What follows belongs to an exercise in optimizing a design on an open flow for small area; a production flow would make more cautious choices.
RTL that was checked went through simulation tests only; none was proved equivalent to the original.
Not every run is shown, and edits may drop behaviour that the tests do not exercise.
Only the layout flow was run in runs 2 and 4; the RTL was not checked for function there.
Power figures rest on the tool's default switching activity, not on a simulated workload.

File: flow/run.sh
#!/bin/bash
# synth_recipe.tcl (not shown) runs the flow's synth.tcl, then flattens the netlist and writes it again
# the make line also repeats each setting of config.mk as NAME=value (left out here)
make -C /OpenROAD-flow-scripts/flow DESIGN_CONFIG=/design/flow/config.mk WORK_HOME=/design/flow/orfs CLKGATE_MAP_FILE= SYNTH_SCRIPT=/design/flow/synth_recipe.tcl finish
File: flow/config.mk
export PLATFORM = sky130hd
export DESIGN_NAME = lasd_cpu
export DESIGN_NICKNAME = lasd_cpu
export VERILOG_FILES = /design/flow/design.v
export SDC_FILE = /design/flow/constraint.sdc
export NUM_CORES = 4
export LEC_CHECK = 0
export CAP_MARGIN = 20
export CORE_MARGIN = 2
export CORE_UTILIZATION = 30
export SLEW_MARGIN = 20
File: flow/constraint.sdc
create_clock -name core_clock -period 10.0 [get_ports {clk}]
set_input_delay 2.0000 -clock core_clock [delete_from_list [all_inputs] [get_ports {clk}]]
set_output_delay 2.0000 -clock core_clock [all_outputs]
set_load 0.01 [all_outputs]
File: flow/design.v
module mux_2x1 #(parameter N=8) 
(input [N-1:0] it0,it1, 
input sel, 
output[N-1:0] out);
assign out = (sel==1'b1)?it1:it0;  
endmodule
module mux_4x1 #(parameter N=12) 
(input [N-1:0] it0,it1, it2, it3,
input [1:0] sel, 
output reg [N-1:0] out);
always @(*) begin
case(sel)
2'b00 : out = it0;
2'b01 : out = it1;
2'b10 : out = it2;
2'b11 : out = it3;
default : out = 0;
endcase
end
endmodule
module ULA (input [7:0] SrcA, SrcB,
input [2:0] ULAControl,
output Z,
output reg [7:0] ULAResult);
always @(*) begin		
	case (ULAControl)  
		3'b000 : ULAResult <= SrcA + SrcB; 
		3'b001 : ULAResult <= SrcA + (~SrcB) +1;
		3'b010 : ULAResult <= SrcA & SrcB;  
		3'b011: ULAResult <= SrcA | SrcB;  
      3'b100: ULAResult <= SrcA ^ SrcB;
		3'b101 : ULAResult <= (SrcA<SrcB)?1:0;
		3'b110 : ULAResult <= SrcA >> SrcB;  
		default :	ULAResult = 0;
	endcase
end
assign Z = (ULAResult==1'b0)?1:0;
endmodule
module ControlUnit (input [6:0] OP, Funct7,
input [2:0] Funct3,
output reg [2:0] ULAControl,
output reg ULASrc, RegWrite, MemWrite,Branch, Jump, Jr,
output reg [1:0] ImmSrc, ResultSrc);
always @(*) begin
casex({OP,Funct3,Funct7})
17'b0110011_000_0000000 :{RegWrite,ImmSrc,ULASrc,ULAControl,MemWrite,ResultSrc,Branch,Jump, Jr} = 13'b1000000000000;
17'b0110011_000_0100000 :{RegWrite,ImmSrc,ULASrc,ULAControl,MemWrite,ResultSrc,Branch,Jump, Jr} = 13'b1000001000000;
17'b0110011_111_0000000 :{RegWrite,ImmSrc,ULASrc,ULAControl,MemWrite,ResultSrc,Branch,Jump, Jr} = 13'b1000010000000;
17'b0110011_110_0000000 :{RegWrite,ImmSrc,ULASrc,ULAControl,MemWrite,ResultSrc,Branch,Jump, Jr} = 13'b1000011000000;
17'b0110011_100_0000000 :{RegWrite,ImmSrc,ULASrc,ULAControl,MemWrite,ResultSrc,Branch,Jump, Jr} = 13'b1000100000000;
17'b0110011_010_0000000 :{RegWrite,ImmSrc,ULASrc,ULAControl,MemWrite,ResultSrc,Branch,Jump, Jr} = 13'b1000101000000;
17'b0010011_000_xxxxxxx :{RegWrite,ImmSrc,ULASrc,ULAControl,MemWrite,ResultSrc,Branch,Jump, Jr} = 13'b1001000000000;
17'b0000011_000_xxxxxxx :{RegWrite,ImmSrc,ULASrc,ULAControl,MemWrite,ResultSrc,Branch,Jump, Jr} = 13'b1001000001000;
17'b0100011_000_xxxxxxx :{RegWrite,ImmSrc,ULASrc,ULAControl,MemWrite,ResultSrc,Branch,Jump, Jr} = 13'b0011000100000;
17'b1100011_000_xxxxxxx :{RegWrite,ImmSrc,ULASrc,ULAControl,MemWrite,ResultSrc,Branch,Jump, Jr} = 13'b0100001000100;
17'b1101111_xxx_xxxxxxx :{RegWrite,ImmSrc,ULASrc,ULAControl,MemWrite,ResultSrc,Branch,Jump, Jr} = 13'b1110000010010;  
17'b0010011_110_xxxxxxx :{RegWrite,ImmSrc,ULASrc,ULAControl,MemWrite,ResultSrc,Branch,Jump, Jr} = 13'b1001011000000;  
17'b0010011_111_xxxxxxx :{RegWrite,ImmSrc,ULASrc,ULAControl,MemWrite,ResultSrc,Branch,Jump, Jr} = 13'b1001010000000; 
17'b0110011_101_0000000 :{RegWrite,ImmSrc,ULASrc,ULAControl,MemWrite,ResultSrc,Branch,Jump, Jr} = 13'b1000110000000; 
17'b1100111_000_xxxxxxx :{RegWrite,ImmSrc,ULASrc,ULAControl,MemWrite,ResultSrc,Branch,Jump, Jr} = 13'b0000000000011;  
default : {RegWrite,ImmSrc,ULASrc,ULAControl,MemWrite,ResultSrc,Branch,Jump, Jr} = 13'b0000_0000_0000_0;
endcase
end
endmodule
module Program_Counter(input clk,
input rst,
input[7:0] PCin,
output reg [7:0] PC);
always @ (posedge clk or negedge rst)
begin
	if(!rst)
	PC <=0;
	else
	PC <= PCin;
end
endmodule
module registrars_bank 
(input [7:0] wd3,
input [2:0] wa3,
input we3, clk,
input [2:0]  ra1, ra2,
input rst,
output [7:0] rd1, rd2,
output [7:0] saida_0, saida_1, saida_2, saida_3, saida_4, saida_5, saida_6, saida_7);
reg [7:0] register [7:0];
integer i;
always @ (posedge clk or negedge rst)
begin
		if (!rst)  
		begin
			for(i=0;i<8;i=i+1)
			begin
			register[i]<=0;
			end
		end
		else if (we3==1 && wa3 != 0)
			register[wa3]<=wd3;
		else 
		register[0] <=0;
end
 assign rd1 = register[ra1];
 assign rd2 = register[ra2];
 assign saida_0 = register[0];
 assign saida_1 = register[1];
 assign saida_2= register[2];
 assign saida_3= register[3];
 assign saida_4 = register[4];
 assign saida_5 = register[5];
 assign saida_6 = register[6];
 assign saida_7 = register[7];
 endmodule
module Data_mem (input [7:0] A, WD,
input rst, WE, clk,
output [7:0] RD);
reg [7:0] armazen [255:0];
integer i;
always @ (posedge clk or negedge rst)
begin
		if (!rst)  
		begin
			for(i=0;i<256;i=i+1)
			begin
			armazen[i]<=0;
			end
		end
		else if (WE==1)
			armazen[A]<=WD;
end
assign RD = armazen[A];
endmodule
module parallel_in
(input [7:0] Data_in,
input [7:0] Address, MemData,
output reg [7:0] RegData);
always @ (*)
begin
	if(Address == 	8'hFF)
	RegData <= Data_in;
	else
	RegData <= MemData;
end	
endmodule	
module parallel_out
(input [7:0] RegData,
input [7:0] Address,
input EN, clk,
input rst,
output reg [7:0] Data_Out);
wire enable;
always @ (posedge clk or negedge rst)
begin
	if(!rst)
		Data_Out <= 0;
	else if(EN == 1 && Address == 8'hFF)
		Data_Out <= RegData;
end	
endmodule	
`default_nettype none
module lasd_cpu (
input wire clk,
input wire rst_n,
output wire [7:0] instr_addr,
input wire [31:0] instr,
input wire [7:0] sw_in,
output wire [7:0] data_out,
output wire [7:0] reg_x1, reg_x2, reg_x3, reg_x4, reg_x5, reg_x6, reg_x7
);
wire w_ULASrc, w_RegWrite, w_MemWrite, w_Branch, w_PCSrc, w_Zero, clock, w_Jump, w_JR;
wire [1:0] w_ImmSrc, w_ResultSrc;
wire [2:0] w_ULAControl;
wire [7:0] w_PCp4, w_PC, w_rd1SrcA, w_rd2, w_SrcB, w_ULAResult, w_Wd3, w_RData, w_PCn, w_ImmPC, w_outJR;
wire [11:0] w_Imm12;
wire [7:0] w_Imm;
wire [31:0] w_Inst;
wire [7:0] w_DataOut, w_Data_in, w_RegData;
wire [7:0] w_x0;
assign clock = clk;
assign w_Inst = instr;
assign instr_addr = w_PC;
assign w_Data_in = sw_in;
assign data_out = w_DataOut;
assign w_Imm = w_Imm12[7:0];
mux_2x1 #(.N(8)) MuxJr (.it0(w_PC), .it1(w_rd1SrcA), .sel(w_JR), .out(w_outJR) );
assign w_ImmPC = w_Imm + w_outJR;
registrars_bank registradores(.wd3(w_Wd3), .wa3(w_Inst[9:7]), .we3(w_RegWrite), .clk(clock), .ra1(w_Inst[17:15]), .ra2(w_Inst[22:20]),
.rst(rst_n),
.rd1(w_rd1SrcA), .rd2(w_rd2), .saida_0(w_x0), .saida_1(reg_x1), .saida_2(reg_x2), .saida_3(reg_x3), .saida_4(reg_x4), .saida_5(reg_x5), .saida_6(reg_x6), .saida_7(reg_x7)  ) ;
assign w_PCp4 = w_PC+8'd4;
Program_Counter CONTADOR_PROGRAMA (.clk(clock), .rst(rst_n), .PCin(w_PCn), .PC(w_PC) );
ControlUnit unidade_controle (.OP(w_Inst[6:0]), .Funct7(w_Inst[31:25]),
.Funct3(w_Inst[14:12]),
.ULAControl(w_ULAControl[2:0]), .ImmSrc(w_ImmSrc),
.ULASrc(w_ULASrc), .RegWrite(w_RegWrite), .ResultSrc(w_ResultSrc), .MemWrite(w_MemWrite), .Branch(w_Branch), .Jump(w_Jump), .Jr(w_JR));
mux_4x1 #(.N(12)) MuxImmSrc (.it0(w_Inst[31:20]), .it1({w_Inst[31:25],w_Inst[11:7]}), .it2({w_Inst[7], w_Inst[30:25], w_Inst[11:8], 1'b0}), .it3({w_Inst[20], w_Inst[30:21], 1'b0}), .sel(w_ImmSrc), .out(w_Imm12) );
ULA ulinha (.SrcA(w_rd1SrcA), .SrcB(w_SrcB),
.ULAControl(w_ULAControl[2:0]),
.Z(w_Zero),
.ULAResult(w_ULAResult));
mux_2x1 #(.N(8)) MuxULASrc (.it0(w_rd2), .it1(w_Imm), .sel(w_ULASrc), .out(w_SrcB) );
Data_mem memoria_dados (.A(w_ULAResult), .WD(w_rd2), .rst(rst_n),.clk(clock),
.WE(w_MemWrite),.RD(w_RData));
mux_4x1 #(.N(8)) MuxResSrc (.it0(w_ULAResult), .it1(w_RegData), .it2(w_PCp4), .it3(8'h00), .sel(w_ResultSrc), .out(w_Wd3));
assign w_PCSrc = (w_Branch & w_Zero) | w_Jump;
mux_2x1 #(.N(8)) MuxPCSrc (.it0(w_PCp4), .it1(w_ImmPC), .sel(w_PCSrc), .out(w_PCn) );
parallel_out saida (.RegData(w_rd2), .Address(w_ULAResult), .EN(w_MemWrite), .clk(clock), .rst(rst_n),.Data_Out(w_DataOut));
parallel_in entrada (.Data_in(w_Data_in), .Address(w_ULAResult), .MemData(w_RData), .RegData(w_RegData));
endmodule
`default_nettype wire
**Run 1: M1 wires**

Scale bar: 200 microns.
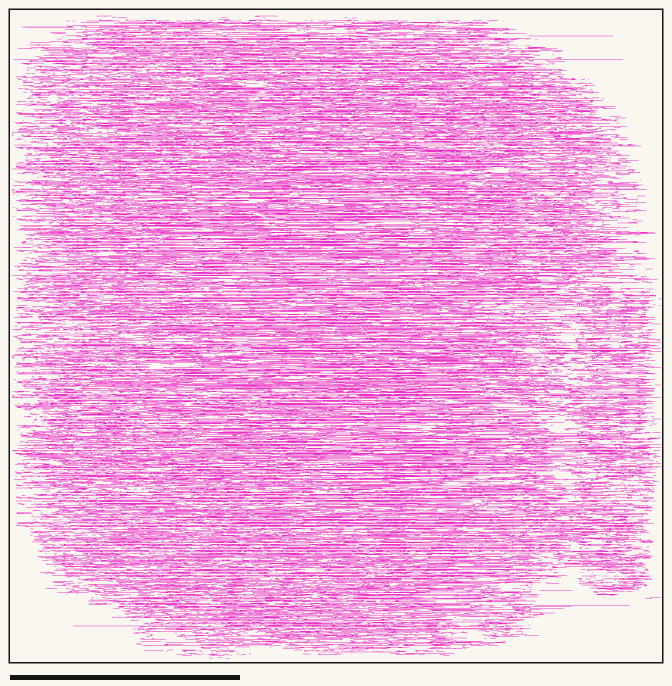
- nets with wire on the layer: 11383
- main direction: horizontal

**Run 1: M2 wires**

Scale bar: 200 microns.
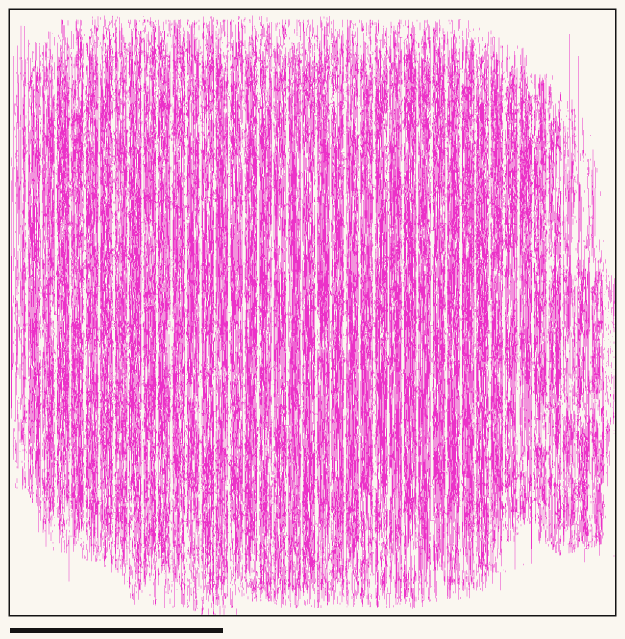
- main direction: vertical
- wire length on this layer: 312 mm
- nets with wire on the layer: 9415

**Run 1: M3 wires**

Scale bar: 200 microns.
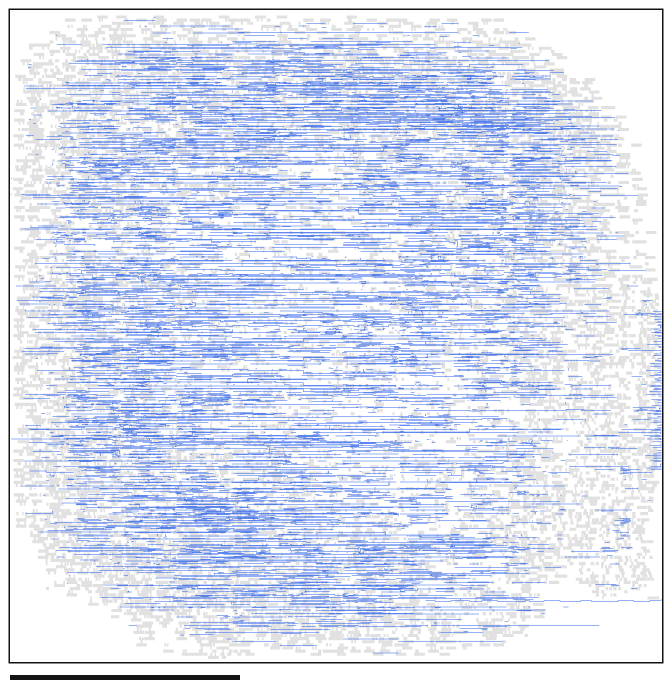
- share of all routed wire: 13%
- main direction: horizontal
- nets with wire on the layer: 2197
- wire length on this layer: 104 mm

**Run 1: clock tree branches**

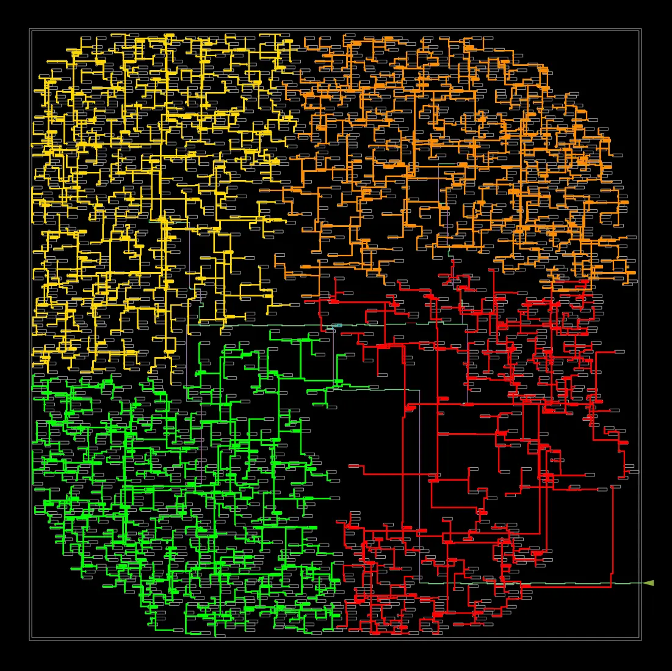
TritonCTS buffer count: 269
number of clock sinks: 2120

==> results.txt, run 1 <==
Status:
- The flow ran to the end and the layout has no timing, DRC or antenna violations.

Global routing:
- The first global-routing pass estimated ~1000000 microns of wire.
- The global-route met1 utilization is between 50% and 60%.
- The met2 capacity usage during global routing is 64.8%.
- The initial antenna violation count is 156.
- The layer flagged by global routing as most heavily used is met2.
- The global-route congestion overflow total is 0.
- For this run, global-route usage on met3 was measured as between 20 and 25%.
- Entering global routing, the biggest net connects ~160 pins.
- The via count of the first global-routing pass is between 90000 and 100k.

Flow run:
- The tool flagged a number of max-cap violations equal to 0.

STA:
- After routing, the total negative slack on setup checks comes to 0 ns.
- The setup violation total in the final timing report is 0.
- After layout, the worst setup slack is about 0.24 ns.
- Headroom to the max-slew limit came out at 15.4%.
- The final number of max-transition violations is 0.
- The maximum clock frequency is 102 MHz.
- Setup repair after global routing left no endpoint under its margin.
- At the pin with the least slew margin, the transition time is 1.26 ns.
- The number of endpoints with negative hold slack in the final report is 0.
- The fraction of the cycle the final worst path needs is a little under 100%.

Pwr:
- For the combinational group, total power comes out at between 0.003 and 0.004 W.
- The clock network power is ~0.010 W.
- In this run, power in flip-flops and latches comes to between 0.008 and 0.009 W.
- The cell area power density is roughly 170 nW/um^2.
- The combinational cell fraction of total power is approximately 14%.
- The share of power burned in the clock network is a little under half.
- Of the total power, the share spent switching nets is a little under a third.
- The power share of the sequential group is approximately 40%.
- The net switching power is ~0.0066 W.
- Across the VDD grid, the largest voltage drop is 181 uV.

Critical path:
- The combined buffer and inverter count along the critical path is 13.
- The setup path with the least slack is of type in -> reg.
- The critical path runs through a total of 34 cells.
- The cell with the biggest individual delay on the critical path is sky130_fd_sc_hd__or4b_1.
- The kind of end point of the critical path is a flop.
- The destination of the critical timing path is registradores.register[1][3].
- The worst reg2reg path endpoint is registradores.register[6][0].
- Data on the critical path is required at its endpoint by approximately 11 ns.
- The critical path's largest stage delay is roughly 0.64 ns.
- The top cell family by delay on the critical path is buffers and inverters.

Place:
- The count of buffers inserted at the top-level ports is about 110.
- The HPWL after detailed placement is 626000 microns.
- The placed instances occupy a cell area of between 100000 and 150000 sq um.
- Routability-driven placement finished with a final weighted congestion of 1.13.
- At the placement stage, the worst setup path has a slack of -0.514 ns.

Clocking:
- The number of cells upsized or downsized after cts is 0.
- The root buffer cell is sky130_fd_sc_hd__clkbuf_16.
- After clock tree synthesis, the setup repair step added 0 buffers.
- The deepest level of the CTS H-tree is 5.
- The insertion delay to the later sink of the worst-skew pair is around 1.0 ns.
- The clock transition at the registers of the reported paths is 0.06 ns.

Synth:
- The instance count of the mapped netlist is about 10000.
- Yosys instantiated no cell more often than sky130_fd_sc_hd__nand2_1.
- The number of distinct library cells after synthesis is approximately 100.
- The most common flop cell mapped by yosys is sky130_fd_sc_hd__dfrtp_1.
- After synthesis, the largest family of logic cells by area is compound AO/OA/AOI/OAI gates.
- Of the post-synthesis cell area, the part taken by muxes is under 10%.
- The total number of yosys warnings is 11.
- The commonest cells after synthesis are 2273 x sky130_fd_sc_hd__nand2_1, 2120 x sky130_fd_sc_hd__dfrtp_1, 1958 x sky130_fd_sc_hd__o21ai_0.
- The synthesized design contains 2120 register bits.
- The average size of a mapped cell is between 9 and 10 sq um.
- Of the total synthesized cell area, the portion taken by AND, OR, NAND and NOR gates is roughly 16%.
- The number of nets in the synthesized netlist is 10200.
- sky130_fd_sc_hd__dfrtp_1 takes more of the synthesized area than any other cell.
- Sorting the synthesized cells by area gives the leading types as sky130_fd_sc_hd__dfrtp_1 56%, sky130_fd_sc_hd__o21ai_0 10%, sky130_fd_sc_hd__nand2_1 8.9%.
- Summing every instance area after synthesis gives 95400 sq um.
- The area share of the largest cell type after synthesis is between 50% and 60%.

Final layout:
- The design has about 2100 sequential cells.
- Ranked by flip-flop count, first place goes to memoria_dados.armazen.
- Buffers outside the clock tree occupy 16.4% of the routed design's cell area.
- With fillers left out, the area of the finished cells amounts to approximately 130000 sq um.
- The biggest cell category by area in the final layout is sequential cells.
- The number of non-clock buffers in the layout is ~2300.
- The register with the most flip-flops in the layout has 2040 of them.
- The top cell types in the final layout, fill and taps aside, are 2270 x sky130_fd_sc_hd__nand2_1, 2120 x sky130_fd_sc_hd__dfrtp_1, 1957 x sky130_fd_sc_hd__o21ai_0, 1855 x sky130_fd_sc_hd__buf_4, 422 x sky130_fd_sc_hd__a22oi_1.
- The fraction of final cell area spent on clock buffers and inverters in this run is under 10%.
- The filler cell count is between 30000 and 40000.
- The number of multi-input combinational cells in the layout is 7113.
- The non-filler instance count after layout is 16300.
- Summing all flip-flop and latch instances after layout gives around 53000 sq um.
- The sequential share of cell area is about two fifths.
- Cells fill 40.5% of the core in the end.
- At the end of the flow, the number of nets in the layout was about 12000.
- Compared with the post-synthesis result, the final layout area differs by 34.6%.

Drt:
- The first detailed-routing pass took 9 iterations.
- After detailed routing, the met2 layer carries just over 300000 microns of wire.
- Wire segments on met3 add up to 104000 microns in the final route.
- The vias per cell is ~6.3.

Die:
- The core region is 317000 sq um.
- Tap insertion was completed with ~4200 tapcells.
- The starting density of the core is between 30 and 40%.
- From bottom edge to top edge, the die measures 568 microns.

Hold path:
- The path with the worst hold slack has its endpoint at memoria_dados.armazen[85][2].
- The type of the most critical hold path is reg -> reg.
--- run 2 (changed files replaced; the others as in run 1) ---
==> flow/design.v <==
module registrars_bank (
  input        clk,
  input        rst,
  input  [7:0] wd3,
  input  [2:0] wa3,
  input        we3,
  input  [2:0] ra1, ra2,
  output [7:0] rd1, rd2,
  output [7:0] saida_1, saida_2, saida_3, saida_4, saida_5, saida_6, saida_7);
  reg [7:0] x1, x2, x3, x4, x5, x6, x7;
  always @(posedge clk or negedge rst)
    if (!rst) begin
      x1 <= 8'd0; x2 <= 8'd0; x3 <= 8'd0; x4 <= 8'd0;
      x5 <= 8'd0; x6 <= 8'd0; x7 <= 8'd0;
    end else if (we3) begin
      case (wa3)
        3'd1: x1 <= wd3;
        3'd2: x2 <= wd3;
        3'd3: x3 <= wd3;
        3'd4: x4 <= wd3;
        3'd5: x5 <= wd3;
        3'd6: x6 <= wd3;
        3'd7: x7 <= wd3;
        default: ;
      endcase
    end
  wire [7:0] regs [0:7];
  assign regs[0] = 8'd0;
  assign regs[1] = x1; assign regs[2] = x2; assign regs[3] = x3;
  assign regs[4] = x4; assign regs[5] = x5; assign regs[6] = x6;
  assign regs[7] = x7;
  assign rd1 = regs[ra1];
  assign rd2 = regs[ra2];
  assign saida_1 = x1; assign saida_2 = x2; assign saida_3 = x3;
  assign saida_4 = x4; assign saida_5 = x5; assign saida_6 = x6;
  assign saida_7 = x7;
endmodule
module Data_mem (
  input        clk,
  input        rst,       
  input  [7:0] A,
  input  [7:0] WD,
  input        WE,
  input  [7:0] sw_in,
  output [7:0] RD);
  reg written;
  always @(posedge clk or negedge rst)
    if (!rst) written <= 1'b0;
    else if (WE) written <= 1'b1;
  wire clr = WE & ~written;
  wire [15:0] lo = 16'b1 << A[3:0];
  wire [15:0] hi = 16'b1 << A[7:4];
  wire [15:0] hi_rd = hi & {16{written}};
  wire [15:0] hi_wr = hi & {16{WE}};
  wire [8*255-1:0] mem;
  reg [7:0] rd_acc;
  integer j;
  genvar i;
  generate
    for (i = 0; i < 255; i = i + 1) begin : byte_g
      wire we   = lo[i % 16] & hi_wr[i / 16];
      wire hold = ~(we | clr);
      mem_byte u (.clk(clk), .we(we), .hold(hold), .d(WD),
        .q(mem[8*i +: 8]));
    end
  endgenerate
  always @(*) begin
    rd_acc = sw_in & {8{lo[15] & hi[15]}};
    for (j = 0; j < 255; j = j + 1)
      rd_acc = rd_acc | (mem[8*j +: 8] & {8{lo[j % 16] & hi_rd[j / 16]}});
  end
  assign RD = rd_acc;
endmodule
module mem_byte (
  input            clk,
  input            we,
  input            hold,
  input      [7:0] d,
  output reg [7:0] q);
  always @(posedge clk)
    q <= (d & {8{we}}) | (q & {8{hold}});
endmodule
`default_nettype none
module lasd_cpu (
input wire clk,
input wire rst_n,
output wire [7:0] instr_addr,
input wire [31:0] instr,
input wire [7:0] sw_in,
output wire [7:0] data_out,
output wire [7:0] reg_x1, reg_x2, reg_x3, reg_x4, reg_x5, reg_x6, reg_x7
);
wire [6:0] op = instr[6:0];
wire [2:0] f3 = instr[14:12];
wire [6:0] f7 = instr[31:25];
wire f3_0  = (f3 == 3'b000);
wire f7_0  = (f7 == 7'b0000000);
wire opR   = (op == 7'b0110011);
wire isR   = opR & ((f7_0 & (f3 != 3'b001) & (f3 != 3'b011)) |
                    ((f7 == 7'b0100000) & f3_0));
wire isI   = (op == 7'b0010011) & (f3_0 | (f3 == 3'b110) | (f3 == 3'b111));
wire isL   = (op == 7'b0000011) & f3_0;
wire isS   = (op == 7'b0100011) & f3_0;
wire isB   = (op == 7'b1100011) & f3_0;
wire isJ   = (op == 7'b1101111);
wire isJR  = (op == 7'b1100111) & f3_0;
wire imm_sb = op[5] & ~op[2];               
wire src_r  = op[5] & op[4];                
wire a_pc   = op[6] & (op[3] | ~op[2]);     
wire sub    = instr[30] | instr[13];        
wire [7:0] pc;
wire [7:0] r1, r2;
wire [7:0] imm;
assign imm[7:5] = instr[27:25];
assign imm[4:1] = imm_sb ? instr[11:8] : instr[24:21];
assign imm[0]   = imm_sb ? (~op[6] & instr[7]) : (~op[3] & instr[20]);
wire [7:0] b    = src_r ? r2 : imm;
wire [7:0] a    = a_pc ? pc : r1;
wire       cin  = src_r & sub;
wire [8:0] sum9 = {1'b0, a} + {1'b0, b ^ {8{cin}}} + {8'd0, cin};
wire [7:0] sum  = sum9[7:0];
wire       ltu  = ~sum9[8];
wire [7:0] srl  = (|b[7:3]) ? 8'd0 : (r1 >> b[2:0]);
reg [7:0] alu;
always @(*) begin
  case (f3)
    3'b111:  alu = r1 & b;
    3'b110:  alu = r1 | b;
    3'b100:  alu = r1 ^ b;
    3'b010:  alu = {7'd0, ltu};
    3'b101:  alu = srl;
    default: alu = sum;
  endcase
end
wire [7:0] pc4 = {pc[7:2] + 6'd1, pc[1:0]};
wire [7:0] ld;
Data_mem memoria_dados (.clk(clk), .rst(rst_n), .A(sum), .WD(r2), .WE(isS),
  .sw_in(sw_in), .RD(ld));
wire [7:0] wd = op[4] ? alu : (op[2] ? pc4 : ld);
wire       we = isR | isI | isL | isJ;
registrars_bank registradores (.clk(clk), .rst(rst_n), .wd3(wd),
  .wa3(instr[9:7]), .we3(we), .ra1(instr[17:15]), .ra2(instr[22:20]),
  .rd1(r1), .rd2(r2),
  .saida_1(reg_x1), .saida_2(reg_x2), .saida_3(reg_x3), .saida_4(reg_x4),
  .saida_5(reg_x5), .saida_6(reg_x6), .saida_7(reg_x7));
wire eq    = (r1 == r2);
wire taken = isJ | isJR | (isB & eq);
reg [7:0] pc_q;
reg [7:0] out_q;
always @(posedge clk or negedge rst_n)
  if (!rst_n) begin
    pc_q  <= 8'd0;
    out_q <= 8'd0;
  end else begin
    pc_q <= taken ? sum : pc4;
    if (isS & (sum == 8'hFF)) out_q <= r2;
  end
assign pc = pc_q;
assign instr_addr = pc_q;
assign data_out = out_q;
endmodule
`default_nettype wire
==> flow/config.mk <==
export PLATFORM = sky130hd
export DESIGN_NAME = lasd_cpu
export DESIGN_NICKNAME = lasd_cpu
export VERILOG_FILES = /design/flow/design.v
export SDC_FILE = /design/flow/constraint.sdc
export NUM_CORES = 4
export LEC_CHECK = 0
export CAP_MARGIN = 20
export CORE_MARGIN = 2
export CORE_UTILIZATION = 50
export GPL_TIMING_DRIVEN = 0
export SLEW_MARGIN = 20
export SYNTH_HIERARCHICAL = 1
==> run 2 against run 1 <==
Effect of this change:
- synthesized cell count shrank 21%
- area after synthesis shrank 9.8%
- the run now fails in global routing (5_1_grt)
==> results.txt, run 2 <==
Global routing:
- The first global-routing pass estimated roughly 1000000 microns of wire.
- In the global route stage, overall resource usage came out at between 80% and 90%.
- The via count of the first global-routing pass is a little over 100k.
- Global routing consumed, on the met3 layer, between 80% and 90% of the routing resources.
- For this run, global-route usage on met1 was measured as between 80 and 90%.
- Summed over all layers, the global routing overflow is 1670.
- The maximum number of pins on one net before global-route repair is 57.
- The most used routing layer in global routing is met2.
- The met2 capacity usage during global routing is a little over nine tenths.

Synth:
- The top cell type by total area after synthesis is sky130_fd_sc_hd__dfxtp_1 (was sky130_fd_sc_hd__dfrtp_1).
- The most common cell in the netlist is sky130_fd_sc_hd__a22o_1 (was sky130_fd_sc_hd__nand2_1).
- The simple-gate area share of the yosys netlist is 8.33% (was 15.8%).
- The combinational family with the most area after synthesis is compound AO/OA/AOI/OAI gates (unchanged).
- The area share of the largest cell type after synthesis is 47.5% (was 55.6%).
- The number of distinct library cells after synthesis is 99 (was 103).
- The number of nets in the synthesized netlist was 8045 (was 10200).
- The count of flip-flops with a built-in enable after synthesis came to 0 (unchanged).
- The fraction of synthesis flops using an asynchronous set or reset pin is 3.45% (was 100%).
- The most common flop cell mapped by yosys is sky130_fd_sc_hd__dfxtp_1 (was sky130_fd_sc_hd__dfrtp_1).
- Top cell types by occurrence after synthesis: 2123 x sky130_fd_sc_hd__a22o_1, 2040 x sky130_fd_sc_hd__dfxtp_1, 598 x sky130_fd_sc_hd__nor2_1 (was 2273 x sky130_fd_sc_hd__nand2_1, 2120 x sky130_fd_sc_hd__dfrtp_1, 1958 x sky130_fd_sc_hd__o21ai_0).
- Top cells by area, synth: sky130_fd_sc_hd__dfxtp_1 47%, sky130_fd_sc_hd__a22o_1 22%, sky130_fd_sc_hd__a22oi_1 3.9% (was sky130_fd_sc_hd__dfrtp_1 56%, sky130_fd_sc_hd__o21ai_0 10%, sky130_fd_sc_hd__nand2_1 8.9%).
- The synthesized-area fraction occupied by xor and xnor cells is 0.212% (was 0.138%).
- The combined area of all synthesized cells is 86000 sq um (was 95400 sq um).
- The average size of a mapped cell is 10.8 sq um (was 9.45 sq um).
- The adder and majority cell fraction of the synthesized area is 0.372% (was 0.483%).
- The instance count of the mapped netlist is 7978 (was 10100).
- The part of the Yosys area used for sequential elements is 49.6% (was 55.6%).
- The fraction of the mapped netlist area in compound gates came to 31.8% (was 21.5%).
- The number of storage elements in the synthesis netlist was 2113 (was 2120).
- The total number of yosys warnings was 10 (was 11).
- The mux share of post-synthesis cell area is 2.66% (was 2.96%).

Die:
- The number of top-level pins came to 114 (unchanged).
- The die width is 419 microns (was 568 microns).
- The starting density of the core is 50.2% (was 30.1%).
- The count of standard-cell rows was 152 (was 207).
- The vertical die dimension is 419 microns (was 568 microns).

Place:
- The minimum setup slack after placement is -3.23 ns (was -0.514 ns).
- The HPWL after detailed placement came to 519000 microns (was 626000 microns).
- The cell area after placement is 96300 sq um (was 119000 sq um).
- The count of buffers inserted at the top-level ports came to 108 (was 111).
- The number of placed cells counting well taps is 10800 (was 15700).
- The final weighted congestion of routability-driven global placement is 1.43 (was 1.13).

Clocking:
- The clock buffer count from CTS came to 215 (was 269).
- The deepest level of the CTS H-tree is 4 (was 5).
- The number of post-CTS setup repair buffers is 13 (was 0).
- The buffer levels on the longest clock path is 3 (was 4).
- The root buffer cell is sky130_fd_sc_hd__clkbuf_16 (unchanged).
- The number of cells upsized or downsized after cts was 274 (was 0).
- The hold-fix buffer count after cts is 0 (unchanged).
- The clock net sink count is 2113 (was 2120).

Status:
- The tool reported: "[ERROR GRT-0116] Global routing finished with congestion. Check the congestion regions in the DRC Viewer".
- It got as far as global routing (5_1_grt) and failed there.
- Result of the run: stopped before the end (was no timing/DRC/antenna violations).
==> run 3: changes to the inputs <==
--- a/flow/design.v
+++ b/flow/design.v
@@ -49,10 +49,12 @@
     else if (WE) written <= 1'b1;
-  wire clr = WE & ~written;
-  wire [15:0] lo = 16'b1 << A[3:0];
-  wire [15:0] hi = 16'b1 << A[7:4];
+  wire clr_n = ~(WE & ~written);
+  wire [15:0] lo    = 16'b1 << A[3:0];
+  wire [15:0] hi    = 16'b1 << A[7:4];
   wire [15:0] hi_rd = hi & {16{written}};
   wire [15:0] hi_wr = hi & {16{WE}};
-  wire [8*255-1:0] mem;
-  reg [7:0] rd_acc;
-  integer j;
+  wire [7:0] wd_n = ~WD;
+  wire [8*256-1:0] data_n;
+  wire [255:0]     sel_n;
+  assign data_n[8*255 +: 8] = ~sw_in;
+  assign sel_n[255] = ~(lo[15] & hi[15]);
   genvar i;
@@ -60,23 +62,60 @@
     for (i = 0; i < 255; i = i + 1) begin : byte_g
-      wire we   = lo[i % 16] & hi_wr[i / 16];
-      wire hold = ~(we | clr);
-      mem_byte u (.clk(clk), .we(we), .hold(hold), .d(WD),
-        .q(mem[8*i +: 8]));
+      wire we_n, hold_n;
+      mem_dec dec (.lo(lo[i % 16]), .hi_wr(hi_wr[i / 16]),
+        .hi_rd(hi_rd[i / 16]), .we_n(we_n), .sel_n(sel_n[i]));
+      mem_hold hld (.we_n(we_n), .clr_n(clr_n), .hold_n(hold_n));
+      mem_byte u (.clk(clk), .we_n(we_n), .hold_n(hold_n), .d_n(wd_n),
+        .q_n(data_n[8*i +: 8]));
     end
   endgenerate
-  always @(*) begin
-    rd_acc = sw_in & {8{lo[15] & hi[15]}};
-    for (j = 0; j < 255; j = j + 1)
-      rd_acc = rd_acc | (mem[8*j +: 8] & {8{lo[j % 16] & hi_rd[j / 16]}});
-  end
-  assign RD = rd_acc;
+  generate
+    for (i = 0; i < 8; i = i + 1) begin : rd_g
+      wire [255:0] col_n;
+      genvar k;
+      for (k = 0; k < 256; k = k + 1) begin : col_g
+        assign col_n[k] = data_n[8*k + i];
+      end
+      mem_rd_bit r (.s_n(sel_n), .d_n(col_n), .q(RD[i]));
+    end
+  endgenerate
+endmodule
+module mem_dec (
+  input  lo, hi_wr, hi_rd,
+  output we_n, sel_n);
+  assign we_n  = ~(lo & hi_wr);
+  assign sel_n = ~(lo & hi_rd);
+endmodule
+module mem_hold (
+  input  we_n, clr_n,
+  output hold_n);
+  assign hold_n = ~(we_n & clr_n);
 endmodule
 module mem_byte (
-  input            clk,
-  input            we,
-  input            hold,
-  input      [7:0] d,
-  output reg [7:0] q);
+  input        clk,
+  input        we_n,
+  input        hold_n,
+  input  [7:0] d_n,
+  output [7:0] q_n);
+  genvar b;
+  generate
+    for (b = 0; b < 8; b = b + 1) begin : bit_g
+      mem_bit u (.clk(clk), .we_n(we_n), .hold_n(hold_n), .d_n(d_n[b]),
+        .q_n(q_n[b]));
+    end
+  endgenerate
+endmodule
+module mem_bit (
+  input      clk,
+  input      we_n,
+  input      hold_n,
+  input      d_n,
+  output reg q_n);
   always @(posedge clk)
-    q <= (d & {8{we}}) | (q & {8{hold}});
+    q_n <= (d_n | we_n) & (q_n | hold_n);
+endmodule
+module mem_rd_bit (
+  input  [255:0] s_n,
+  input  [255:0] d_n,
+  output         q);
+  assign q = ~&(s_n | d_n);
 endmodule
--- a/flow/config.mk
+++ b/flow/config.mk
@@ -9,4 +9,3 @@
 export CORE_MARGIN = 2
-export CORE_UTILIZATION = 50
-export GPL_TIMING_DRIVEN = 0
+export CORE_UTILIZATION = 35
 export SLEW_MARGIN = 20
**Run 3: clock wires, drivers and flops**

Scale bar: 100 microns.
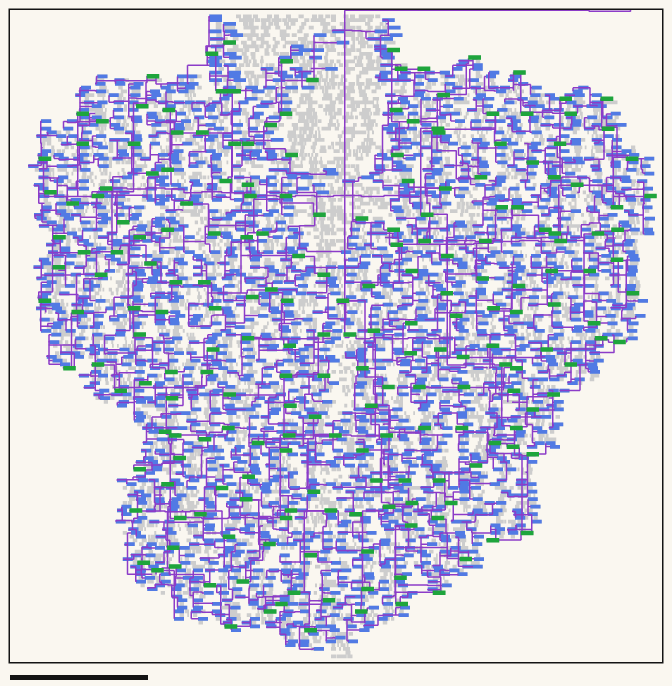
- flip-flops: blue (count 2113)
- clock wires: purple (length 24.9 mm)
- cells driving clock nets: green (count 215)
- flops lie: widely spread

**Run 3: clock tree branches**

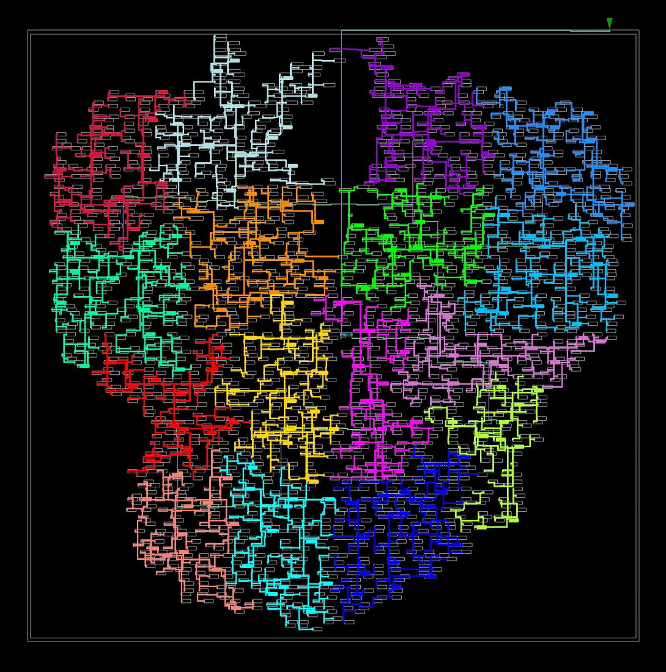
number of clock sinks: 2113
count of sequential standard cells: 2113
H-tree depth: 4
Clock Tree Root: sky130_fd_sc_hd__clkbuf_16
TritonCTS buffer count: 215

**Run 3: M2 wires**

Scale bar: 100 microns.
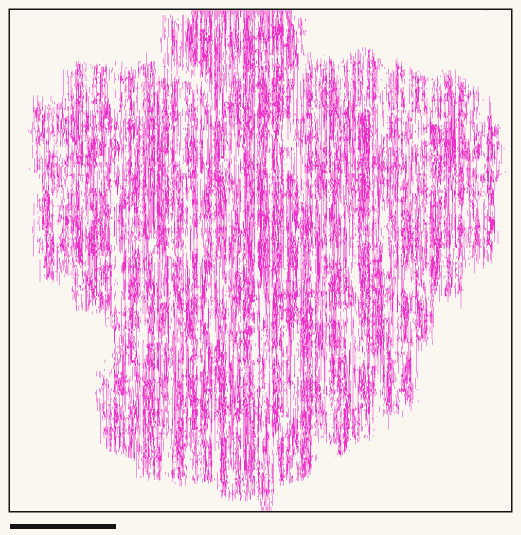
- nets with wire on the layer: 6986
- share of all routed wire: 44%
- main direction: vertical

==> run 3 against run 2 <==
Effect of this change:
- now clean on timing, DRC and antenna
- area after synthesis decreased by 10%
- synthesized cell count decreased by 9.4%
==> results.txt, run 3 <==
STA:
- The setup violation total in the final timing report is 0.
- The maximum clock frequency is 105 MHz.
- The final critical-path setup slack is about 0.45 ns.
- For the pin with the worst max-slew slack, the measured transition is 1.21 ns.
- The final number of max-transition violations was 0.
- Setup repair after global routing left no endpoint under its margin.
- The fraction of the cycle the final worst path needs is between 90% and 100%.

Pwr:
- Per report_power, the sequential group accounts for a little under half of the total.
- For the sequential group, total power comes out at about 0.009 W.
- The combinational group power is 0.00162 W.
- The combinational cell fraction of total power is around 8.5%.
- The clock network power is about 0.0083 W.

Critical path:
- On the critical path, the stage with the largest delay is an instance of sky130_fd_sc_hd__nor4_1.
- The path length in cells of the critical path is 26.
- The combined buffer and inverter count along the critical path is 4.
- The kind of end point of the critical path is a flop.

Global routing:
- Global routing consumed, over all layers together, 23.2% of the routing resources.
- The initial antenna violation count came to 7.
- The global-route congestion overflow total is 0.
- The via count of the first global-routing pass is approximately 64000.
- For met3 alone, demand over resource in global routing was under 10%.

Final layout:
- By area, the class that comes first in the final layout consists of sequential cells.
- Leaving out fill and tap cells, the most frequent cells in the layout are 2040 x sky130_fd_sc_hd__o22a_1, 2040 x sky130_fd_sc_hd__dfxtp_1, 1028 x sky130_fd_sc_hd__o22ai_1, 806 x sky130_fd_sc_hd__nand2_1, 536 x sky130_fd_sc_hd__nor2_1.
- The number of flip-flops in the largest register is 2040.
- The synthesis-to-finish area growth is 17.7%.
- The filler cell count is roughly 21000.
- The number of multi-input combinational cells in the layout is 5028.

Clocking:
- The clock transition at the registers of the reported paths is about 0.060 ns.
- The number of cells upsized or downsized after cts came to 0 (was 274).
- The buffer levels on the longest clock path is 3 (unchanged).

Synth:
- The mux share of post-synthesis cell area was 1.98% (was 2.66%).
- The part of the Yosys area used for sequential elements came to 55.2% (was 49.6%).
- The adder and majority cell fraction of the synthesized area is 0.415% (was 0.372%).
- The number of distinct library cells after synthesis came to 70 (was 99).
- The instance count of the mapped netlist is 7228 (was 7978).
- The fraction of the mapped netlist area in compound gates is 32.7% (was 31.8%).
- The simple-gate area share of the yosys netlist is 8.92% (was 8.33%).
- The most common flop cell mapped by yosys was sky130_fd_sc_hd__dfxtp_1 (unchanged).
- The top cell type by total area after synthesis is sky130_fd_sc_hd__dfxtp_1 (unchanged).
- Top cells by area, synth: sky130_fd_sc_hd__dfxtp_1 53%, sky130_fd_sc_hd__o22a_1 23%, sky130_fd_sc_hd__o22ai_1 8.3% (was sky130_fd_sc_hd__dfxtp_1 47%, sky130_fd_sc_hd__a22o_1 22%, sky130_fd_sc_hd__a22oi_1 3.9%).

Drt:
- The vias per cell is 6.23.
- The first-pass iteration count of the detailed router is 8.

Status:
- Result of the run: no timing/DRC/antenna violations (was stopped before the end).

Place:
- The number of placed cells counting well taps was 10300 (was 10800).
- The count of buffers inserted at the top-level ports came to 111 (was 108).

Die:
- The total number of tap cells is about 2900.
- The starting density of the core came to 35.2% (was 50.2%).
**Run 3: M1 wires**

Scale bar: 100 microns.
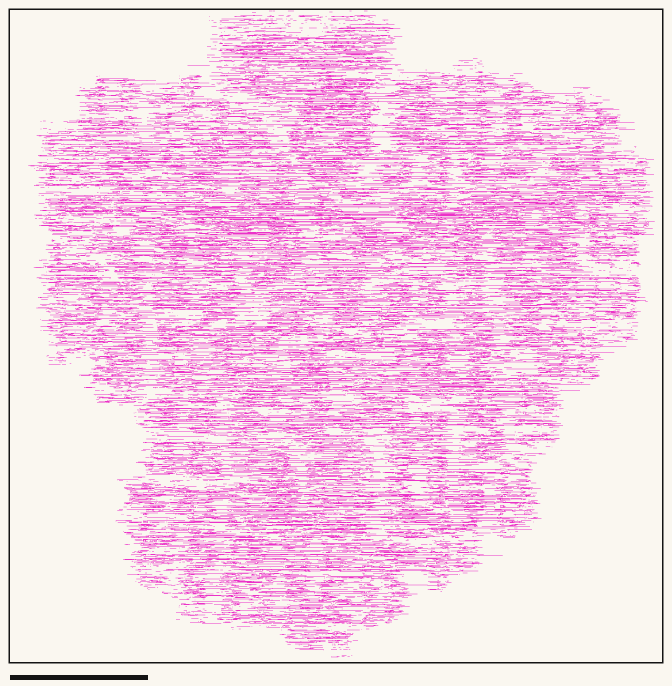

==> run 4: changes to the inputs <==
--- a/flow/design.v
+++ b/flow/design.v
@@ -52,3 +52,3 @@
   wire [15:0] hi    = 16'b1 << A[7:4];
-  wire [15:0] hi_rd = hi & {16{written}};
+  wire [15:0] hi_rd = hi & {lo[15] | written, {15{written}}};
   wire [15:0] hi_wr = hi & {16{WE}};
@@ -56,5 +56,4 @@
   wire [8*256-1:0] data_n;
-  wire [255:0]     sel_n;
   assign data_n[8*255 +: 8] = ~sw_in;
-  assign sel_n[255] = ~(lo[15] & hi[15]);
+  wire [15:0] lo_n = ~lo;
   genvar i;
@@ -63,4 +62,3 @@
       wire we_n, hold_n;
-      mem_dec dec (.lo(lo[i % 16]), .hi_wr(hi_wr[i / 16]),
-        .hi_rd(hi_rd[i / 16]), .we_n(we_n), .sel_n(sel_n[i]));
+      mem_dec dec (.lo(lo[i % 16]), .hi_wr(hi_wr[i / 16]), .we_n(we_n));
       mem_hold hld (.we_n(we_n), .clr_n(clr_n), .hold_n(hold_n));
@@ -72,8 +70,13 @@
     for (i = 0; i < 8; i = i + 1) begin : rd_g
-      wire [255:0] col_n;
-      genvar k;
-      for (k = 0; k < 256; k = k + 1) begin : col_g
-        assign col_n[k] = data_n[8*k + i];
+      wire [15:0] grp_n;
+      genvar g, k;
+      for (g = 0; g < 16; g = g + 1) begin : grp_g
+        wire [15:0] col_n;
+        for (k = 0; k < 16; k = k + 1) begin : col_g
+          assign col_n[k] = data_n[8*(16*g + k) + i];
+        end
+        mem_rd_grp r (.lo_n(lo_n), .d_n(col_n), .hi(hi_rd[g]),
+          .y_n(grp_n[g]));
       end
-      mem_rd_bit r (.s_n(sel_n), .d_n(col_n), .q(RD[i]));
+      mem_rd_fin f (.y_n(grp_n), .q(RD[i]));
     end
@@ -82,6 +85,5 @@
 module mem_dec (
-  input  lo, hi_wr, hi_rd,
-  output we_n, sel_n);
-  assign we_n  = ~(lo & hi_wr);
-  assign sel_n = ~(lo & hi_rd);
+  input  lo, hi_wr,
+  output we_n);
+  assign we_n = ~(lo & hi_wr);
 endmodule
@@ -115,7 +117,13 @@
 endmodule
-module mem_rd_bit (
-  input  [255:0] s_n,
-  input  [255:0] d_n,
-  output         q);
-  assign q = ~&(s_n | d_n);
+module mem_rd_grp (
+  input  [15:0] lo_n,
+  input  [15:0] d_n,
+  input         hi,
+  output        y_n);
+  assign y_n = ~(hi & ~&(lo_n | d_n));
+endmodule
+module mem_rd_fin (
+  input  [15:0] y_n,
+  output        q);
+  assign q = ~&y_n;
 endmodule
@@ -161,2 +169,7 @@
 wire       ltu  = ~sum9[8];
+wire [7:0] imm_ls;
+assign imm_ls[7:5] = instr[27:25];
+assign imm_ls[4:1] = op[5] ? instr[11:8] : instr[24:21];
+assign imm_ls[0]   = op[5] ? instr[7] : instr[20];
+wire [7:0] addr = r1 + imm_ls;
 wire [7:0] srl  = (|b[7:3]) ? 8'd0 : (r1 >> b[2:0]);
@@ -175,3 +188,3 @@
 wire [7:0] ld;
-Data_mem memoria_dados (.clk(clk), .rst(rst_n), .A(sum), .WD(r2), .WE(isS),
+Data_mem memoria_dados (.clk(clk), .rst(rst_n), .A(addr), .WD(r2), .WE(isS),
   .sw_in(sw_in), .RD(ld));
@@ -194,3 +207,3 @@
     pc_q <= taken ? sum : pc4;
-    if (isS & (sum == 8'hFF)) out_q <= r2;
+    if (isS & (addr == 8'hFF)) out_q <= r2;
   end
--- a/flow/config.mk
+++ b/flow/config.mk
@@ -10,2 +10,3 @@
 export CORE_UTILIZATION = 35
+export CTS_BUF_LIST = sky130_fd_sc_hd__clkbuf_4 sky130_fd_sc_hd__clkbuf_8
 export SLEW_MARGIN = 20
**Run 4: M1 wires**

Scale bar: 100 microns.
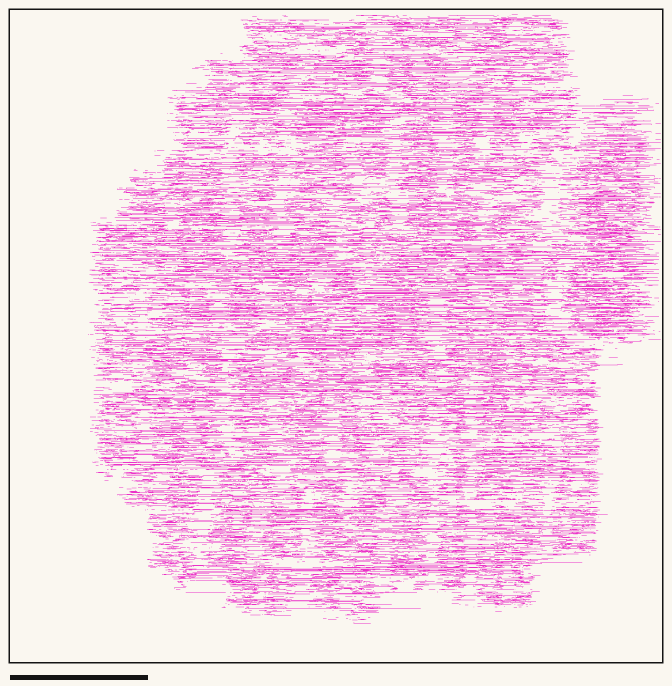
- wire length on this layer: 118 mm
- nets with wire on the layer: 7524
- share of all routed wire: 43%

**Run 4: M3 wires**

Scale bar: 100 microns.
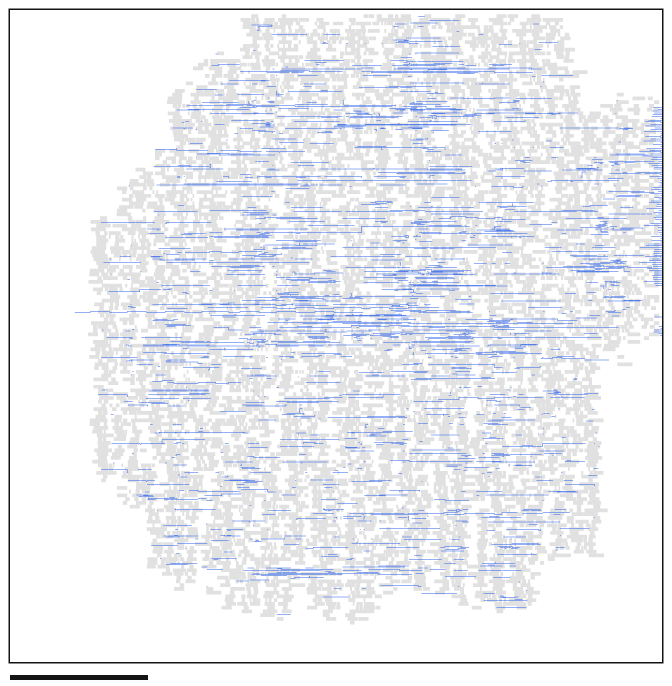
- longest straight run: 126 microns
- nets with wire on the layer: 771
- main direction: horizontal

**Run 4: clock wires, drivers and flops**

Scale bar: 100 microns.
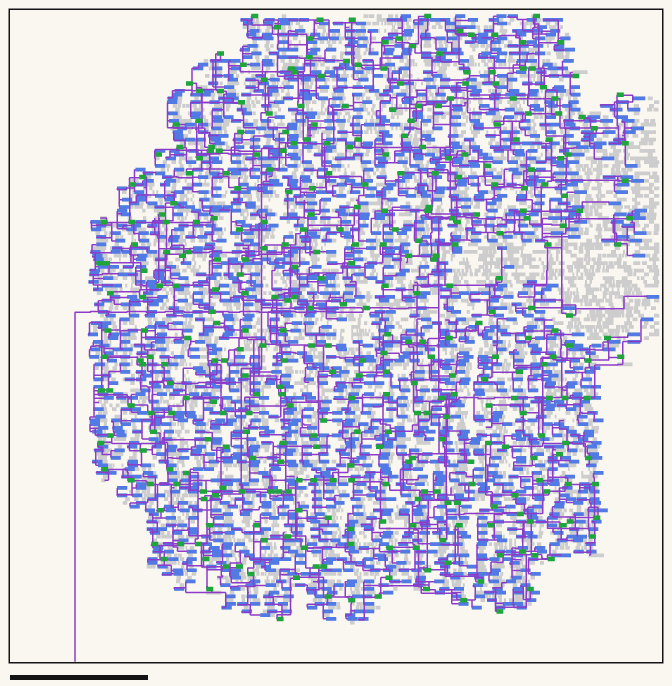
- flip-flops: blue (count 2113)
- cells driving clock nets: green (count 354)
- clock wires: purple (length 27.1 mm)
- routed clock nets: 355

==> run 4 against run 3 <==
Effect of this change:
- highest routed layer unchanged
- fmax rose by 14%
- clock skew grew 0.048 ns
- still clean on timing, DRC and antenna
- via count rose by 0.35%
- synthesized cell count down 1.4%
- global-route usage grew 0.14 points
- final cell count rose by 1.0%
- design area hardly changed
- count of clock-buffer cells in the layout grew 241
- critical endpoint is now registradores.x1[0]
- critical path depth down 4
==> results.txt, run 4 <==
Final layout:
- The final design area excluding fillers came to 91000 sq um (about the same).
- The final-stage net count was 7791 (was 7748).
- The fraction of area in clock buffers and inverters came to 8.09% (was 8.08%).
- The synthesis-to-finish area growth came to 18.0% (was 17.7%).
- The flip-flop and latch area is 42700 sq um (unchanged).
- The filler cell count is 20900 (about the same).
- The non-clock buffering overhead in the final layout is 3.13% (was 2.86%).
- The sequential share of cell area is 46.9% (about the same).
- The number of flip-flops in the largest register is 2040 (unchanged).
- The number of multi-input combinational cells in the layout came to 4932 (was 5028).
- The biggest cell category by area in the final layout was sequential cells (unchanged).
- The sequential cell count is 2113 (unchanged).
- The register ranked first by flip-flop count is memoria_dados.byte_g.u.bit_g.u.q_n (unchanged).
- The number of non-clock buffers in the layout is 271 (was 272).
- Leading cell types in the layout, fill and taps excluded: 2040 x sky130_fd_sc_hd__o22a_1, 2040 x sky130_fd_sc_hd__dfxtp_1, 1027 x sky130_fd_sc_hd__o22ai_1, 672 x sky130_fd_sc_hd__nand2_1, 564 x sky130_fd_sc_hd__nor2_1 (was 2040 x sky130_fd_sc_hd__o22a_1, 2040 x sky130_fd_sc_hd__dfxtp_1, 1028 x sky130_fd_sc_hd__o22ai_1, 806 x sky130_fd_sc_hd__nand2_1, 536 x sky130_fd_sc_hd__nor2_1).
- The final design utilization is 41.5% (was 41.4%).

Synth:
- Top cells by area, synth: sky130_fd_sc_hd__dfxtp_1 53%, sky130_fd_sc_hd__o22a_1 23%, sky130_fd_sc_hd__o22ai_1 8.3% (unchanged).
- The synthesized-area fraction occupied by xor and xnor cells is 0.318% (was 0.204%).
- The simple-gate area share of the yosys netlist was 8.40% (was 8.92%).
- The part of the Yosys area used for sequential elements is 55.3% (was 55.2%).
- The number of nets in the synthesized netlist was 7204 (was 7295).
- The combinational family with the most area after synthesis is compound AO/OA/AOI/OAI gates (unchanged).
- The top cell type by total area after synthesis is sky130_fd_sc_hd__dfxtp_1 (unchanged).
- The number of distinct library cells after synthesis was 81 (was 70).
- The area share of the largest cell type after synthesis is 52.9% (about the same).
- The instance count of the mapped netlist is 7129 (was 7228).
- Top cell types by occurrence after synthesis: 2040 x sky130_fd_sc_hd__dfxtp_1, 2040 x sky130_fd_sc_hd__o22a_1, 1027 x sky130_fd_sc_hd__o22ai_1 (was 2040 x sky130_fd_sc_hd__dfxtp_1, 2040 x sky130_fd_sc_hd__o22a_1, 1028 x sky130_fd_sc_hd__o22ai_1).
- The fraction of synthesis flops using an asynchronous set or reset pin is 3.45% (unchanged).
- The mux share of post-synthesis cell area was 2.02% (was 1.98%).
- The adder and majority cell fraction of the synthesized area is 0.554% (was 0.415%).
- The total number of yosys warnings came to 10 (unchanged).
- The most common flop cell mapped by yosys is sky130_fd_sc_hd__dfxtp_1 (unchanged).
- The number of storage elements in the synthesis netlist came to 2113 (unchanged).
- The average size of a mapped cell is 10.8 sq um (was 10.7 sq um).

Critical path:
- The path length in cells of the critical path came to 22 (was 26).
- The kind of end point of the critical path is a flop (unchanged).
- The maximum fanout along the worst path is 37 (was 14).
- The worst reg2reg path endpoint was registradores.x1[0] (was registradores.x1[1]).
- The depth of the most critical reg-to-reg path is 21 (was 29).
- The combined buffer and inverter count along the critical path is 3 (was 4).
- The required time of the worst setup path is 10.90 ns (was 10.75 ns).
- The critical path's largest stage delay is 0.79 ns (was 1.00 ns).
- The cell with the biggest individual delay on the critical path is sky130_fd_sc_hd__or4_1 (was sky130_fd_sc_hd__nor4_1).
- The top cell family by delay on the critical path is simple AND/OR/NAND/NOR gates (unchanged).
- The destination of the critical timing path is registradores.x1[0] (was registradores.x1[1]).

Place:
- The count of buffers inserted at the top-level ports is 111 (unchanged).
- The final weighted congestion of routability-driven global placement came to 0.919 (was 0.932).
- The minimum setup slack after placement is 0.764 ns (was -0.0601 ns).
- The HPWL after detailed placement came to 171000 microns (was 174000 microns).
- The cell area after placement is 83600 sq um (about the same).
- The number of placed cells counting well taps is 10200 (was 10300).

Clocking:
- The deepest level of the CTS H-tree is 5 (was 4).
- The clock transition at the registers of the reported paths was 0.06 ns (about the same).
- The buffer levels on the longest clock path is 4 (was 3).
- The hold-fix buffer count after cts is 0 (unchanged).
- The clock buffer count from CTS is 354 (was 215).
- The clock net sink count is 2113 (unchanged).
- The insertion delay to the later sink of the worst-skew pair was 1.11 ns (was 0.88 ns).
- The root buffer cell was sky130_fd_sc_hd__clkbuf_8 (was sky130_fd_sc_hd__clkbuf_16).
- The number of cells upsized or downsized after cts was 0 (unchanged).

STA:
- The max-slew headroom at the worst pin is 25.2% (was 19.2%).
- The transition time at the pin with the least slew margin is 1.12 ns (was 1.21 ns).
- The fraction of the cycle the final worst path needs is 84.0% (was 95.5%).
- The final critical-path setup slack is 1.60 ns (was 0.450 ns).
- Setup repair after global routing missed its margin: false (unchanged).
- The setup violation total in the final timing report came to 0 (unchanged).
- The aggregate negative setup slack is 0 ns (unchanged).
- The number of endpoints with negative hold slack in the final report is 0 (unchanged).
- The maximum clock frequency is 119 MHz (was 105 MHz).
- The final number of max-transition violations is 0 (unchanged).

Pwr:
- The power share of the sequential group is 44.9% (was 48.0%).
- The cell area power density is 223 nW/um^2 (was 210 nW/um^2).
- The fraction of power spent switching nets is 28.8% (was 25.1%).
- The net switching power is 0.00585 W (was 0.00479 W).
- The combinational group power came to 0.00316 W (was 0.00162 W).
- The clock network power is 0.00802 W (was 0.00830 W).
- The share of power burned in the clock network is 39.5% (was 43.5%).
- The power attributed to sequential cells came to 0.00912 W (was 0.00916 W).

Status:
- Result of the run: no timing/DRC/antenna violations (unchanged).

Global routing:
- The most used routing layer in global routing is met2 (unchanged).
- The global-route met1 utilization was 31.0% (was 31.1%).
- The met3 usage in global routing is 4.19% (was 4.34%).
- The met2 capacity usage during global routing is 36.5% (was 36.2%).
- The via count of the first global-routing pass came to 64900 (was 64200).
- The overall routing resource usage is 23.4% (was 23.2%).
- The initial antenna violation count is 8 (was 7).
- The wire length of the first global-routing pass is 406000 microns (was 404000 microns).
- The global-route congestion overflow total was 0 (unchanged).
- The maximum number of pins on one net before global-route repair was 149 (was 142).

Hold path:
- The type of the most critical hold path was reg -> reg (unchanged).
- The end point of the most critical hold path is memoria_dados.byte_g[58].u.bit_g[5].u.q_n (was memoria_dados.byte_g[232].u.bit_g[7].u.q_n).

Die:
- The starting density of the core came to 35.2% (about the same).
- The number of top-level pins was 114 (unchanged).
- The core area is 220000 sq um (unchanged).
- The vertical die dimension came to 474 microns (about the same).
- The total number of tap cells is 2871 (unchanged).

Drt:
- The number of DRC markers in iteration 0 is 5462 (was 6470).
- The amount of wire on met2 after detailed routing is 122000 microns (was 121000 microns).
- The routed wire length on met3 came to 20900 microns (was 21700 microns).
- The vias per cell is 6.18 (was 6.23).
**Run 4: clock tree branches**

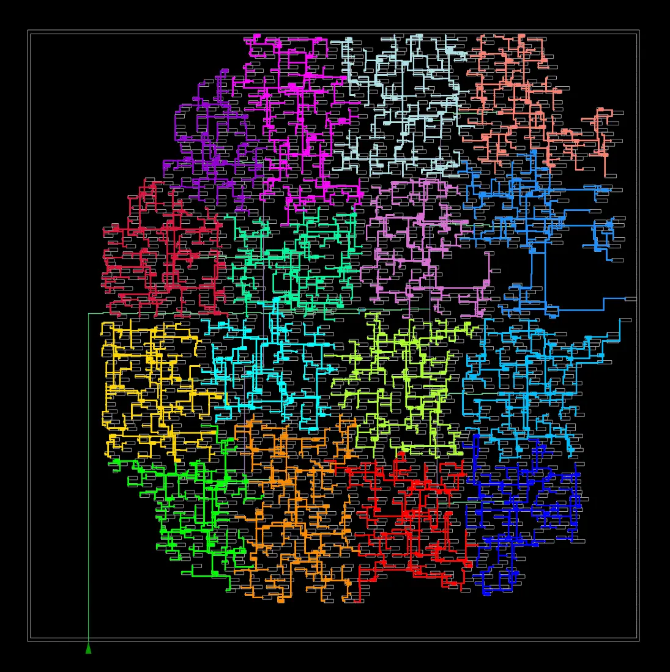

==> run 5: changes to the inputs <==
--- a/flow/design.v
+++ b/flow/design.v
@@ -9,29 +9,45 @@
   output [7:0] saida_1, saida_2, saida_3, saida_4, saida_5, saida_6, saida_7);
-  reg [7:0] x1, x2, x3, x4, x5, x6, x7;
+  wire [8*8-1:0] x;
+  assign x[7:0] = 8'd0;
+  wire [7:0] wsel = {7'd0, we3} << wa3;
+  wire [7:0] sel1 = 8'd1 << ra1;
+  wire [7:0] sel2 = 8'd1 << ra2;
+  genvar k, b;
+  generate
+    for (k = 1; k < 8; k = k + 1) begin : reg_g
+      wire we = wsel[k];
+      wire hold = ~wsel[k];
+      for (b = 0; b < 8; b = b + 1) begin : bit_g
+        reg_bit u (.clk(clk), .rst(rst), .we(we), .hold(hold), .d(wd3[b]),
+          .q(x[8*k + b]));
+      end
+    end
+    for (b = 0; b < 8; b = b + 1) begin : rd_g
+      reg_rd_bit p1 (.s(sel1[7:1]), .d({x[56+b], x[48+b], x[40+b], x[32+b],
+        x[24+b], x[16+b], x[8+b]}), .q(rd1[b]));
+      reg_rd_bit p2 (.s(sel2[7:1]), .d({x[56+b], x[48+b], x[40+b], x[32+b],
+        x[24+b], x[16+b], x[8+b]}), .q(rd2[b]));
+    end
+  endgenerate
+  assign saida_1 = x[15:8];  assign saida_2 = x[23:16];
+  assign saida_3 = x[31:24]; assign saida_4 = x[39:32];
+  assign saida_5 = x[47:40]; assign saida_6 = x[55:48];
+  assign saida_7 = x[63:56];
+endmodule
+module reg_bit (
+  input      clk,
+  input      rst,
+  input      we,
+  input      hold,
+  input      d,
+  output reg q);
   always @(posedge clk or negedge rst)
-    if (!rst) begin
-      x1 <= 8'd0; x2 <= 8'd0; x3 <= 8'd0; x4 <= 8'd0;
-      x5 <= 8'd0; x6 <= 8'd0; x7 <= 8'd0;
-    end else if (we3) begin
-      case (wa3)
-        3'd1: x1 <= wd3;
-        3'd2: x2 <= wd3;
-        3'd3: x3 <= wd3;
-        3'd4: x4 <= wd3;
-        3'd5: x5 <= wd3;
-        3'd6: x6 <= wd3;
-        3'd7: x7 <= wd3;
-        default: ;
-      endcase
-    end
-  wire [7:0] regs [0:7];
-  assign regs[0] = 8'd0;
-  assign regs[1] = x1; assign regs[2] = x2; assign regs[3] = x3;
-  assign regs[4] = x4; assign regs[5] = x5; assign regs[6] = x6;
-  assign regs[7] = x7;
-  assign rd1 = regs[ra1];
-  assign rd2 = regs[ra2];
-  assign saida_1 = x1; assign saida_2 = x2; assign saida_3 = x3;
-  assign saida_4 = x4; assign saida_5 = x5; assign saida_6 = x6;
-  assign saida_7 = x7;
+    if (!rst) q <= 1'b0;
+    else q <= (d & we) | (q & hold);
+endmodule
+module reg_rd_bit (
+  input  [6:0] s,
+  input  [6:0] d,
+  output       q);
+  assign q = |(s & d);
 endmodule
==> flow/flow/run.sh (new file) <==
#!/bin/bash
# Layout flow: the standard flow (standard.sh: the standard synthesis and
# ORFS place and route) with three changes to how the layout is made:
#  - ports are buffered with buf_1 instead of a delay cell,
#  - clock tree synthesis uses no dummy loads,
#  - clock tree buffers are clkbuf_16, with clusters of up to 32 sinks.
# Every tool's output is kept in a log file in this folder.
set -e
export BUFFER_PORTS_ARGS="-buffer_cell sky130_fd_sc_hd__buf_1"
export CTS_ARGS="-sink_clustering_enable -repair_clock_nets -dont_use_dummy_load -sink_clustering_size 32 -sink_clustering_max_diameter 80 -buf_list {sky130_fd_sc_hd__clkbuf_16}"
bash standard.sh > standard_flow.log 2>&1
==> flow/standard.sh (new file) <==
#!/bin/bash
# synth_recipe.tcl (not shown) runs the flow's synth.tcl, then flattens the netlist and writes it again
# the make line also repeats each setting of config.mk as NAME=value (left out here)
make -C /OpenROAD-flow-scripts/flow DESIGN_CONFIG=/design/flow/config.mk WORK_HOME=/design/flow/orfs CLKGATE_MAP_FILE= SYNTH_SCRIPT=/design/flow/synth_recipe.tcl "${@:-finish}"
--- a/flow/config.mk
+++ b/flow/config.mk
@@ -10,3 +10,2 @@
 export CORE_UTILIZATION = 35
-export CTS_BUF_LIST = sky130_fd_sc_hd__clkbuf_4 sky130_fd_sc_hd__clkbuf_8
 export SLEW_MARGIN = 20
removed: flow/run.sh
**Run 5: clock tree branches**

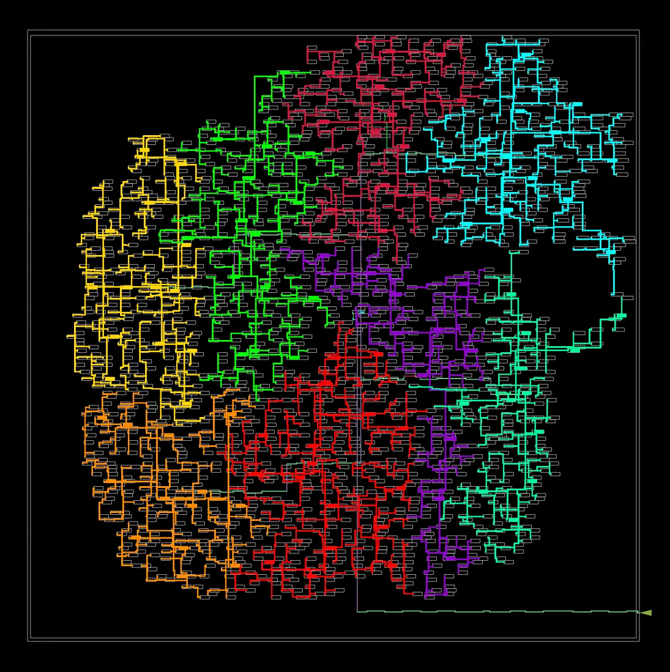
H-tree depth: 3
TritonCTS buffer count: 109

**Run 5: M3 wires**

Scale bar: 100 microns.
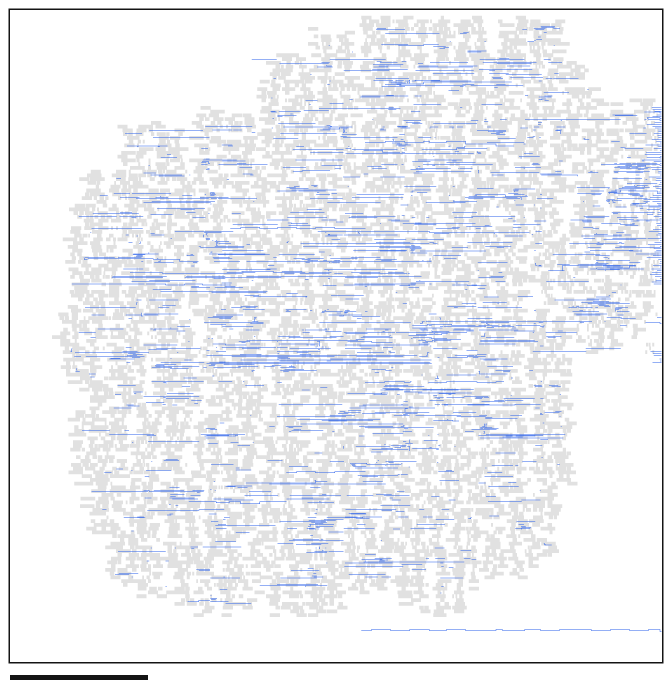
- longest straight run: 163 microns
- main direction: horizontal

==> run 5 against run 4 <==
Effect of this change:
- area after synthesis decreased by 0.65%
- count of clock-buffer cells in the layout decreased by 441
- register-to-register slack worse by 0.89 ns
- die area fell by 0.64%
- via count fell by 2.4%
- non-clock buffer count is 25 lower
- final cell count fell by 5.0%
- setup slack worse by 0.29 ns
- critical path type unchanged
- largest power group unchanged
- sequential share of layout area increased by 3.3 points
- combinational power down 33%
- largest cell class unchanged
- fmax decreased by 3.3%
==> results.txt, run 5 <==
Synth:
- The simple-gate area share of the yosys netlist is 8.61% (was 8.40%).
- The total number of yosys warnings is 10 (unchanged).
- The number of distinct library cells after synthesis is 75 (was 81).
- The top cell type by total area after synthesis was sky130_fd_sc_hd__dfxtp_1 (unchanged).
- The combinational family with the most area after synthesis is compound AO/OA/AOI/OAI gates (unchanged).
- The instance count of the mapped netlist came to 7116 (was 7129).
- The area share of the largest cell type after synthesis is 53.3% (was 52.9%).
- The most common flop cell mapped by yosys is sky130_fd_sc_hd__dfxtp_1 (unchanged).
- The fraction of the mapped netlist area in compound gates came to 33.8% (was 32.8%).
- Top cell types by occurrence after synthesis: 2040 x sky130_fd_sc_hd__dfxtp_1, 2040 x sky130_fd_sc_hd__o22a_1, 1029 x sky130_fd_sc_hd__o22ai_1 (was 2040 x sky130_fd_sc_hd__dfxtp_1, 2040 x sky130_fd_sc_hd__o22a_1, 1027 x sky130_fd_sc_hd__o22ai_1).
- The count of flip-flops with a built-in enable after synthesis came to 0 (unchanged).
- The part of the Yosys area used for sequential elements came to 55.6% (was 55.3%).
- The adder and majority cell fraction of the synthesized area came to 0.558% (was 0.554%).
- The number of nets in the synthesized netlist is 7191 (was 7204).
- The number of storage elements in the synthesis netlist is 2113 (unchanged).
- The synthesized-area fraction occupied by xor and xnor cells is 0.320% (was 0.318%).

Pwr:
- The maximum ir drop on the vdd rail was 157 uV (was 155 uV).
- The cell area power density is 186 nW/um^2 (was 223 nW/um^2).
- The clock network power is 0.00460 W (was 0.00802 W).
- The power share of the sequential group is 57.6% (was 44.9%).
- The combinational cell fraction of total power was 13.3% (was 15.6%).
- The power attributed to sequential cells is 0.00911 W (was 0.00912 W).
- The share of power burned in the clock network is 29.1% (was 39.5%).
- The net switching power is 0.00434 W (was 0.00585 W).
- The combinational group power was 0.00211 W (was 0.00316 W).
- The fraction of power spent switching nets is 27.4% (was 28.8%).

Hold path:
- The type of the most critical hold path is reg -> reg (unchanged).
- The end point of the most critical hold path is memoria_dados.byte_g[182].u.bit_g[3].u.q_n (was memoria_dados.byte_g[58].u.bit_g[5].u.q_n).

Drt:
- The number of DRC markers in iteration 0 is 6725 (was 5462).
- The vias per cell is 6.35 (was 6.18).
- The first-pass iteration count of the detailed router is 9 (was 7).
- The routed wire length on met3 is 19200 microns (was 20900 microns).
- The amount of wire on met2 after detailed routing came to 119000 microns (was 122000 microns).

Die:
- The number of top-level pins is 114 (unchanged).
- The die width is 472 microns (was 474 microns).
- The starting density of the core came to 35.3% (was 35.2%).
- The total number of tap cells is 2854 (was 2871).

Final layout:
- The sequential cell count is 2113 (unchanged).
- Leading cell types in the layout, fill and taps excluded: 2040 x sky130_fd_sc_hd__o22a_1, 2040 x sky130_fd_sc_hd__dfxtp_1, 1028 x sky130_fd_sc_hd__o22ai_1, 668 x sky130_fd_sc_hd__nand2_1, 570 x sky130_fd_sc_hd__nor2_1 (was 2040 x sky130_fd_sc_hd__o22a_1, 2040 x sky130_fd_sc_hd__dfxtp_1, 1027 x sky130_fd_sc_hd__o22ai_1, 672 x sky130_fd_sc_hd__nand2_1, 564 x sky130_fd_sc_hd__nor2_1).
- The flip-flop and latch area was 42700 sq um (unchanged).
- The non-filler instance count after layout is 10300 (was 10800).
- The non-clock buffering overhead in the final layout is 2.13% (was 3.13%).
- The final-stage net count is 7520 (was 7791).
- The final design utilization was 39.1% (was 41.5%).
- The biggest cell category by area in the final layout was sequential cells (unchanged).
- The filler cell count is 21200 (was 20900).
- The number of multi-input combinational cells in the layout is 4931 (was 4932).
- The sequential share of cell area is 50.2% (was 46.9%).
- The fraction of area in clock buffers and inverters came to 3.21% (was 8.09%).
- The synthesis-to-finish area growth came to 10.8% (was 18.0%).

Place:
- The number of placed cells counting well taps is 10200 (about the same).
- The count of buffers inserted at the top-level ports is 111 (unchanged).
- The minimum setup slack after placement is 0.744 ns (was 0.764 ns).
- The cell area after placement is 82200 sq um (was 83600 sq um).
- The final weighted congestion of routability-driven global placement is 0.925 (was 0.919).

Critical path:
- The combined buffer and inverter count along the critical path is 2 (was 3).
- The critical path's largest stage delay is 1.09 ns (was 0.79 ns).
- The kind of end point of the critical path is a flop (unchanged).
- The worst reg2reg path endpoint is registradores.reg_g[2].bit_g[0].u.q (was registradores.x1[0]).
- The destination of the critical timing path is registradores.reg_g[2].bit_g[0].u.q (was registradores.x1[0]).
- The depth of the most critical reg-to-reg path is 17 (was 21).
- The type of the setup path with the least slack is in -> reg (unchanged).

Global routing:
- The global-route met1 utilization is 31.8% (was 31.0%).
- The global-route congestion overflow total is 0 (unchanged).
- The overall routing resource usage is 23.0% (was 23.4%).
- The wire length of the first global-routing pass came to 398000 microns (was 406000 microns).
- The met2 capacity usage during global routing was 36.0% (was 36.5%).
- The maximum number of pins on one net before global-route repair is 165 (was 149).

Clocking:
- The root buffer cell is sky130_fd_sc_hd__clkbuf_16 (was sky130_fd_sc_hd__clkbuf_8).
- The number of post-CTS setup repair buffers is 0 (unchanged).
- The number of cells upsized or downsized after cts is 0 (unchanged).
- The hold-fix buffer count after cts came to 0 (unchanged).
- The buffer levels on the longest clock path came to 3 (was 4).
- The clock net sink count is 2113 (unchanged).

Flow run:
- The number of max-cap violations came to 0 (unchanged).

STA:
- The max-slew headroom at the worst pin was 17.3% (was 25.2%).
- The maximum clock frequency is 115 MHz (was 119 MHz).
- The transition time at the pin with the least slew margin is 1.24 ns (was 1.12 ns).
- Setup repair after global routing missed its margin: false (unchanged).
- The setup violation total in the final timing report came to 0 (unchanged).
- The final critical-path setup slack is 1.31 ns (was 1.60 ns).
- The final number of max-transition violations was 0 (unchanged).

Status:
- Result of the run: no timing/DRC/antenna violations (unchanged).
**Run 5: clock wires, drivers and flops**

Scale bar: 100 microns.
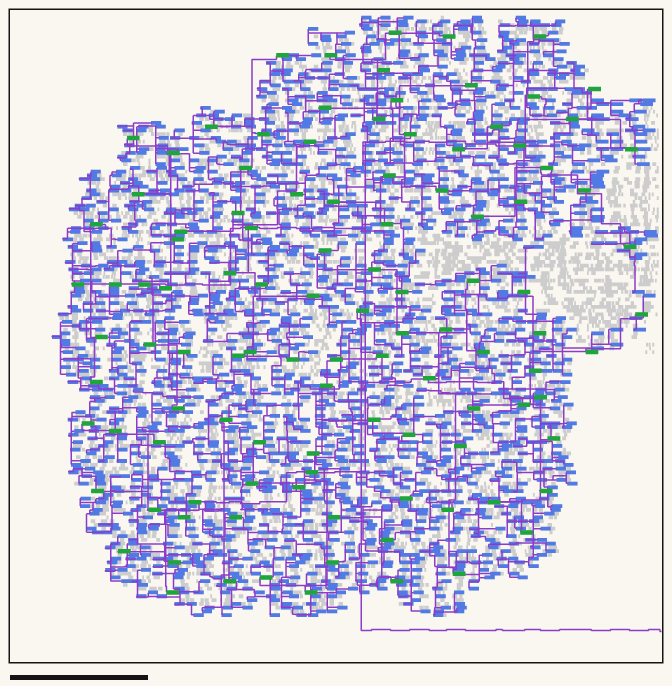
- flip-flops: blue (count 2113)
- clock wires: purple (length 22.1 mm)
- cells driving clock nets: green (count 109)
- flops lie: widely spread

**Run 5: M2 wires**

Scale bar: 100 microns.
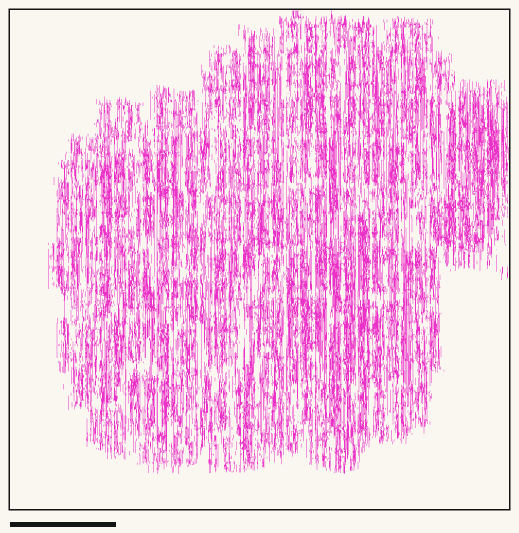

==> run 6: changes to the inputs <==
==> flow/flow/run.sh (replaced) <==
#!/bin/bash
# Layout flow: the standard flow (standard.sh: the standard synthesis and
# ORFS place and route) with three changes to how the layout is made:
#  - ports are buffered with buf_1 instead of a delay cell,
#  - clock tree synthesis uses no dummy loads,
#  - clock tree buffers are clkbuf_8, with clusters of up to 19 sinks.
# Every tool's output is kept in a log file in this folder.
set -e
export BUFFER_PORTS_ARGS="-buffer_cell sky130_fd_sc_hd__buf_1"
export CTS_ARGS="-sink_clustering_enable -repair_clock_nets -dont_use_dummy_load -sink_clustering_size 19 -sink_clustering_max_diameter 50 -buf_list {sky130_fd_sc_hd__clkbuf_8}"
bash standard.sh > standard_flow.log 2>&1
--- a/flow/config.mk
+++ b/flow/config.mk
@@ -7,6 +7,6 @@
 export LEC_CHECK = 0
-export CAP_MARGIN = 20
+export CAP_MARGIN = 10
 export CORE_MARGIN = 2
 export CORE_UTILIZATION = 35
-export SLEW_MARGIN = 20
+export SLEW_MARGIN = 10
 export SYNTH_HIERARCHICAL = 1
**Run 6: M2 wires**

Scale bar: 100 microns.
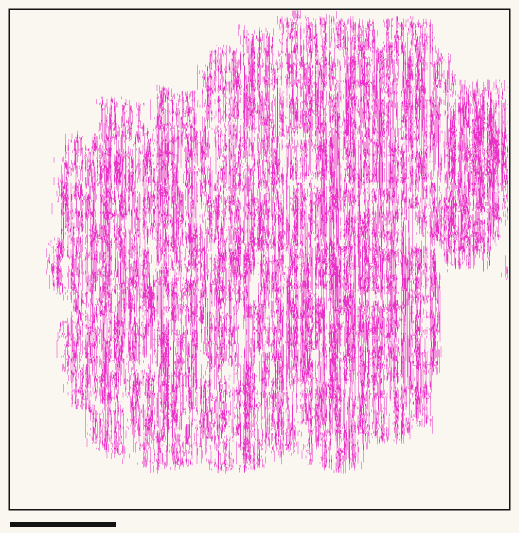
- longest straight run: 141 microns
- wire length on this layer: 119 mm
- nets with wire on the layer: 6779
- main direction: vertical

**Run 6: clock tree branches**

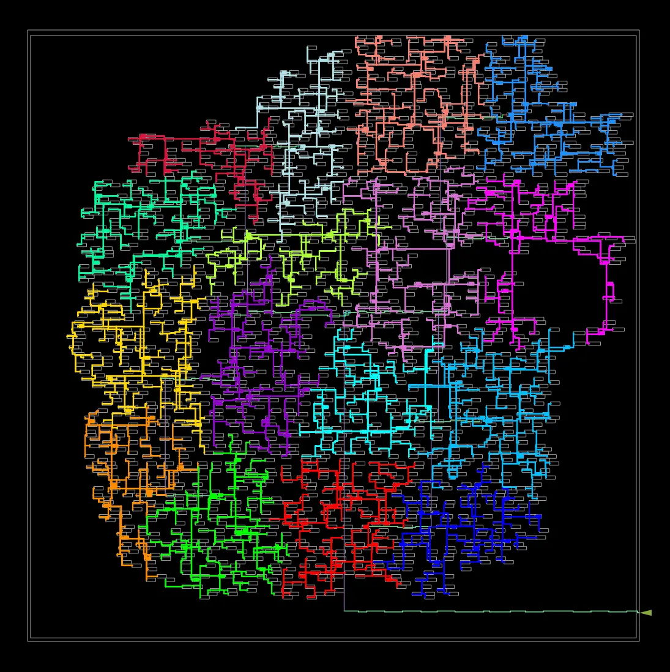
TritonCTS buffer count: 182
Clock Tree Root: sky130_fd_sc_hd__clkbuf_8
H-tree depth: 4

==> run 6 against run 5 <==
Effect of this change:
- synthesized cell count did not move
- worst hold slack hardly changed
- clock power fell by 5.9%
- highest routed layer unchanged
- sequential share of layout area grew 0.14 points
- global-route usage up 0.15 points
- final cell count increased by 0.73%
- still clean on timing, DRC and antenna
- register-to-register slack lost 0.05 ns
- core utilization decreased by 0.11 points
- routed wire length is 0.29% higher
- die area unchanged
- critical path depth grew 1
==> results.txt, run 6 <==
Hold path:
- The type of the most critical hold path was reg -> reg (unchanged).

Synth:
- The number of nets in the synthesized netlist is 7191 (unchanged).
- The simple-gate area share of the yosys netlist is 8.61% (unchanged).
- The combinational family with the most area after synthesis is compound AO/OA/AOI/OAI gates (unchanged).
- The combined area of all synthesized cells is 76700 sq um (unchanged).
- The part of the Yosys area used for sequential elements is 55.6% (unchanged).
- The area share of the largest cell type after synthesis is 53.3% (unchanged).
- The instance count of the mapped netlist is 7116 (unchanged).
- The number of distinct library cells after synthesis is 75 (unchanged).
- The fraction of synthesis flops using an asynchronous set or reset pin is 3.45% (unchanged).

Critical path:
- The worst reg2reg path endpoint is registradores.reg_g[2].bit_g[0].u.q (unchanged).
- The type of the setup path with the least slack is in -> reg (unchanged).
- The destination of the critical timing path is registradores.reg_g[2].bit_g[0].u.q (unchanged).
- The required time of the worst setup path came to 10.89 ns (was 10.69 ns).
- The depth of the most critical reg-to-reg path is 17 (unchanged).
- The path length in cells of the critical path was 19 (was 18).
- The kind of end point of the critical path is a flop (unchanged).
- The maximum fanout along the worst path is 31 (was 49).

Flow run:
- The number of max-cap violations is 0 (unchanged).

STA:
- The transition time at the pin with the least slew margin is 1.34 ns (was 1.24 ns).
- The max-slew headroom at the worst pin is 10.6% (was 17.3%).
- The setup violation total in the final timing report was 0 (unchanged).
- The final critical-path setup slack came to 1.47 ns (was 1.31 ns).
- The fraction of the cycle the final worst path needs is 85.3% (was 86.9%).

Clocking:
- The hold-fix buffer count after cts is 0 (unchanged).
- The clock transition at the registers of the reported paths is 0.06 ns (was 0.07 ns).
- The number of post-CTS setup repair buffers is 0 (unchanged).
- The insertion delay to the later sink of the worst-skew pair is 0.98 ns (was 0.84 ns).
- The buffer levels on the longest clock path was 3 (unchanged).

Pwr:
- The combinational group power is 0.00210 W (was 0.00211 W).
- The cell area power density is 183 nW/um^2 (was 186 nW/um^2).
- The net switching power is 0.00437 W (was 0.00434 W).
- The maximum ir drop on the vdd rail is 104 uV (was 157 uV).
- The share of power burned in the clock network came to 27.8% (was 29.1%).
- The power share of the sequential group came to 58.6% (was 57.6%).

Place:
- The final weighted congestion of routability-driven global placement is 0.925 (unchanged).
- The number of placed cells counting well taps is 10200 (about the same).
- The cell area after placement came to 82200 sq um (about the same).
- The count of buffers inserted at the top-level ports is 111 (unchanged).
- The HPWL after detailed placement is 172000 microns (about the same).
- The minimum setup slack after placement is 0.789 ns (was 0.744 ns).

Final layout:
- The fraction of area in clock buffers and inverters is 2.96% (was 3.21%).
- The biggest cell category by area in the final layout is sequential cells (unchanged).
- The filler cell count is 21300 (was 21200).
- The number of non-clock buffers in the layout was 247 (was 246).
- The final design utilization is 39.0% (was 39.1%).
- The flip-flop and latch area is 42700 sq um (unchanged).

Global routing:
- The met2 capacity usage during global routing is 36.0% (about the same).
- The global-route met1 utilization is 31.8% (about the same).
- The overall routing resource usage is 23.1% (was 23.0%).
- The maximum number of pins on one net before global-route repair was 165 (unchanged).
- The via count of the first global-routing pass is 62800 (was 62100).

Die:
- The core area is 217000 sq um (unchanged).
- The count of standard-cell rows is 171 (unchanged).
- The vertical die dimension is 472 microns (unchanged).

Drt:
- The vias per cell is 6.36 (was 6.35).

Status:
- Result of the run: no timing/DRC/antenna violations (unchanged).
**Run 6: clock wires, drivers and flops**

Scale bar: 100 microns.
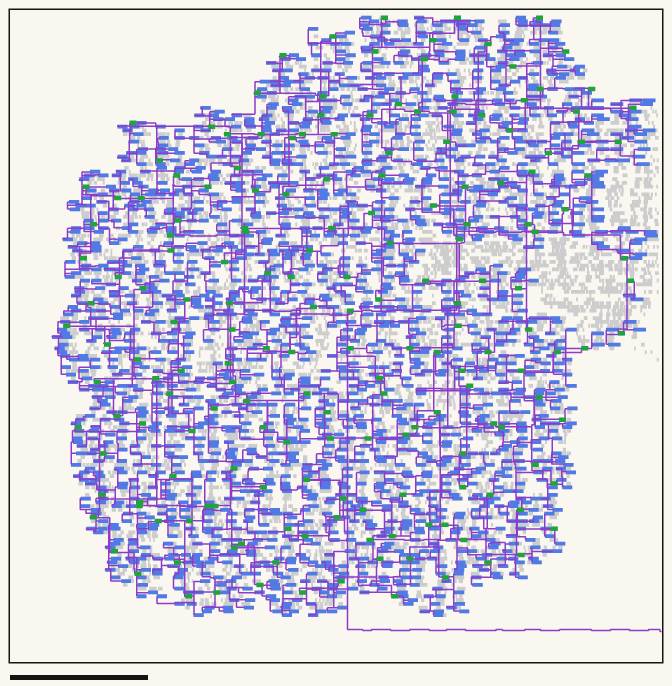
- clock wires: purple (length 23.3 mm)
- flip-flops: blue (count 2113)
- cells driving clock nets: green (count 182)
- flops lie: widely spread
- routed clock nets: 183

**Run 6: M3 wires**

Scale bar: 100 microns.
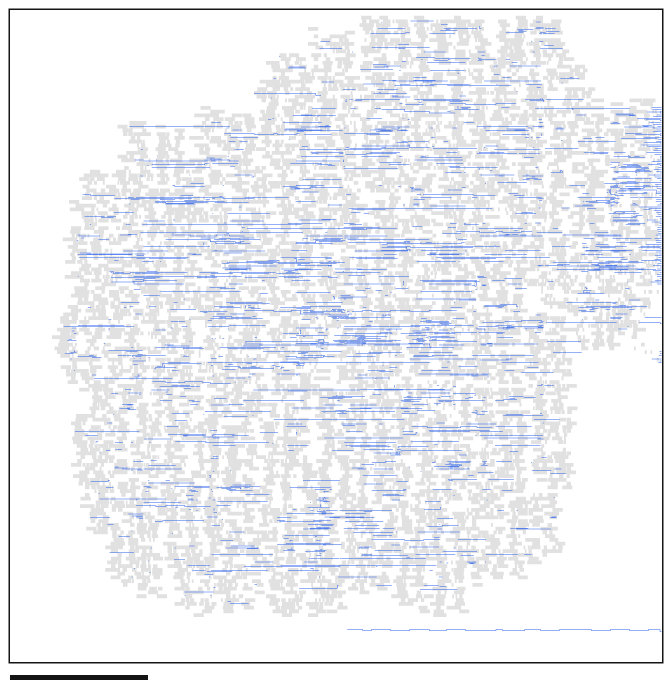

==> run 7: changes to the inputs <==
--- a/flow/config.mk
+++ b/flow/config.mk
@@ -9,3 +9,4 @@
 export CORE_MARGIN = 2
-export CORE_UTILIZATION = 35
+export CORE_UTILIZATION = 40
+export GPL_TIMING_DRIVEN = 0
 export SLEW_MARGIN = 10
**Run 7: M3 wires**

Scale bar: 100 microns.
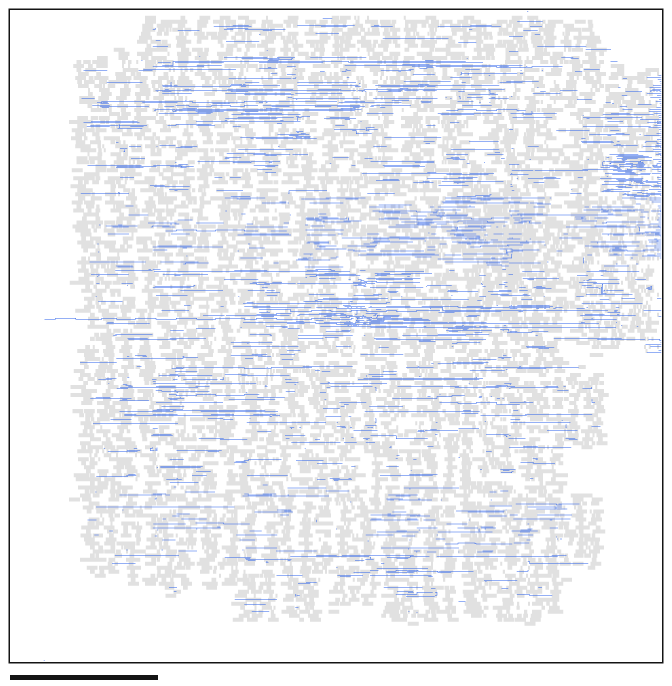
- wire length on this layer: 20.8 mm
- share of all routed wire: 7.8%
- longest straight run: 166 microns

**Run 7: M2 wires**

Scale bar: 100 microns.
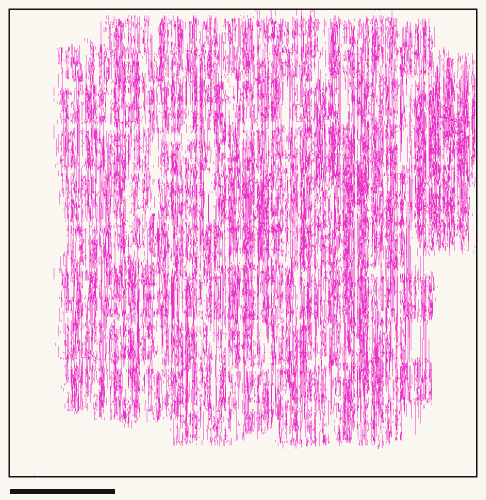
- nets with wire on the layer: 6762
- wire length on this layer: 117 mm

**Run 7: clock tree branches**

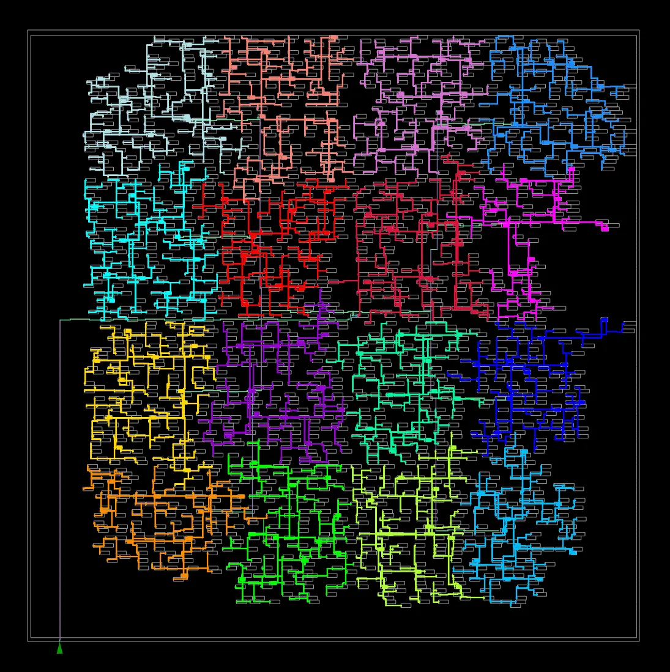
TritonCTS buffer count: 174

==> run 7 against run 6 <==
Effect of this change:
- flip-flop and latch count unchanged
- count of clock-buffer cells in the layout down 8
- largest power group unchanged
- power down 0.42%
- non-clock buffer count up 10
- clock power down 2%
- area after synthesis unchanged
- routed wire length down 0.59%
- highest routed layer unchanged
- still clean on timing, DRC and antenna
- core utilization up 5.8 points
==> results.txt, run 7 <==
Critical path:
- The worst reg2reg path endpoint is registradores.reg_g[5].bit_g[0].u.q (was registradores.reg_g[2].bit_g[0].u.q).
- The type of the setup path with the least slack is in -> reg (unchanged).
- The critical path's largest stage delay is 0.86 ns (was 1.16 ns).

Pwr:
- The share of power burned in the clock network is 27.3% (was 27.8%).
- The clock network power is 0.00423 W (was 0.00433 W).
- The fraction of power spent switching nets was 28.0% (was 28.1%).
- The cell area power density is 182 nW/um^2 (was 183 nW/um^2).
- The power share of the sequential group is 58.9% (was 58.6%).

Final layout:
- The synthesis-to-finish area growth came to 11.2% (was 10.5%).
- The sequential cell count was 2113 (unchanged).
- Leading cell types in the layout, fill and taps excluded: 2040 x sky130_fd_sc_hd__o22a_1, 2040 x sky130_fd_sc_hd__dfxtp_1, 1029 x sky130_fd_sc_hd__o22ai_1, 668 x sky130_fd_sc_hd__nand2_1, 558 x sky130_fd_sc_hd__nor2_1 (was 2040 x sky130_fd_sc_hd__o22a_1, 2040 x sky130_fd_sc_hd__dfxtp_1, 1029 x sky130_fd_sc_hd__o22ai_1, 668 x sky130_fd_sc_hd__nand2_1, 571 x sky130_fd_sc_hd__nor2_1).
- The filler cell count came to 17800 (was 21300).
- The biggest cell category by area in the final layout is sequential cells (unchanged).
- The register ranked first by flip-flop count was memoria_dados.byte_g.u.bit_g.u.q_n (unchanged).
- The final design area excluding fillers is 85200 sq um (was 84700 sq um).
- The flip-flop and latch area is 42700 sq um (unchanged).
- The final design utilization is 44.8% (was 39.0%).
- The non-filler instance count after layout is 10000 (was 10400).

Die:
- The number of top-level pins was 114 (unchanged).

Synth:
- The area share of the largest cell type after synthesis is 53.3% (unchanged).
- The number of distinct library cells after synthesis was 75 (unchanged).
- The adder and majority cell fraction of the synthesized area came to 0.558% (unchanged).
- The average size of a mapped cell is 10.8 sq um (unchanged).
- The part of the Yosys area used for sequential elements is 55.6% (unchanged).
- The number of storage elements in the synthesis netlist was 2113 (unchanged).
- The count of flip-flops with a built-in enable after synthesis is 0 (unchanged).

Clocking:
- The number of cells upsized or downsized after cts is 0 (unchanged).
- The root buffer cell is sky130_fd_sc_hd__clkbuf_8 (unchanged).
- The hold-fix buffer count after cts is 0 (unchanged).
- The clock transition at the registers of the reported paths is 0.06 ns (about the same).
- The deepest level of the CTS H-tree came to 4 (unchanged).

Global routing:
- The met3 usage in global routing is 4.80% (was 3.22%).
- The global-route met1 utilization is 36.0% (was 31.8%).
- The wire length of the first global-routing pass is 399000 microns (was 400000 microns).
- The maximum number of pins on one net before global-route repair is 109 (was 165).

STA:
- The setup violation total in the final timing report was 0 (unchanged).
- The transition time at the pin with the least slew margin is 1.22 ns (was 1.34 ns).
- The max-slew headroom at the worst pin was 18.9% (was 10.6%).
- The final critical-path setup slack was 1.20 ns (was 1.47 ns).

Status:
- Result of the run: no timing/DRC/antenna violations (unchanged).

Place:
- The cell area after placement is 82800 sq um (was 82200 sq um).
- The number of placed cells counting well taps is 9854 (was 10200).

Hold path:
- The type of the most critical hold path is reg -> reg (unchanged).

Drt:
- The routed wire length on met3 was 20800 microns (was 19300 microns).
**Run 7: clock wires, drivers and flops**

Scale bar: 100 microns.
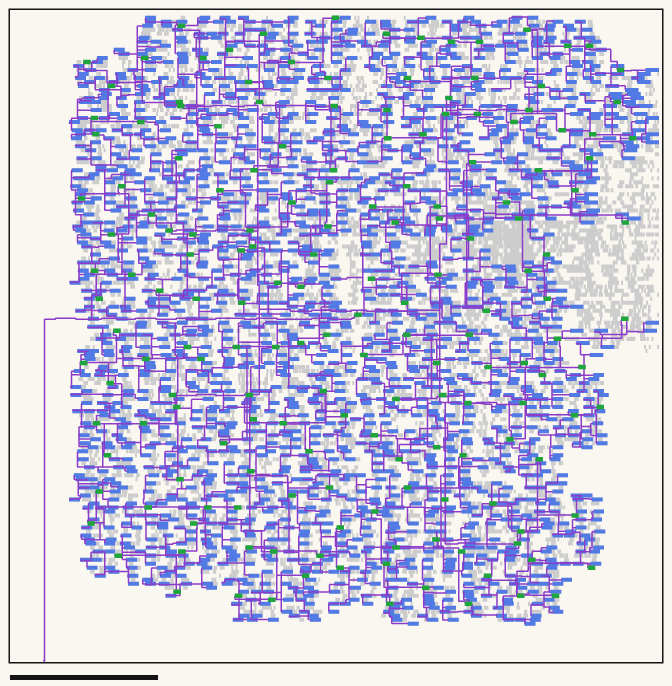

==> run 8: changes to the inputs <==
==> flow/flow/run.sh (replaced) <==
#!/bin/bash
# Layout flow: the standard flow (standard.sh: the standard synthesis and
# ORFS place and route) with three changes to how the layout is made:
#  - ports are buffered with buf_1 instead of a delay cell,
#  - clock tree synthesis uses no dummy loads,
#  - clock tree buffers are clkbuf_8, with clusters of up to 16 sinks.
# Every tool's output is kept in a log file in this folder.
set -e
export BUFFER_PORTS_ARGS="-buffer_cell sky130_fd_sc_hd__buf_1"
export CTS_ARGS="-sink_clustering_enable -repair_clock_nets -dont_use_dummy_load -sink_clustering_size 16 -sink_clustering_max_diameter 60 -buf_list {sky130_fd_sc_hd__clkbuf_8}"
bash standard.sh > standard_flow.log 2>&1
--- a/flow/config.mk
+++ b/flow/config.mk
@@ -7,7 +7,6 @@
 export LEC_CHECK = 0
-export CAP_MARGIN = 10
+export CAP_MARGIN = 20
 export CORE_MARGIN = 2
-export CORE_UTILIZATION = 40
-export GPL_TIMING_DRIVEN = 0
-export SLEW_MARGIN = 10
+export CORE_UTILIZATION = 35
+export SLEW_MARGIN = 20
 export SYNTH_HIERARCHICAL = 1
**Run 8: clock wires, drivers and flops**

Scale bar: 100 microns.
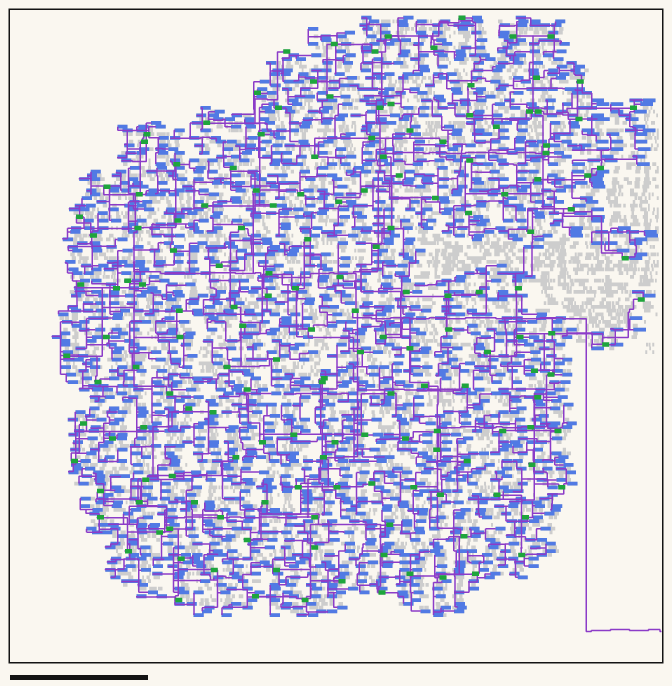
- cells driving clock nets: green (count 165)
- flip-flops: blue (count 2113)
- clock wires: purple (length 23.3 mm)
- routed clock nets: 166
- flops lie: widely spread

**Run 8: M2 wires**

Scale bar: 100 microns.
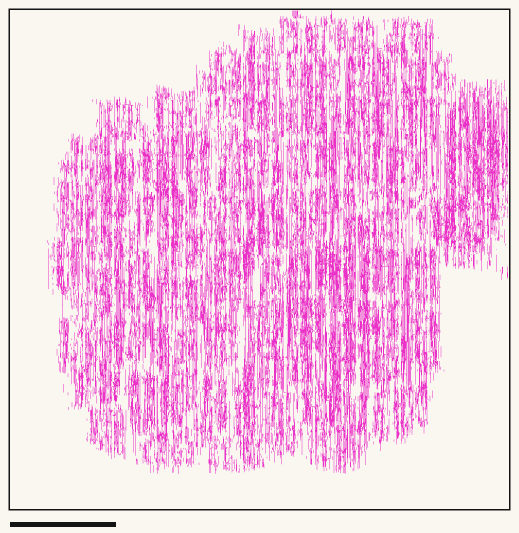
- longest straight run: 125 microns
- main direction: vertical
- share of all routed wire: 44%
- wire length on this layer: 120 mm

==> run 8 against run 7 <==
Effect of this change:
- area after synthesis did not move
- routed wire length is 0.58% higher
- sequential power about the same
- die area is 14% higher
- still clean
- worst hold slack gained 0.0039 ns
- design area shrank 0.85%
==> results.txt, run 8 <==
Place:
- The number of placed cells counting well taps is 10200 (was 9854).
- The final weighted congestion of routability-driven global placement is 0.925 (was 0.951).
- The cell area after placement was 82200 sq um (was 82800 sq um).
- The count of buffers inserted at the top-level ports is 111 (was 110).
- The minimum setup slack after placement is 0.744 ns (was 0.675 ns).
- The HPWL after detailed placement came to 172000 microns (was 176000 microns).

Synth:
- Top cells by area, synth: sky130_fd_sc_hd__dfxtp_1 53%, sky130_fd_sc_hd__o22a_1 23%, sky130_fd_sc_hd__o22ai_1 8.4% (unchanged).
- The adder and majority cell fraction of the synthesized area is 0.558% (unchanged).
- The average size of a mapped cell is 10.8 sq um (unchanged).
- The simple-gate area share of the yosys netlist is 8.61% (unchanged).
- The synthesized-area fraction occupied by xor and xnor cells is 0.320% (unchanged).
- The most common flop cell mapped by yosys is sky130_fd_sc_hd__dfxtp_1 (unchanged).
- The combined area of all synthesized cells came to 76700 sq um (unchanged).
- The combinational family with the most area after synthesis was compound AO/OA/AOI/OAI gates (unchanged).
- The mux share of post-synthesis cell area is 0.663% (unchanged).
- The number of storage elements in the synthesis netlist is 2113 (unchanged).
- The fraction of synthesis flops using an asynchronous set or reset pin is 3.45% (unchanged).
- The part of the Yosys area used for sequential elements is 55.6% (unchanged).
- The fraction of the mapped netlist area in compound gates came to 33.8% (unchanged).
- Top cell types by occurrence after synthesis: 2040 x sky130_fd_sc_hd__dfxtp_1, 2040 x sky130_fd_sc_hd__o22a_1, 1029 x sky130_fd_sc_hd__o22ai_1 (unchanged).
- The instance count of the mapped netlist is 7116 (unchanged).
- The count of flip-flops with a built-in enable after synthesis is 0 (unchanged).
- The number of nets in the synthesized netlist is 7191 (unchanged).

Clocking:
- The number of cells upsized or downsized after cts came to 0 (unchanged).
- The hold-fix buffer count after cts is 0 (unchanged).
- The clock net sink count was 2113 (unchanged).
- The clock transition at the registers of the reported paths is 0.07 ns (was 0.06 ns).
- The root buffer cell is sky130_fd_sc_hd__clkbuf_8 (unchanged).
- The deepest level of the CTS H-tree is 4 (unchanged).
- The buffer levels on the longest clock path is 3 (unchanged).
- The number of post-CTS setup repair buffers was 0 (unchanged).

STA:
- The final number of max-transition violations was 0 (unchanged).
- The max-slew headroom at the worst pin was 16.6% (was 18.9%).
- The maximum clock frequency is 116 MHz (was 114 MHz).
- The fraction of the cycle the final worst path needs was 86.0% (was 88.0%).
- The number of endpoints with negative hold slack in the final report is 0 (unchanged).
- The setup violation total in the final timing report is 0 (unchanged).
- The final critical-path setup slack is 1.40 ns (was 1.20 ns).
- The transition time at the pin with the least slew margin is 1.25 ns (was 1.22 ns).
- The aggregate negative setup slack came to 0 ns (unchanged).
- Setup repair after global routing missed its margin: false (unchanged).

Hold path:
- The end point of the most critical hold path is memoria_dados.byte_g[131].u.bit_g[1].u.q_n (was memoria_dados.byte_g[126].u.bit_g[4].u.q_n).
- The type of the most critical hold path is reg -> reg (unchanged).

Drt:
- The number of DRC markers in iteration 0 came to 6900 (was 6392).
- The vias per cell came to 6.34 (was 6.56).
- The routed wire length on met3 is 20000 microns (was 20800 microns).
- The amount of wire on met2 after detailed routing came to 120000 microns (was 117000 microns).
- The first-pass iteration count of the detailed router is 8 (was 7).

Final layout:
- The final design utilization is 38.9% (was 44.8%).
- The number of multi-input combinational cells in the layout came to 4931 (unchanged).
- The non-filler instance count after layout is 10400 (was 10000).
- The sequential share of cell area is 50.5% (was 50.1%).
- The final-stage net count is 7576 (was 7596).
- Leading cell types in the layout, fill and taps excluded: 2040 x sky130_fd_sc_hd__o22a_1, 2040 x sky130_fd_sc_hd__dfxtp_1, 1028 x sky130_fd_sc_hd__o22ai_1, 668 x sky130_fd_sc_hd__nand2_1, 570 x sky130_fd_sc_hd__nor2_1 (was 2040 x sky130_fd_sc_hd__o22a_1, 2040 x sky130_fd_sc_hd__dfxtp_1, 1029 x sky130_fd_sc_hd__o22ai_1, 668 x sky130_fd_sc_hd__nand2_1, 558 x sky130_fd_sc_hd__nor2_1).
- The register ranked first by flip-flop count is memoria_dados.byte_g.u.bit_g.u.q_n (unchanged).
- The non-clock buffering overhead in the final layout is 2.14% (was 3.30%).
- The fraction of area in clock buffers and inverters is 2.69% (was 2.81%).
- The number of flip-flops in the largest register came to 2040 (unchanged).
- The filler cell count is 21200 (was 17800).
- The biggest cell category by area in the final layout is sequential cells (unchanged).
- The sequential cell count was 2113 (unchanged).
- The flip-flop and latch area is 42700 sq um (unchanged).
- The final design area excluding fillers is 84500 sq um (was 85200 sq um).
- The number of non-clock buffers in the layout is 246 (was 257).

Status:
- Result of the run: no timing/DRC/antenna violations (unchanged).

Pwr:
- The share of power burned in the clock network is 27.0% (was 27.3%).
- The power share of the sequential group is 59.3% (was 58.9%).
- The clock network power came to 0.00415 W (was 0.00423 W).
- The power attributed to sequential cells was 0.00911 W (about the same).
- The combinational cell fraction of total power came to 13.7% (was 13.8%).
- The maximum ir drop on the vdd rail is 118 uV (was 151 uV).
- The net switching power is 0.00434 W (was 0.00433 W).
- The combinational group power came to 0.00211 W (was 0.00214 W).
- The fraction of power spent switching nets was 28.2% (was 28.0%).

Global routing:
- The maximum number of pins on one net before global-route repair is 165 (was 109).
- The via count of the first global-routing pass was 62500 (was 62400).
- The met2 capacity usage during global routing is 36.1% (was 40.5%).
- The overall routing resource usage is 23.1% (was 26.3%).
- The wire length of the first global-routing pass is 399000 microns (about the same).
- The global-route congestion overflow total is 0 (unchanged).
- The global-route met1 utilization was 31.9% (was 36.0%).
- The initial antenna violation count is 8 (was 11).
- The met3 usage in global routing is 3.60% (was 4.80%).

Critical path:
- The worst reg2reg path endpoint is registradores.reg_g[2].bit_g[0].u.q (was registradores.reg_g[5].bit_g[0].u.q).
- The destination of the critical timing path is registradores.reg_g[2].bit_g[0].u.q (was registradores.reg_g[5].bit_g[0].u.q).
- The maximum fanout along the worst path is 49 (was 48).
- The required time of the worst setup path is 10.87 ns (was 10.81 ns).
- The type of the setup path with the least slack is in -> reg (unchanged).
- The depth of the most critical reg-to-reg path is 17 (was 19).
- The startpoint of the most critical setup path is instr[17] (unchanged).
- The top cell family by delay on the critical path is simple AND/OR/NAND/NOR gates (unchanged).
- The cell with the biggest individual delay on the critical path is sky130_fd_sc_hd__nand4_1 (was sky130_fd_sc_hd__nor3b_1).
- The path length in cells of the critical path is 19 (was 21).

Die:
- The count of standard-cell rows is 171 (was 160).
- The starting density of the core is 35.3% (was 40.3%).
- The core area is 217000 sq um (was 190000 sq um).
- The die width is 472 microns (was 442 microns).
- The number of top-level pins came to 114 (unchanged).
- The total number of tap cells was 2854 (was 2511).
- The overall die area is 223000 sq um (was 195000 sq um).

Flow run:
- The number of max-cap violations was 0 (unchanged).
**Run 8: clock tree branches**

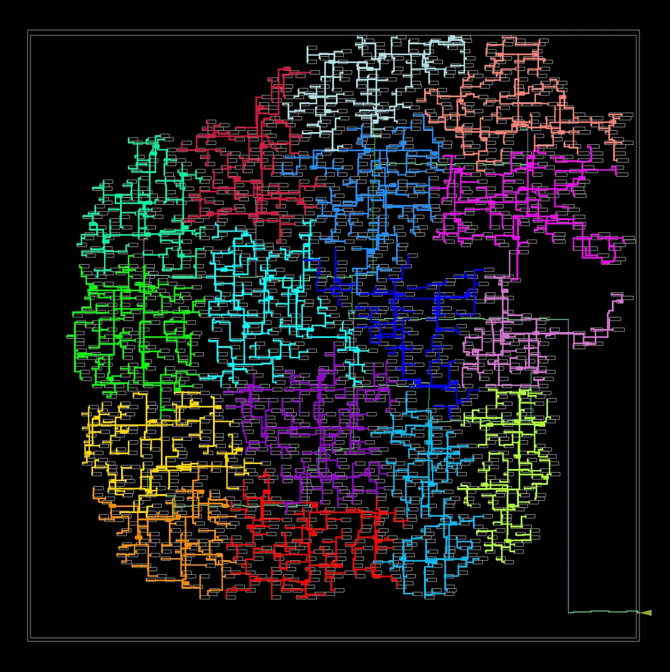
TritonCTS buffer count: 165

**Run 8: M3 wires**

Scale bar: 100 microns.
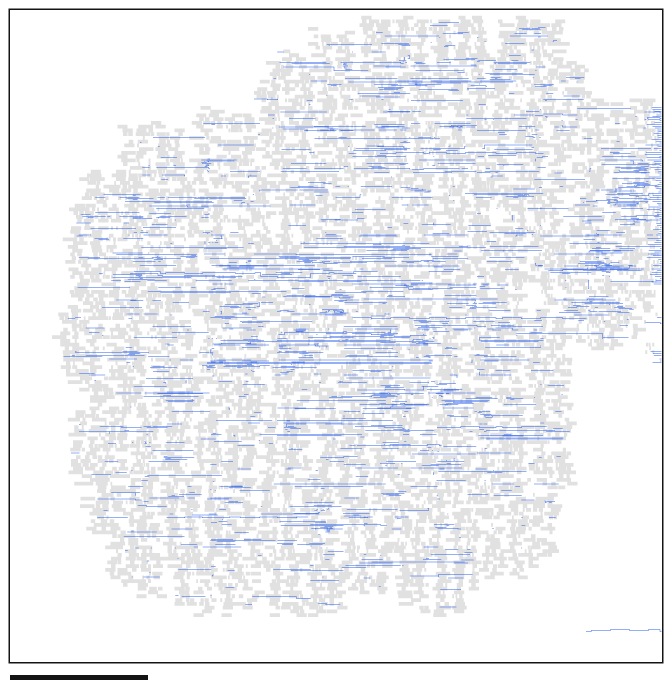

==> run 9: changes to the inputs <==
--- a/flow/design.v
+++ b/flow/design.v
@@ -138,3 +138,12 @@
   output        y_n);
-  assign y_n = ~(hi & ~&(lo_n | d_n));
+  wire [1:0] h;
+  mem_rd_half h0 (.lo_n(lo_n[7:0]),  .d_n(d_n[7:0]),  .y(h[0]));
+  mem_rd_half h1 (.lo_n(lo_n[15:8]), .d_n(d_n[15:8]), .y(h[1]));
+  assign y_n = ~(hi & (h[0] | h[1]));
+endmodule
+module mem_rd_half (
+  input  [7:0] lo_n,
+  input  [7:0] d_n,
+  output       y);
+  assign y = ~&(lo_n | d_n);
 endmodule
@@ -216,11 +225,15 @@
 reg [7:0] pc_q;
-reg [7:0] out_q;
 always @(posedge clk or negedge rst_n)
-  if (!rst_n) begin
-    pc_q  <= 8'd0;
-    out_q <= 8'd0;
-  end else begin
-    pc_q <= taken ? sum : pc4;
-    if (isS & (addr == 8'hFF)) out_q <= r2;
+  if (!rst_n) pc_q <= 8'd0;
+  else pc_q <= taken ? sum : pc4;
+wire       out_we = isS & (addr == 8'hFF);
+wire       out_hold = ~out_we;
+wire [7:0] out_q;
+genvar gi;
+generate
+  for (gi = 0; gi < 8; gi = gi + 1) begin : out_g
+    reg_bit u (.clk(clk), .rst(rst_n), .we(out_we), .hold(out_hold),
+      .d(r2[gi]), .q(out_q[gi]));
   end
+endgenerate
 assign pc = pc_q;
**Run 9: M3 wires**

Scale bar: 100 microns.
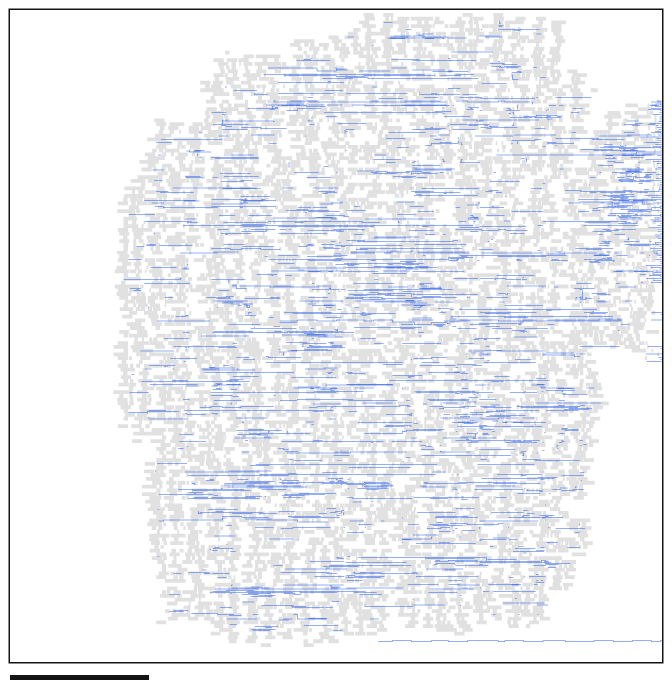
- share of all routed wire: 8.0%
- wire length on this layer: 21.5 mm
- nets with wire on the layer: 787
- main direction: horizontal

**Run 9: M1 wires**

Scale bar: 100 microns.
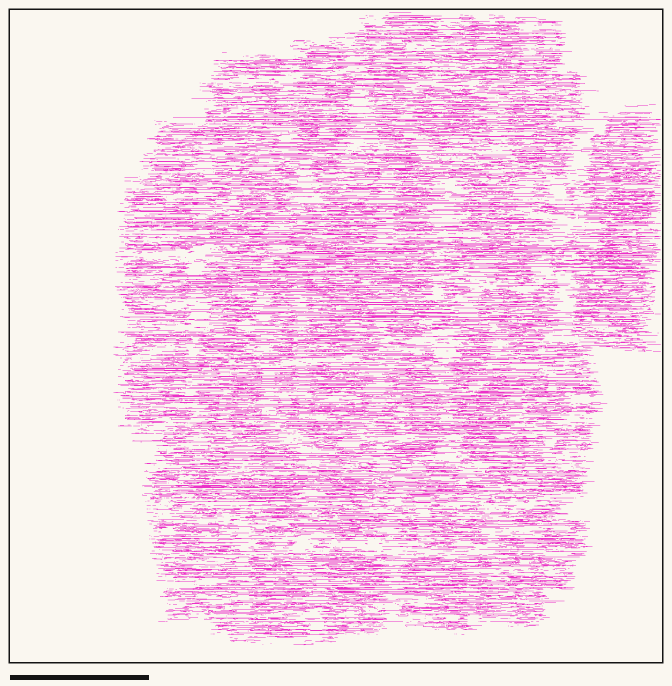
- longest straight run: 105 microns
- share of all routed wire: 43%
- main direction: horizontal

==> run 9 against run 8 <==
Effect of this change:
- via count shrank 1.1%
- register-to-register slack gained 0.22 ns
- first-iteration DRC count shrank 8.9%
- critical path type unchanged
- largest cell class unchanged
- highest routed layer unchanged
==> results.txt, run 9 <==
Global routing:
- The wire length of the first global-routing pass is 400000 microns (was 399000 microns).
- The most used routing layer in global routing is met2 (unchanged).
- The met3 usage in global routing was 4.57% (was 3.60%).
- The overall routing resource usage came to 23.3% (was 23.1%).
- The via count of the first global-routing pass is 61800 (was 62500).
- The maximum number of pins on one net before global-route repair is 153 (was 165).

Critical path:
- The cell with the biggest individual delay on the critical path was sky130_fd_sc_hd__xnor2_2 (was sky130_fd_sc_hd__nand4_1).
- The critical path's largest stage delay is 0.83 ns (was 1.12 ns).
- The required time of the worst setup path is 10.82 ns (was 10.87 ns).
- The kind of end point of the critical path is a flop (unchanged).
- The destination of the critical timing path is registradores.reg_g[7].bit_g[7].u.q (was registradores.reg_g[2].bit_g[0].u.q).
- The startpoint of the most critical setup path is instr[17] (unchanged).
- The worst reg2reg path endpoint is registradores.reg_g[7].bit_g[7].u.q (was registradores.reg_g[2].bit_g[0].u.q).
- The depth of the most critical reg-to-reg path came to 17 (unchanged).
- The maximum fanout along the worst path is 18 (was 49).
- The top cell family by delay on the critical path was simple AND/OR/NAND/NOR gates (unchanged).
- The path length in cells of the critical path is 20 (was 19).
- The type of the setup path with the least slack is in -> reg (unchanged).

Final layout:
- The number of flip-flops in the largest register is 2040 (unchanged).
- The register ranked first by flip-flop count is memoria_dados.byte_g.u.bit_g.u.q_n (unchanged).
- The non-clock buffering overhead in the final layout came to 2.97% (was 2.14%).
- The final-stage net count is 7251 (was 7576).
- The flip-flop and latch area was 42700 sq um (unchanged).
- The filler cell count was 21000 (was 21200).
- The biggest cell category by area in the final layout is sequential cells (unchanged).
- The synthesis-to-finish area growth is 11.1% (was 10.2%).
- The number of non-clock buffers in the layout is 332 (was 246).
- The number of multi-input combinational cells in the layout is 4529 (was 4931).
- Leading cell types in the layout, fill and taps excluded: 2040 x sky130_fd_sc_hd__o22a_1, 2040 x sky130_fd_sc_hd__dfxtp_1, 1029 x sky130_fd_sc_hd__o22ai_1, 547 x sky130_fd_sc_hd__nand2_1, 264 x sky130_fd_sc_hd__or4_1 (was 2040 x sky130_fd_sc_hd__o22a_1, 2040 x sky130_fd_sc_hd__dfxtp_1, 1028 x sky130_fd_sc_hd__o22ai_1, 668 x sky130_fd_sc_hd__nand2_1, 570 x sky130_fd_sc_hd__nor2_1).
- The sequential cell count is 2113 (unchanged).
- The final design utilization was 39.0% (was 38.9%).
- The fraction of area in clock buffers and inverters is 2.58% (was 2.69%).
- The final design area excluding fillers is 84400 sq um (was 84500 sq um).

Die:
- The number of top-level pins is 114 (unchanged).
- The core area is 217000 sq um (about the same).
- The vertical die dimension was 470 microns (was 472 microns).
- The count of standard-cell rows is 171 (unchanged).
- The overall die area came to 221000 sq um (was 223000 sq um).
- The total number of tap cells is 2854 (unchanged).
- The starting density of the core was 35.1% (was 35.3%).
- The die width was 470 microns (was 472 microns).

Synth:
- The adder and majority cell fraction of the synthesized area is 0.563% (was 0.558%).
- The number of storage elements in the synthesis netlist was 2113 (unchanged).
- The number of distinct library cells after synthesis is 78 (was 75).
- The fraction of synthesis flops using an asynchronous set or reset pin is 3.45% (unchanged).
- The number of nets in the synthesized netlist was 6785 (was 7191).
- Top cells by area, synth: sky130_fd_sc_hd__dfxtp_1 54%, sky130_fd_sc_hd__o22a_1 24%, sky130_fd_sc_hd__o22ai_1 8.5% (was sky130_fd_sc_hd__dfxtp_1 53%, sky130_fd_sc_hd__o22a_1 23%, sky130_fd_sc_hd__o22ai_1 8.4%).
- The most common flop cell mapped by yosys is sky130_fd_sc_hd__dfxtp_1 (unchanged).
- The fraction of the mapped netlist area in compound gates was 34.9% (was 33.8%).
- The combinational family with the most area after synthesis was compound AO/OA/AOI/OAI gates (unchanged).
- The top cell type by total area after synthesis is sky130_fd_sc_hd__dfxtp_1 (unchanged).
- The part of the Yosys area used for sequential elements is 56.2% (was 55.6%).
- The count of flip-flops with a built-in enable after synthesis is 0 (unchanged).
- The combined area of all synthesized cells came to 76000 sq um (was 76700 sq um).

Pwr:
- The fraction of power spent switching nets is 26.7% (was 28.2%).
- The combinational group power came to 0.00178 W (was 0.00211 W).
- The combinational cell fraction of total power was 11.9% (was 13.7%).
- The share of power burned in the clock network was 27.2% (was 27.0%).
- The power attributed to sequential cells is 0.00910 W (was 0.00911 W).
- The clock network power is 0.00406 W (was 0.00415 W).
- The net switching power is 0.00399 W (was 0.00434 W).

STA:
- The final number of max-transition violations is 0 (unchanged).
- The max-slew headroom at the worst pin was 19.2% (was 16.6%).
- The transition time at the pin with the least slew margin is 1.21 ns (was 1.25 ns).
- The aggregate negative setup slack is 0 ns (unchanged).
- The fraction of the cycle the final worst path needs is 85.6% (was 86.0%).
- The maximum clock frequency is 117 MHz (was 116 MHz).
- Setup repair after global routing missed its margin: false (unchanged).
- The number of endpoints with negative hold slack in the final report is 0 (unchanged).

Clocking:
- The buffer levels on the longest clock path is 3 (unchanged).
- The number of post-CTS setup repair buffers is 0 (unchanged).
- The clock buffer count from CTS is 158 (was 165).
- The insertion delay to the later sink of the worst-skew pair came to 0.99 ns (was 0.96 ns).
- The hold-fix buffer count after cts is 0 (unchanged).
- The deepest level of the CTS H-tree is 4 (unchanged).
- The number of cells upsized or downsized after cts is 0 (unchanged).

Flow run:
- The number of max-cap violations was 0 (unchanged).

Place:
- The minimum setup slack after placement is 0.829 ns (was 0.744 ns).
- The final weighted congestion of routability-driven global placement is 0.925 (about the same).
- The cell area after placement is 82200 sq um (about the same).

Drt:
- The amount of wire on met2 after detailed routing was 120000 microns (about the same).
- The routed wire length on met3 is 21500 microns (was 20000 microns).
- The number of DRC markers in iteration 0 is 6288 (was 6900).
- The first-pass iteration count of the detailed router is 7 (was 8).
- The vias per cell is 6.47 (was 6.34).

Hold path:
- The end point of the most critical hold path is memoria_dados.byte_g[169].u.bit_g[6].u.q_n (was memoria_dados.byte_g[131].u.bit_g[1].u.q_n).
- The type of the most critical hold path is reg -> reg (unchanged).

Status:
- Result of the run: no timing/DRC/antenna violations (unchanged).
**Run 9: M2 wires**

Scale bar: 100 microns.
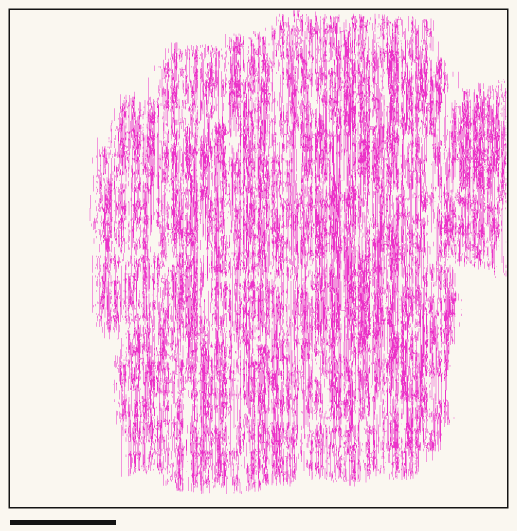
- main direction: vertical
- wire length on this layer: 120 mm
- share of all routed wire: 44%

**Run 9: clock tree branches**

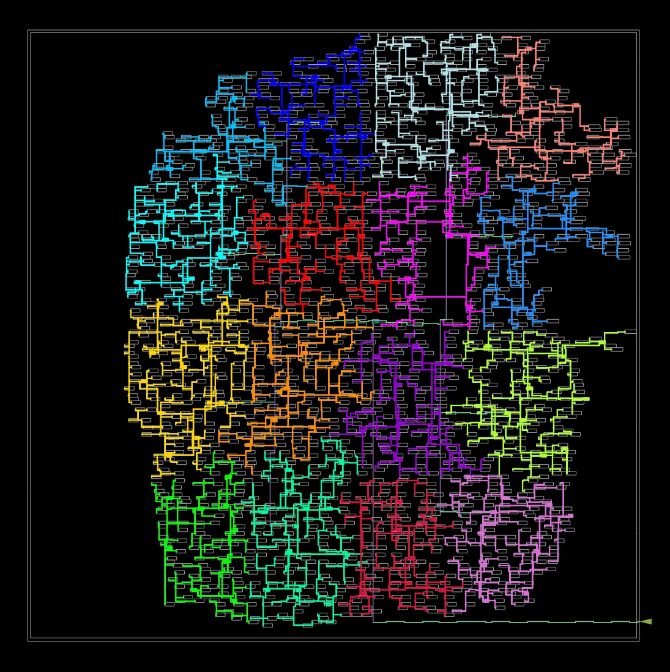

==> run 10: changes to the inputs <==
--- a/flow/config.mk
+++ b/flow/config.mk
@@ -10,2 +10,3 @@
 export CORE_UTILIZATION = 35
+export PLACE_DENSITY = 0.7
 export SLEW_MARGIN = 20
**Run 10: clock tree branches**

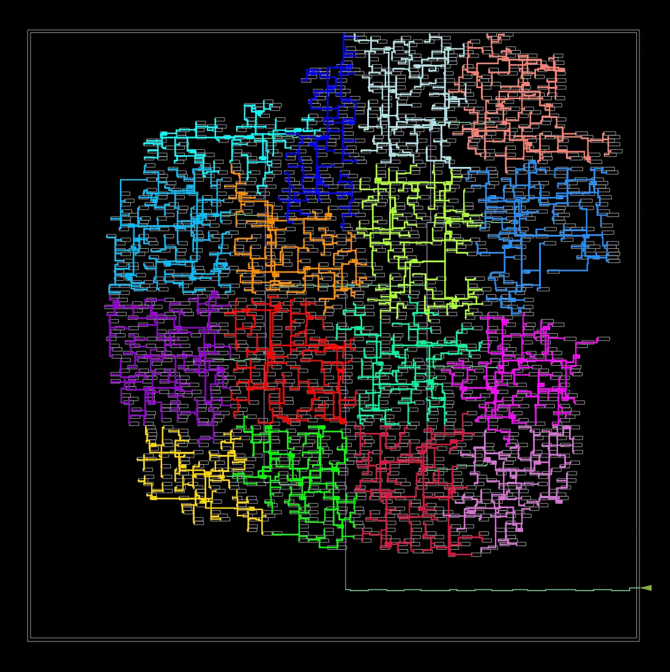
TritonCTS buffer count: 159

**Run 10: M2 wires**

Scale bar: 100 microns.
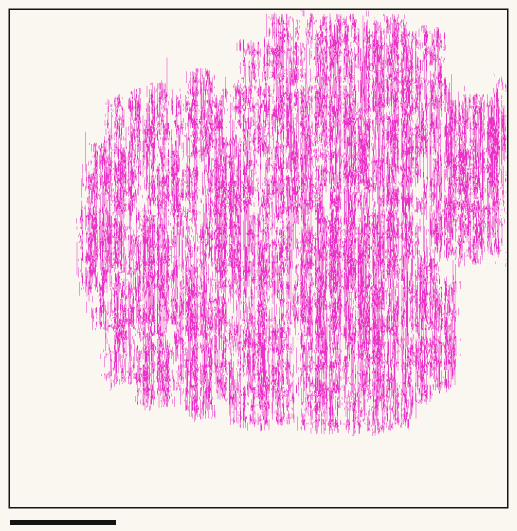
- main direction: vertical
- share of all routed wire: 44%

==> run 10 against run 9 <==
Effect of this change:
- area after synthesis unchanged
- synthesized cell count unchanged
- die area did not move
- clock power hardly changed
- sequential power is essentially flat
- worst hold slack got worse by 0.0039 ns
- combinational power is essentially flat
- power fell by 0.16%
- routed wire length shrank 3.1%
==> results.txt, run 10 <==
Synth:
- The combined area of all synthesized cells is 76000 sq um (unchanged).
- The mux share of post-synthesis cell area was 0.560% (unchanged).
- The fraction of the mapped netlist area in compound gates is 34.9% (unchanged).
- The number of nets in the synthesized netlist is 6785 (unchanged).
- The part of the Yosys area used for sequential elements was 56.2% (unchanged).
- The count of flip-flops with a built-in enable after synthesis is 0 (unchanged).
- The number of storage elements in the synthesis netlist is 2113 (unchanged).
- The instance count of the mapped netlist is 6710 (unchanged).
- The total number of yosys warnings is 10 (unchanged).
- The area share of the largest cell type after synthesis was 53.8% (unchanged).
- Top cells by area, synth: sky130_fd_sc_hd__dfxtp_1 54%, sky130_fd_sc_hd__o22a_1 24%, sky130_fd_sc_hd__o22ai_1 8.5% (unchanged).
- The adder and majority cell fraction of the synthesized area came to 0.563% (unchanged).
- The fraction of synthesis flops using an asynchronous set or reset pin is 3.45% (unchanged).

Place:
- The minimum setup slack after placement was 0.970 ns (was 0.829 ns).
- The HPWL after detailed placement was 168000 microns (was 174000 microns).
- The count of buffers inserted at the top-level ports is 111 (unchanged).
- The number of placed cells counting well taps is 9825 (was 9870).

STA:
- The aggregate negative setup slack is 0 ns (unchanged).
- The fraction of the cycle the final worst path needs is 83.7% (was 85.6%).
- The maximum clock frequency is 119 MHz (was 117 MHz).
- The number of endpoints with negative hold slack in the final report was 0 (unchanged).
- The setup violation total in the final timing report came to 0 (unchanged).
- The final number of max-transition violations is 0 (unchanged).
- The max-slew headroom at the worst pin is 26.0% (was 19.2%).
- The final critical-path setup slack was 1.63 ns (was 1.44 ns).

Global routing:
- The initial antenna violation count is 18 (was 13).
- The met2 capacity usage during global routing is 35.1% (was 36.3%).
- The via count of the first global-routing pass is 62600 (was 61800).
- The met3 usage in global routing is 4.58% (was 4.57%).
- The maximum number of pins on one net before global-route repair is 153 (unchanged).
- The global-route congestion overflow total is 0 (unchanged).
- The wire length of the first global-routing pass is 392000 microns (was 400000 microns).
- The most used routing layer in global routing is met2 (unchanged).
- The global-route met1 utilization came to 30.1% (was 31.4%).

Critical path:
- The depth of the most critical reg-to-reg path is 17 (unchanged).
- The type of the setup path with the least slack is in -> reg (unchanged).
- The startpoint of the most critical setup path is instr[15] (was instr[17]).
- The combined buffer and inverter count along the critical path is 2 (was 1).
- The required time of the worst setup path is 10.85 ns (was 10.82 ns).
- The worst reg2reg path endpoint is registradores.reg_g[4].bit_g[0].u.q (was registradores.reg_g[7].bit_g[7].u.q).
- The top cell family by delay on the critical path was simple AND/OR/NAND/NOR gates (unchanged).
- The critical path's largest stage delay is 0.76 ns (was 0.83 ns).

Pwr:
- The combinational cell fraction of total power was 11.8% (was 11.9%).
- The fraction of power spent switching nets is 26.6% (was 26.7%).
- The combinational group power is 0.00176 W (was 0.00178 W).

Die:
- The number of top-level pins is 114 (unchanged).
- The overall die area is 221000 sq um (unchanged).
- The core area is 217000 sq um (unchanged).
- The count of standard-cell rows is 171 (unchanged).
- The total number of tap cells came to 2854 (unchanged).
- The starting density of the core is 35.1% (unchanged).

Final layout:
- The sequential cell count is 2113 (unchanged).
- The final design area excluding fillers is 84100 sq um (was 84400 sq um).
- The register ranked first by flip-flop count is memoria_dados.byte_g.u.bit_g.u.q_n (unchanged).
- The fraction of area in clock buffers and inverters came to 2.60% (was 2.58%).
- The non-clock buffering overhead in the final layout is 2.62% (was 2.97%).
- The number of multi-input combinational cells in the layout came to 4529 (unchanged).
- The sequential share of cell area is 50.7% (was 50.5%).

Clocking:
- The deepest level of the CTS H-tree is 4 (unchanged).
- The clock transition at the registers of the reported paths is 0.10 ns (was 0.08 ns).
- The number of cells upsized or downsized after cts is 0 (unchanged).

Drt:
- The routed wire length on met3 is 25700 microns (was 21500 microns).
- The first-pass iteration count of the detailed router is 9 (was 7).
- The vias per cell is 6.58 (was 6.47).
- The amount of wire on met2 after detailed routing came to 116000 microns (was 120000 microns).

Status:
- Result of the run: no timing/DRC/antenna violations (unchanged).

Hold path:
- The type of the most critical hold path is reg -> reg (unchanged).
**Run 10: clock wires, drivers and flops**

Scale bar: 100 microns.
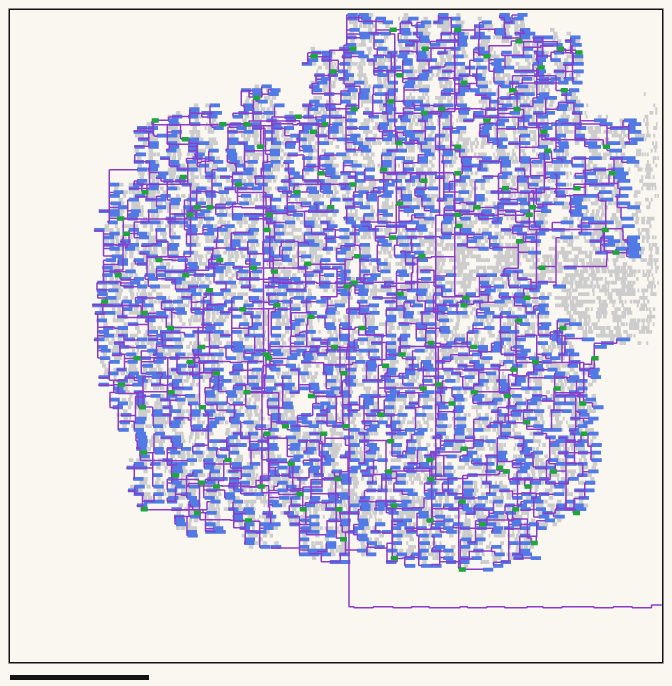
- flip-flops: blue (count 2113)
- clock wires: purple (length 21.8 mm)
- cells driving clock nets: green (count 159)
- routed clock nets: 160

==> separate check: timing with driven ports <==
In the flow no input, the clock included, has a driving cell. The finished layouts below were timed again as built, in two steps.
Step 1 sets driving cells, clkbuf_16 on the clock port and buf_2 on the other inputs (assumed; they add their load-dependent delay and slew).
Step 2, shift: input delay + t, output delay - t, t = (earliest + latest rising clock arrival at the registers) / 2. This alone moves slack from input paths to output paths.
a / b / c = ideal ports / drivers / drivers and shift; a / b = the first two.
run | t (ns) | setup slack, ns | latest minus earliest clock arrival (ns) | pins driven straight from the clock port
run 1 | 1.075 | 0.242 / 0.330 / -0.745 | 0.106 / 0.106 | 1
run 3 | 0.951 | 0.450 / 0.515 / -0.435 | 0.062 / 0.061 | 1
run 4 | 1.134 | 1.599 / 1.645 / 0.511 | 0.113 / 0.112 | 1
run 5 | 0.855 | 1.310 / 1.376 / 0.521 | 0.148 / 0.148 | 1
run 6 | 1.035 | 1.465 / 1.525 / 0.489 | 0.150 / 0.151 | 1
run 7 | 1.024 | 1.196 / 1.251 / 0.228 | 0.118 / 0.117 | 1
run 8 | 1.009 | 1.403 / 1.466 / 0.457 | 0.144 / 0.144 | 1
run 9 | 1.024 | 1.440 / 1.500 / 0.476 | 0.105 / 0.105 | 1
run 10 | 1.000 | 1.630 / 1.695 / 0.695 | 0.112 / 0.112 | 1
With both steps, setup timing fails in run 1 and run 3, where it was met with ideal ports. For run 4, which loses most, drivers alone change the setup slack by +0.046 ns; drivers and shift together by -1.088 ns.
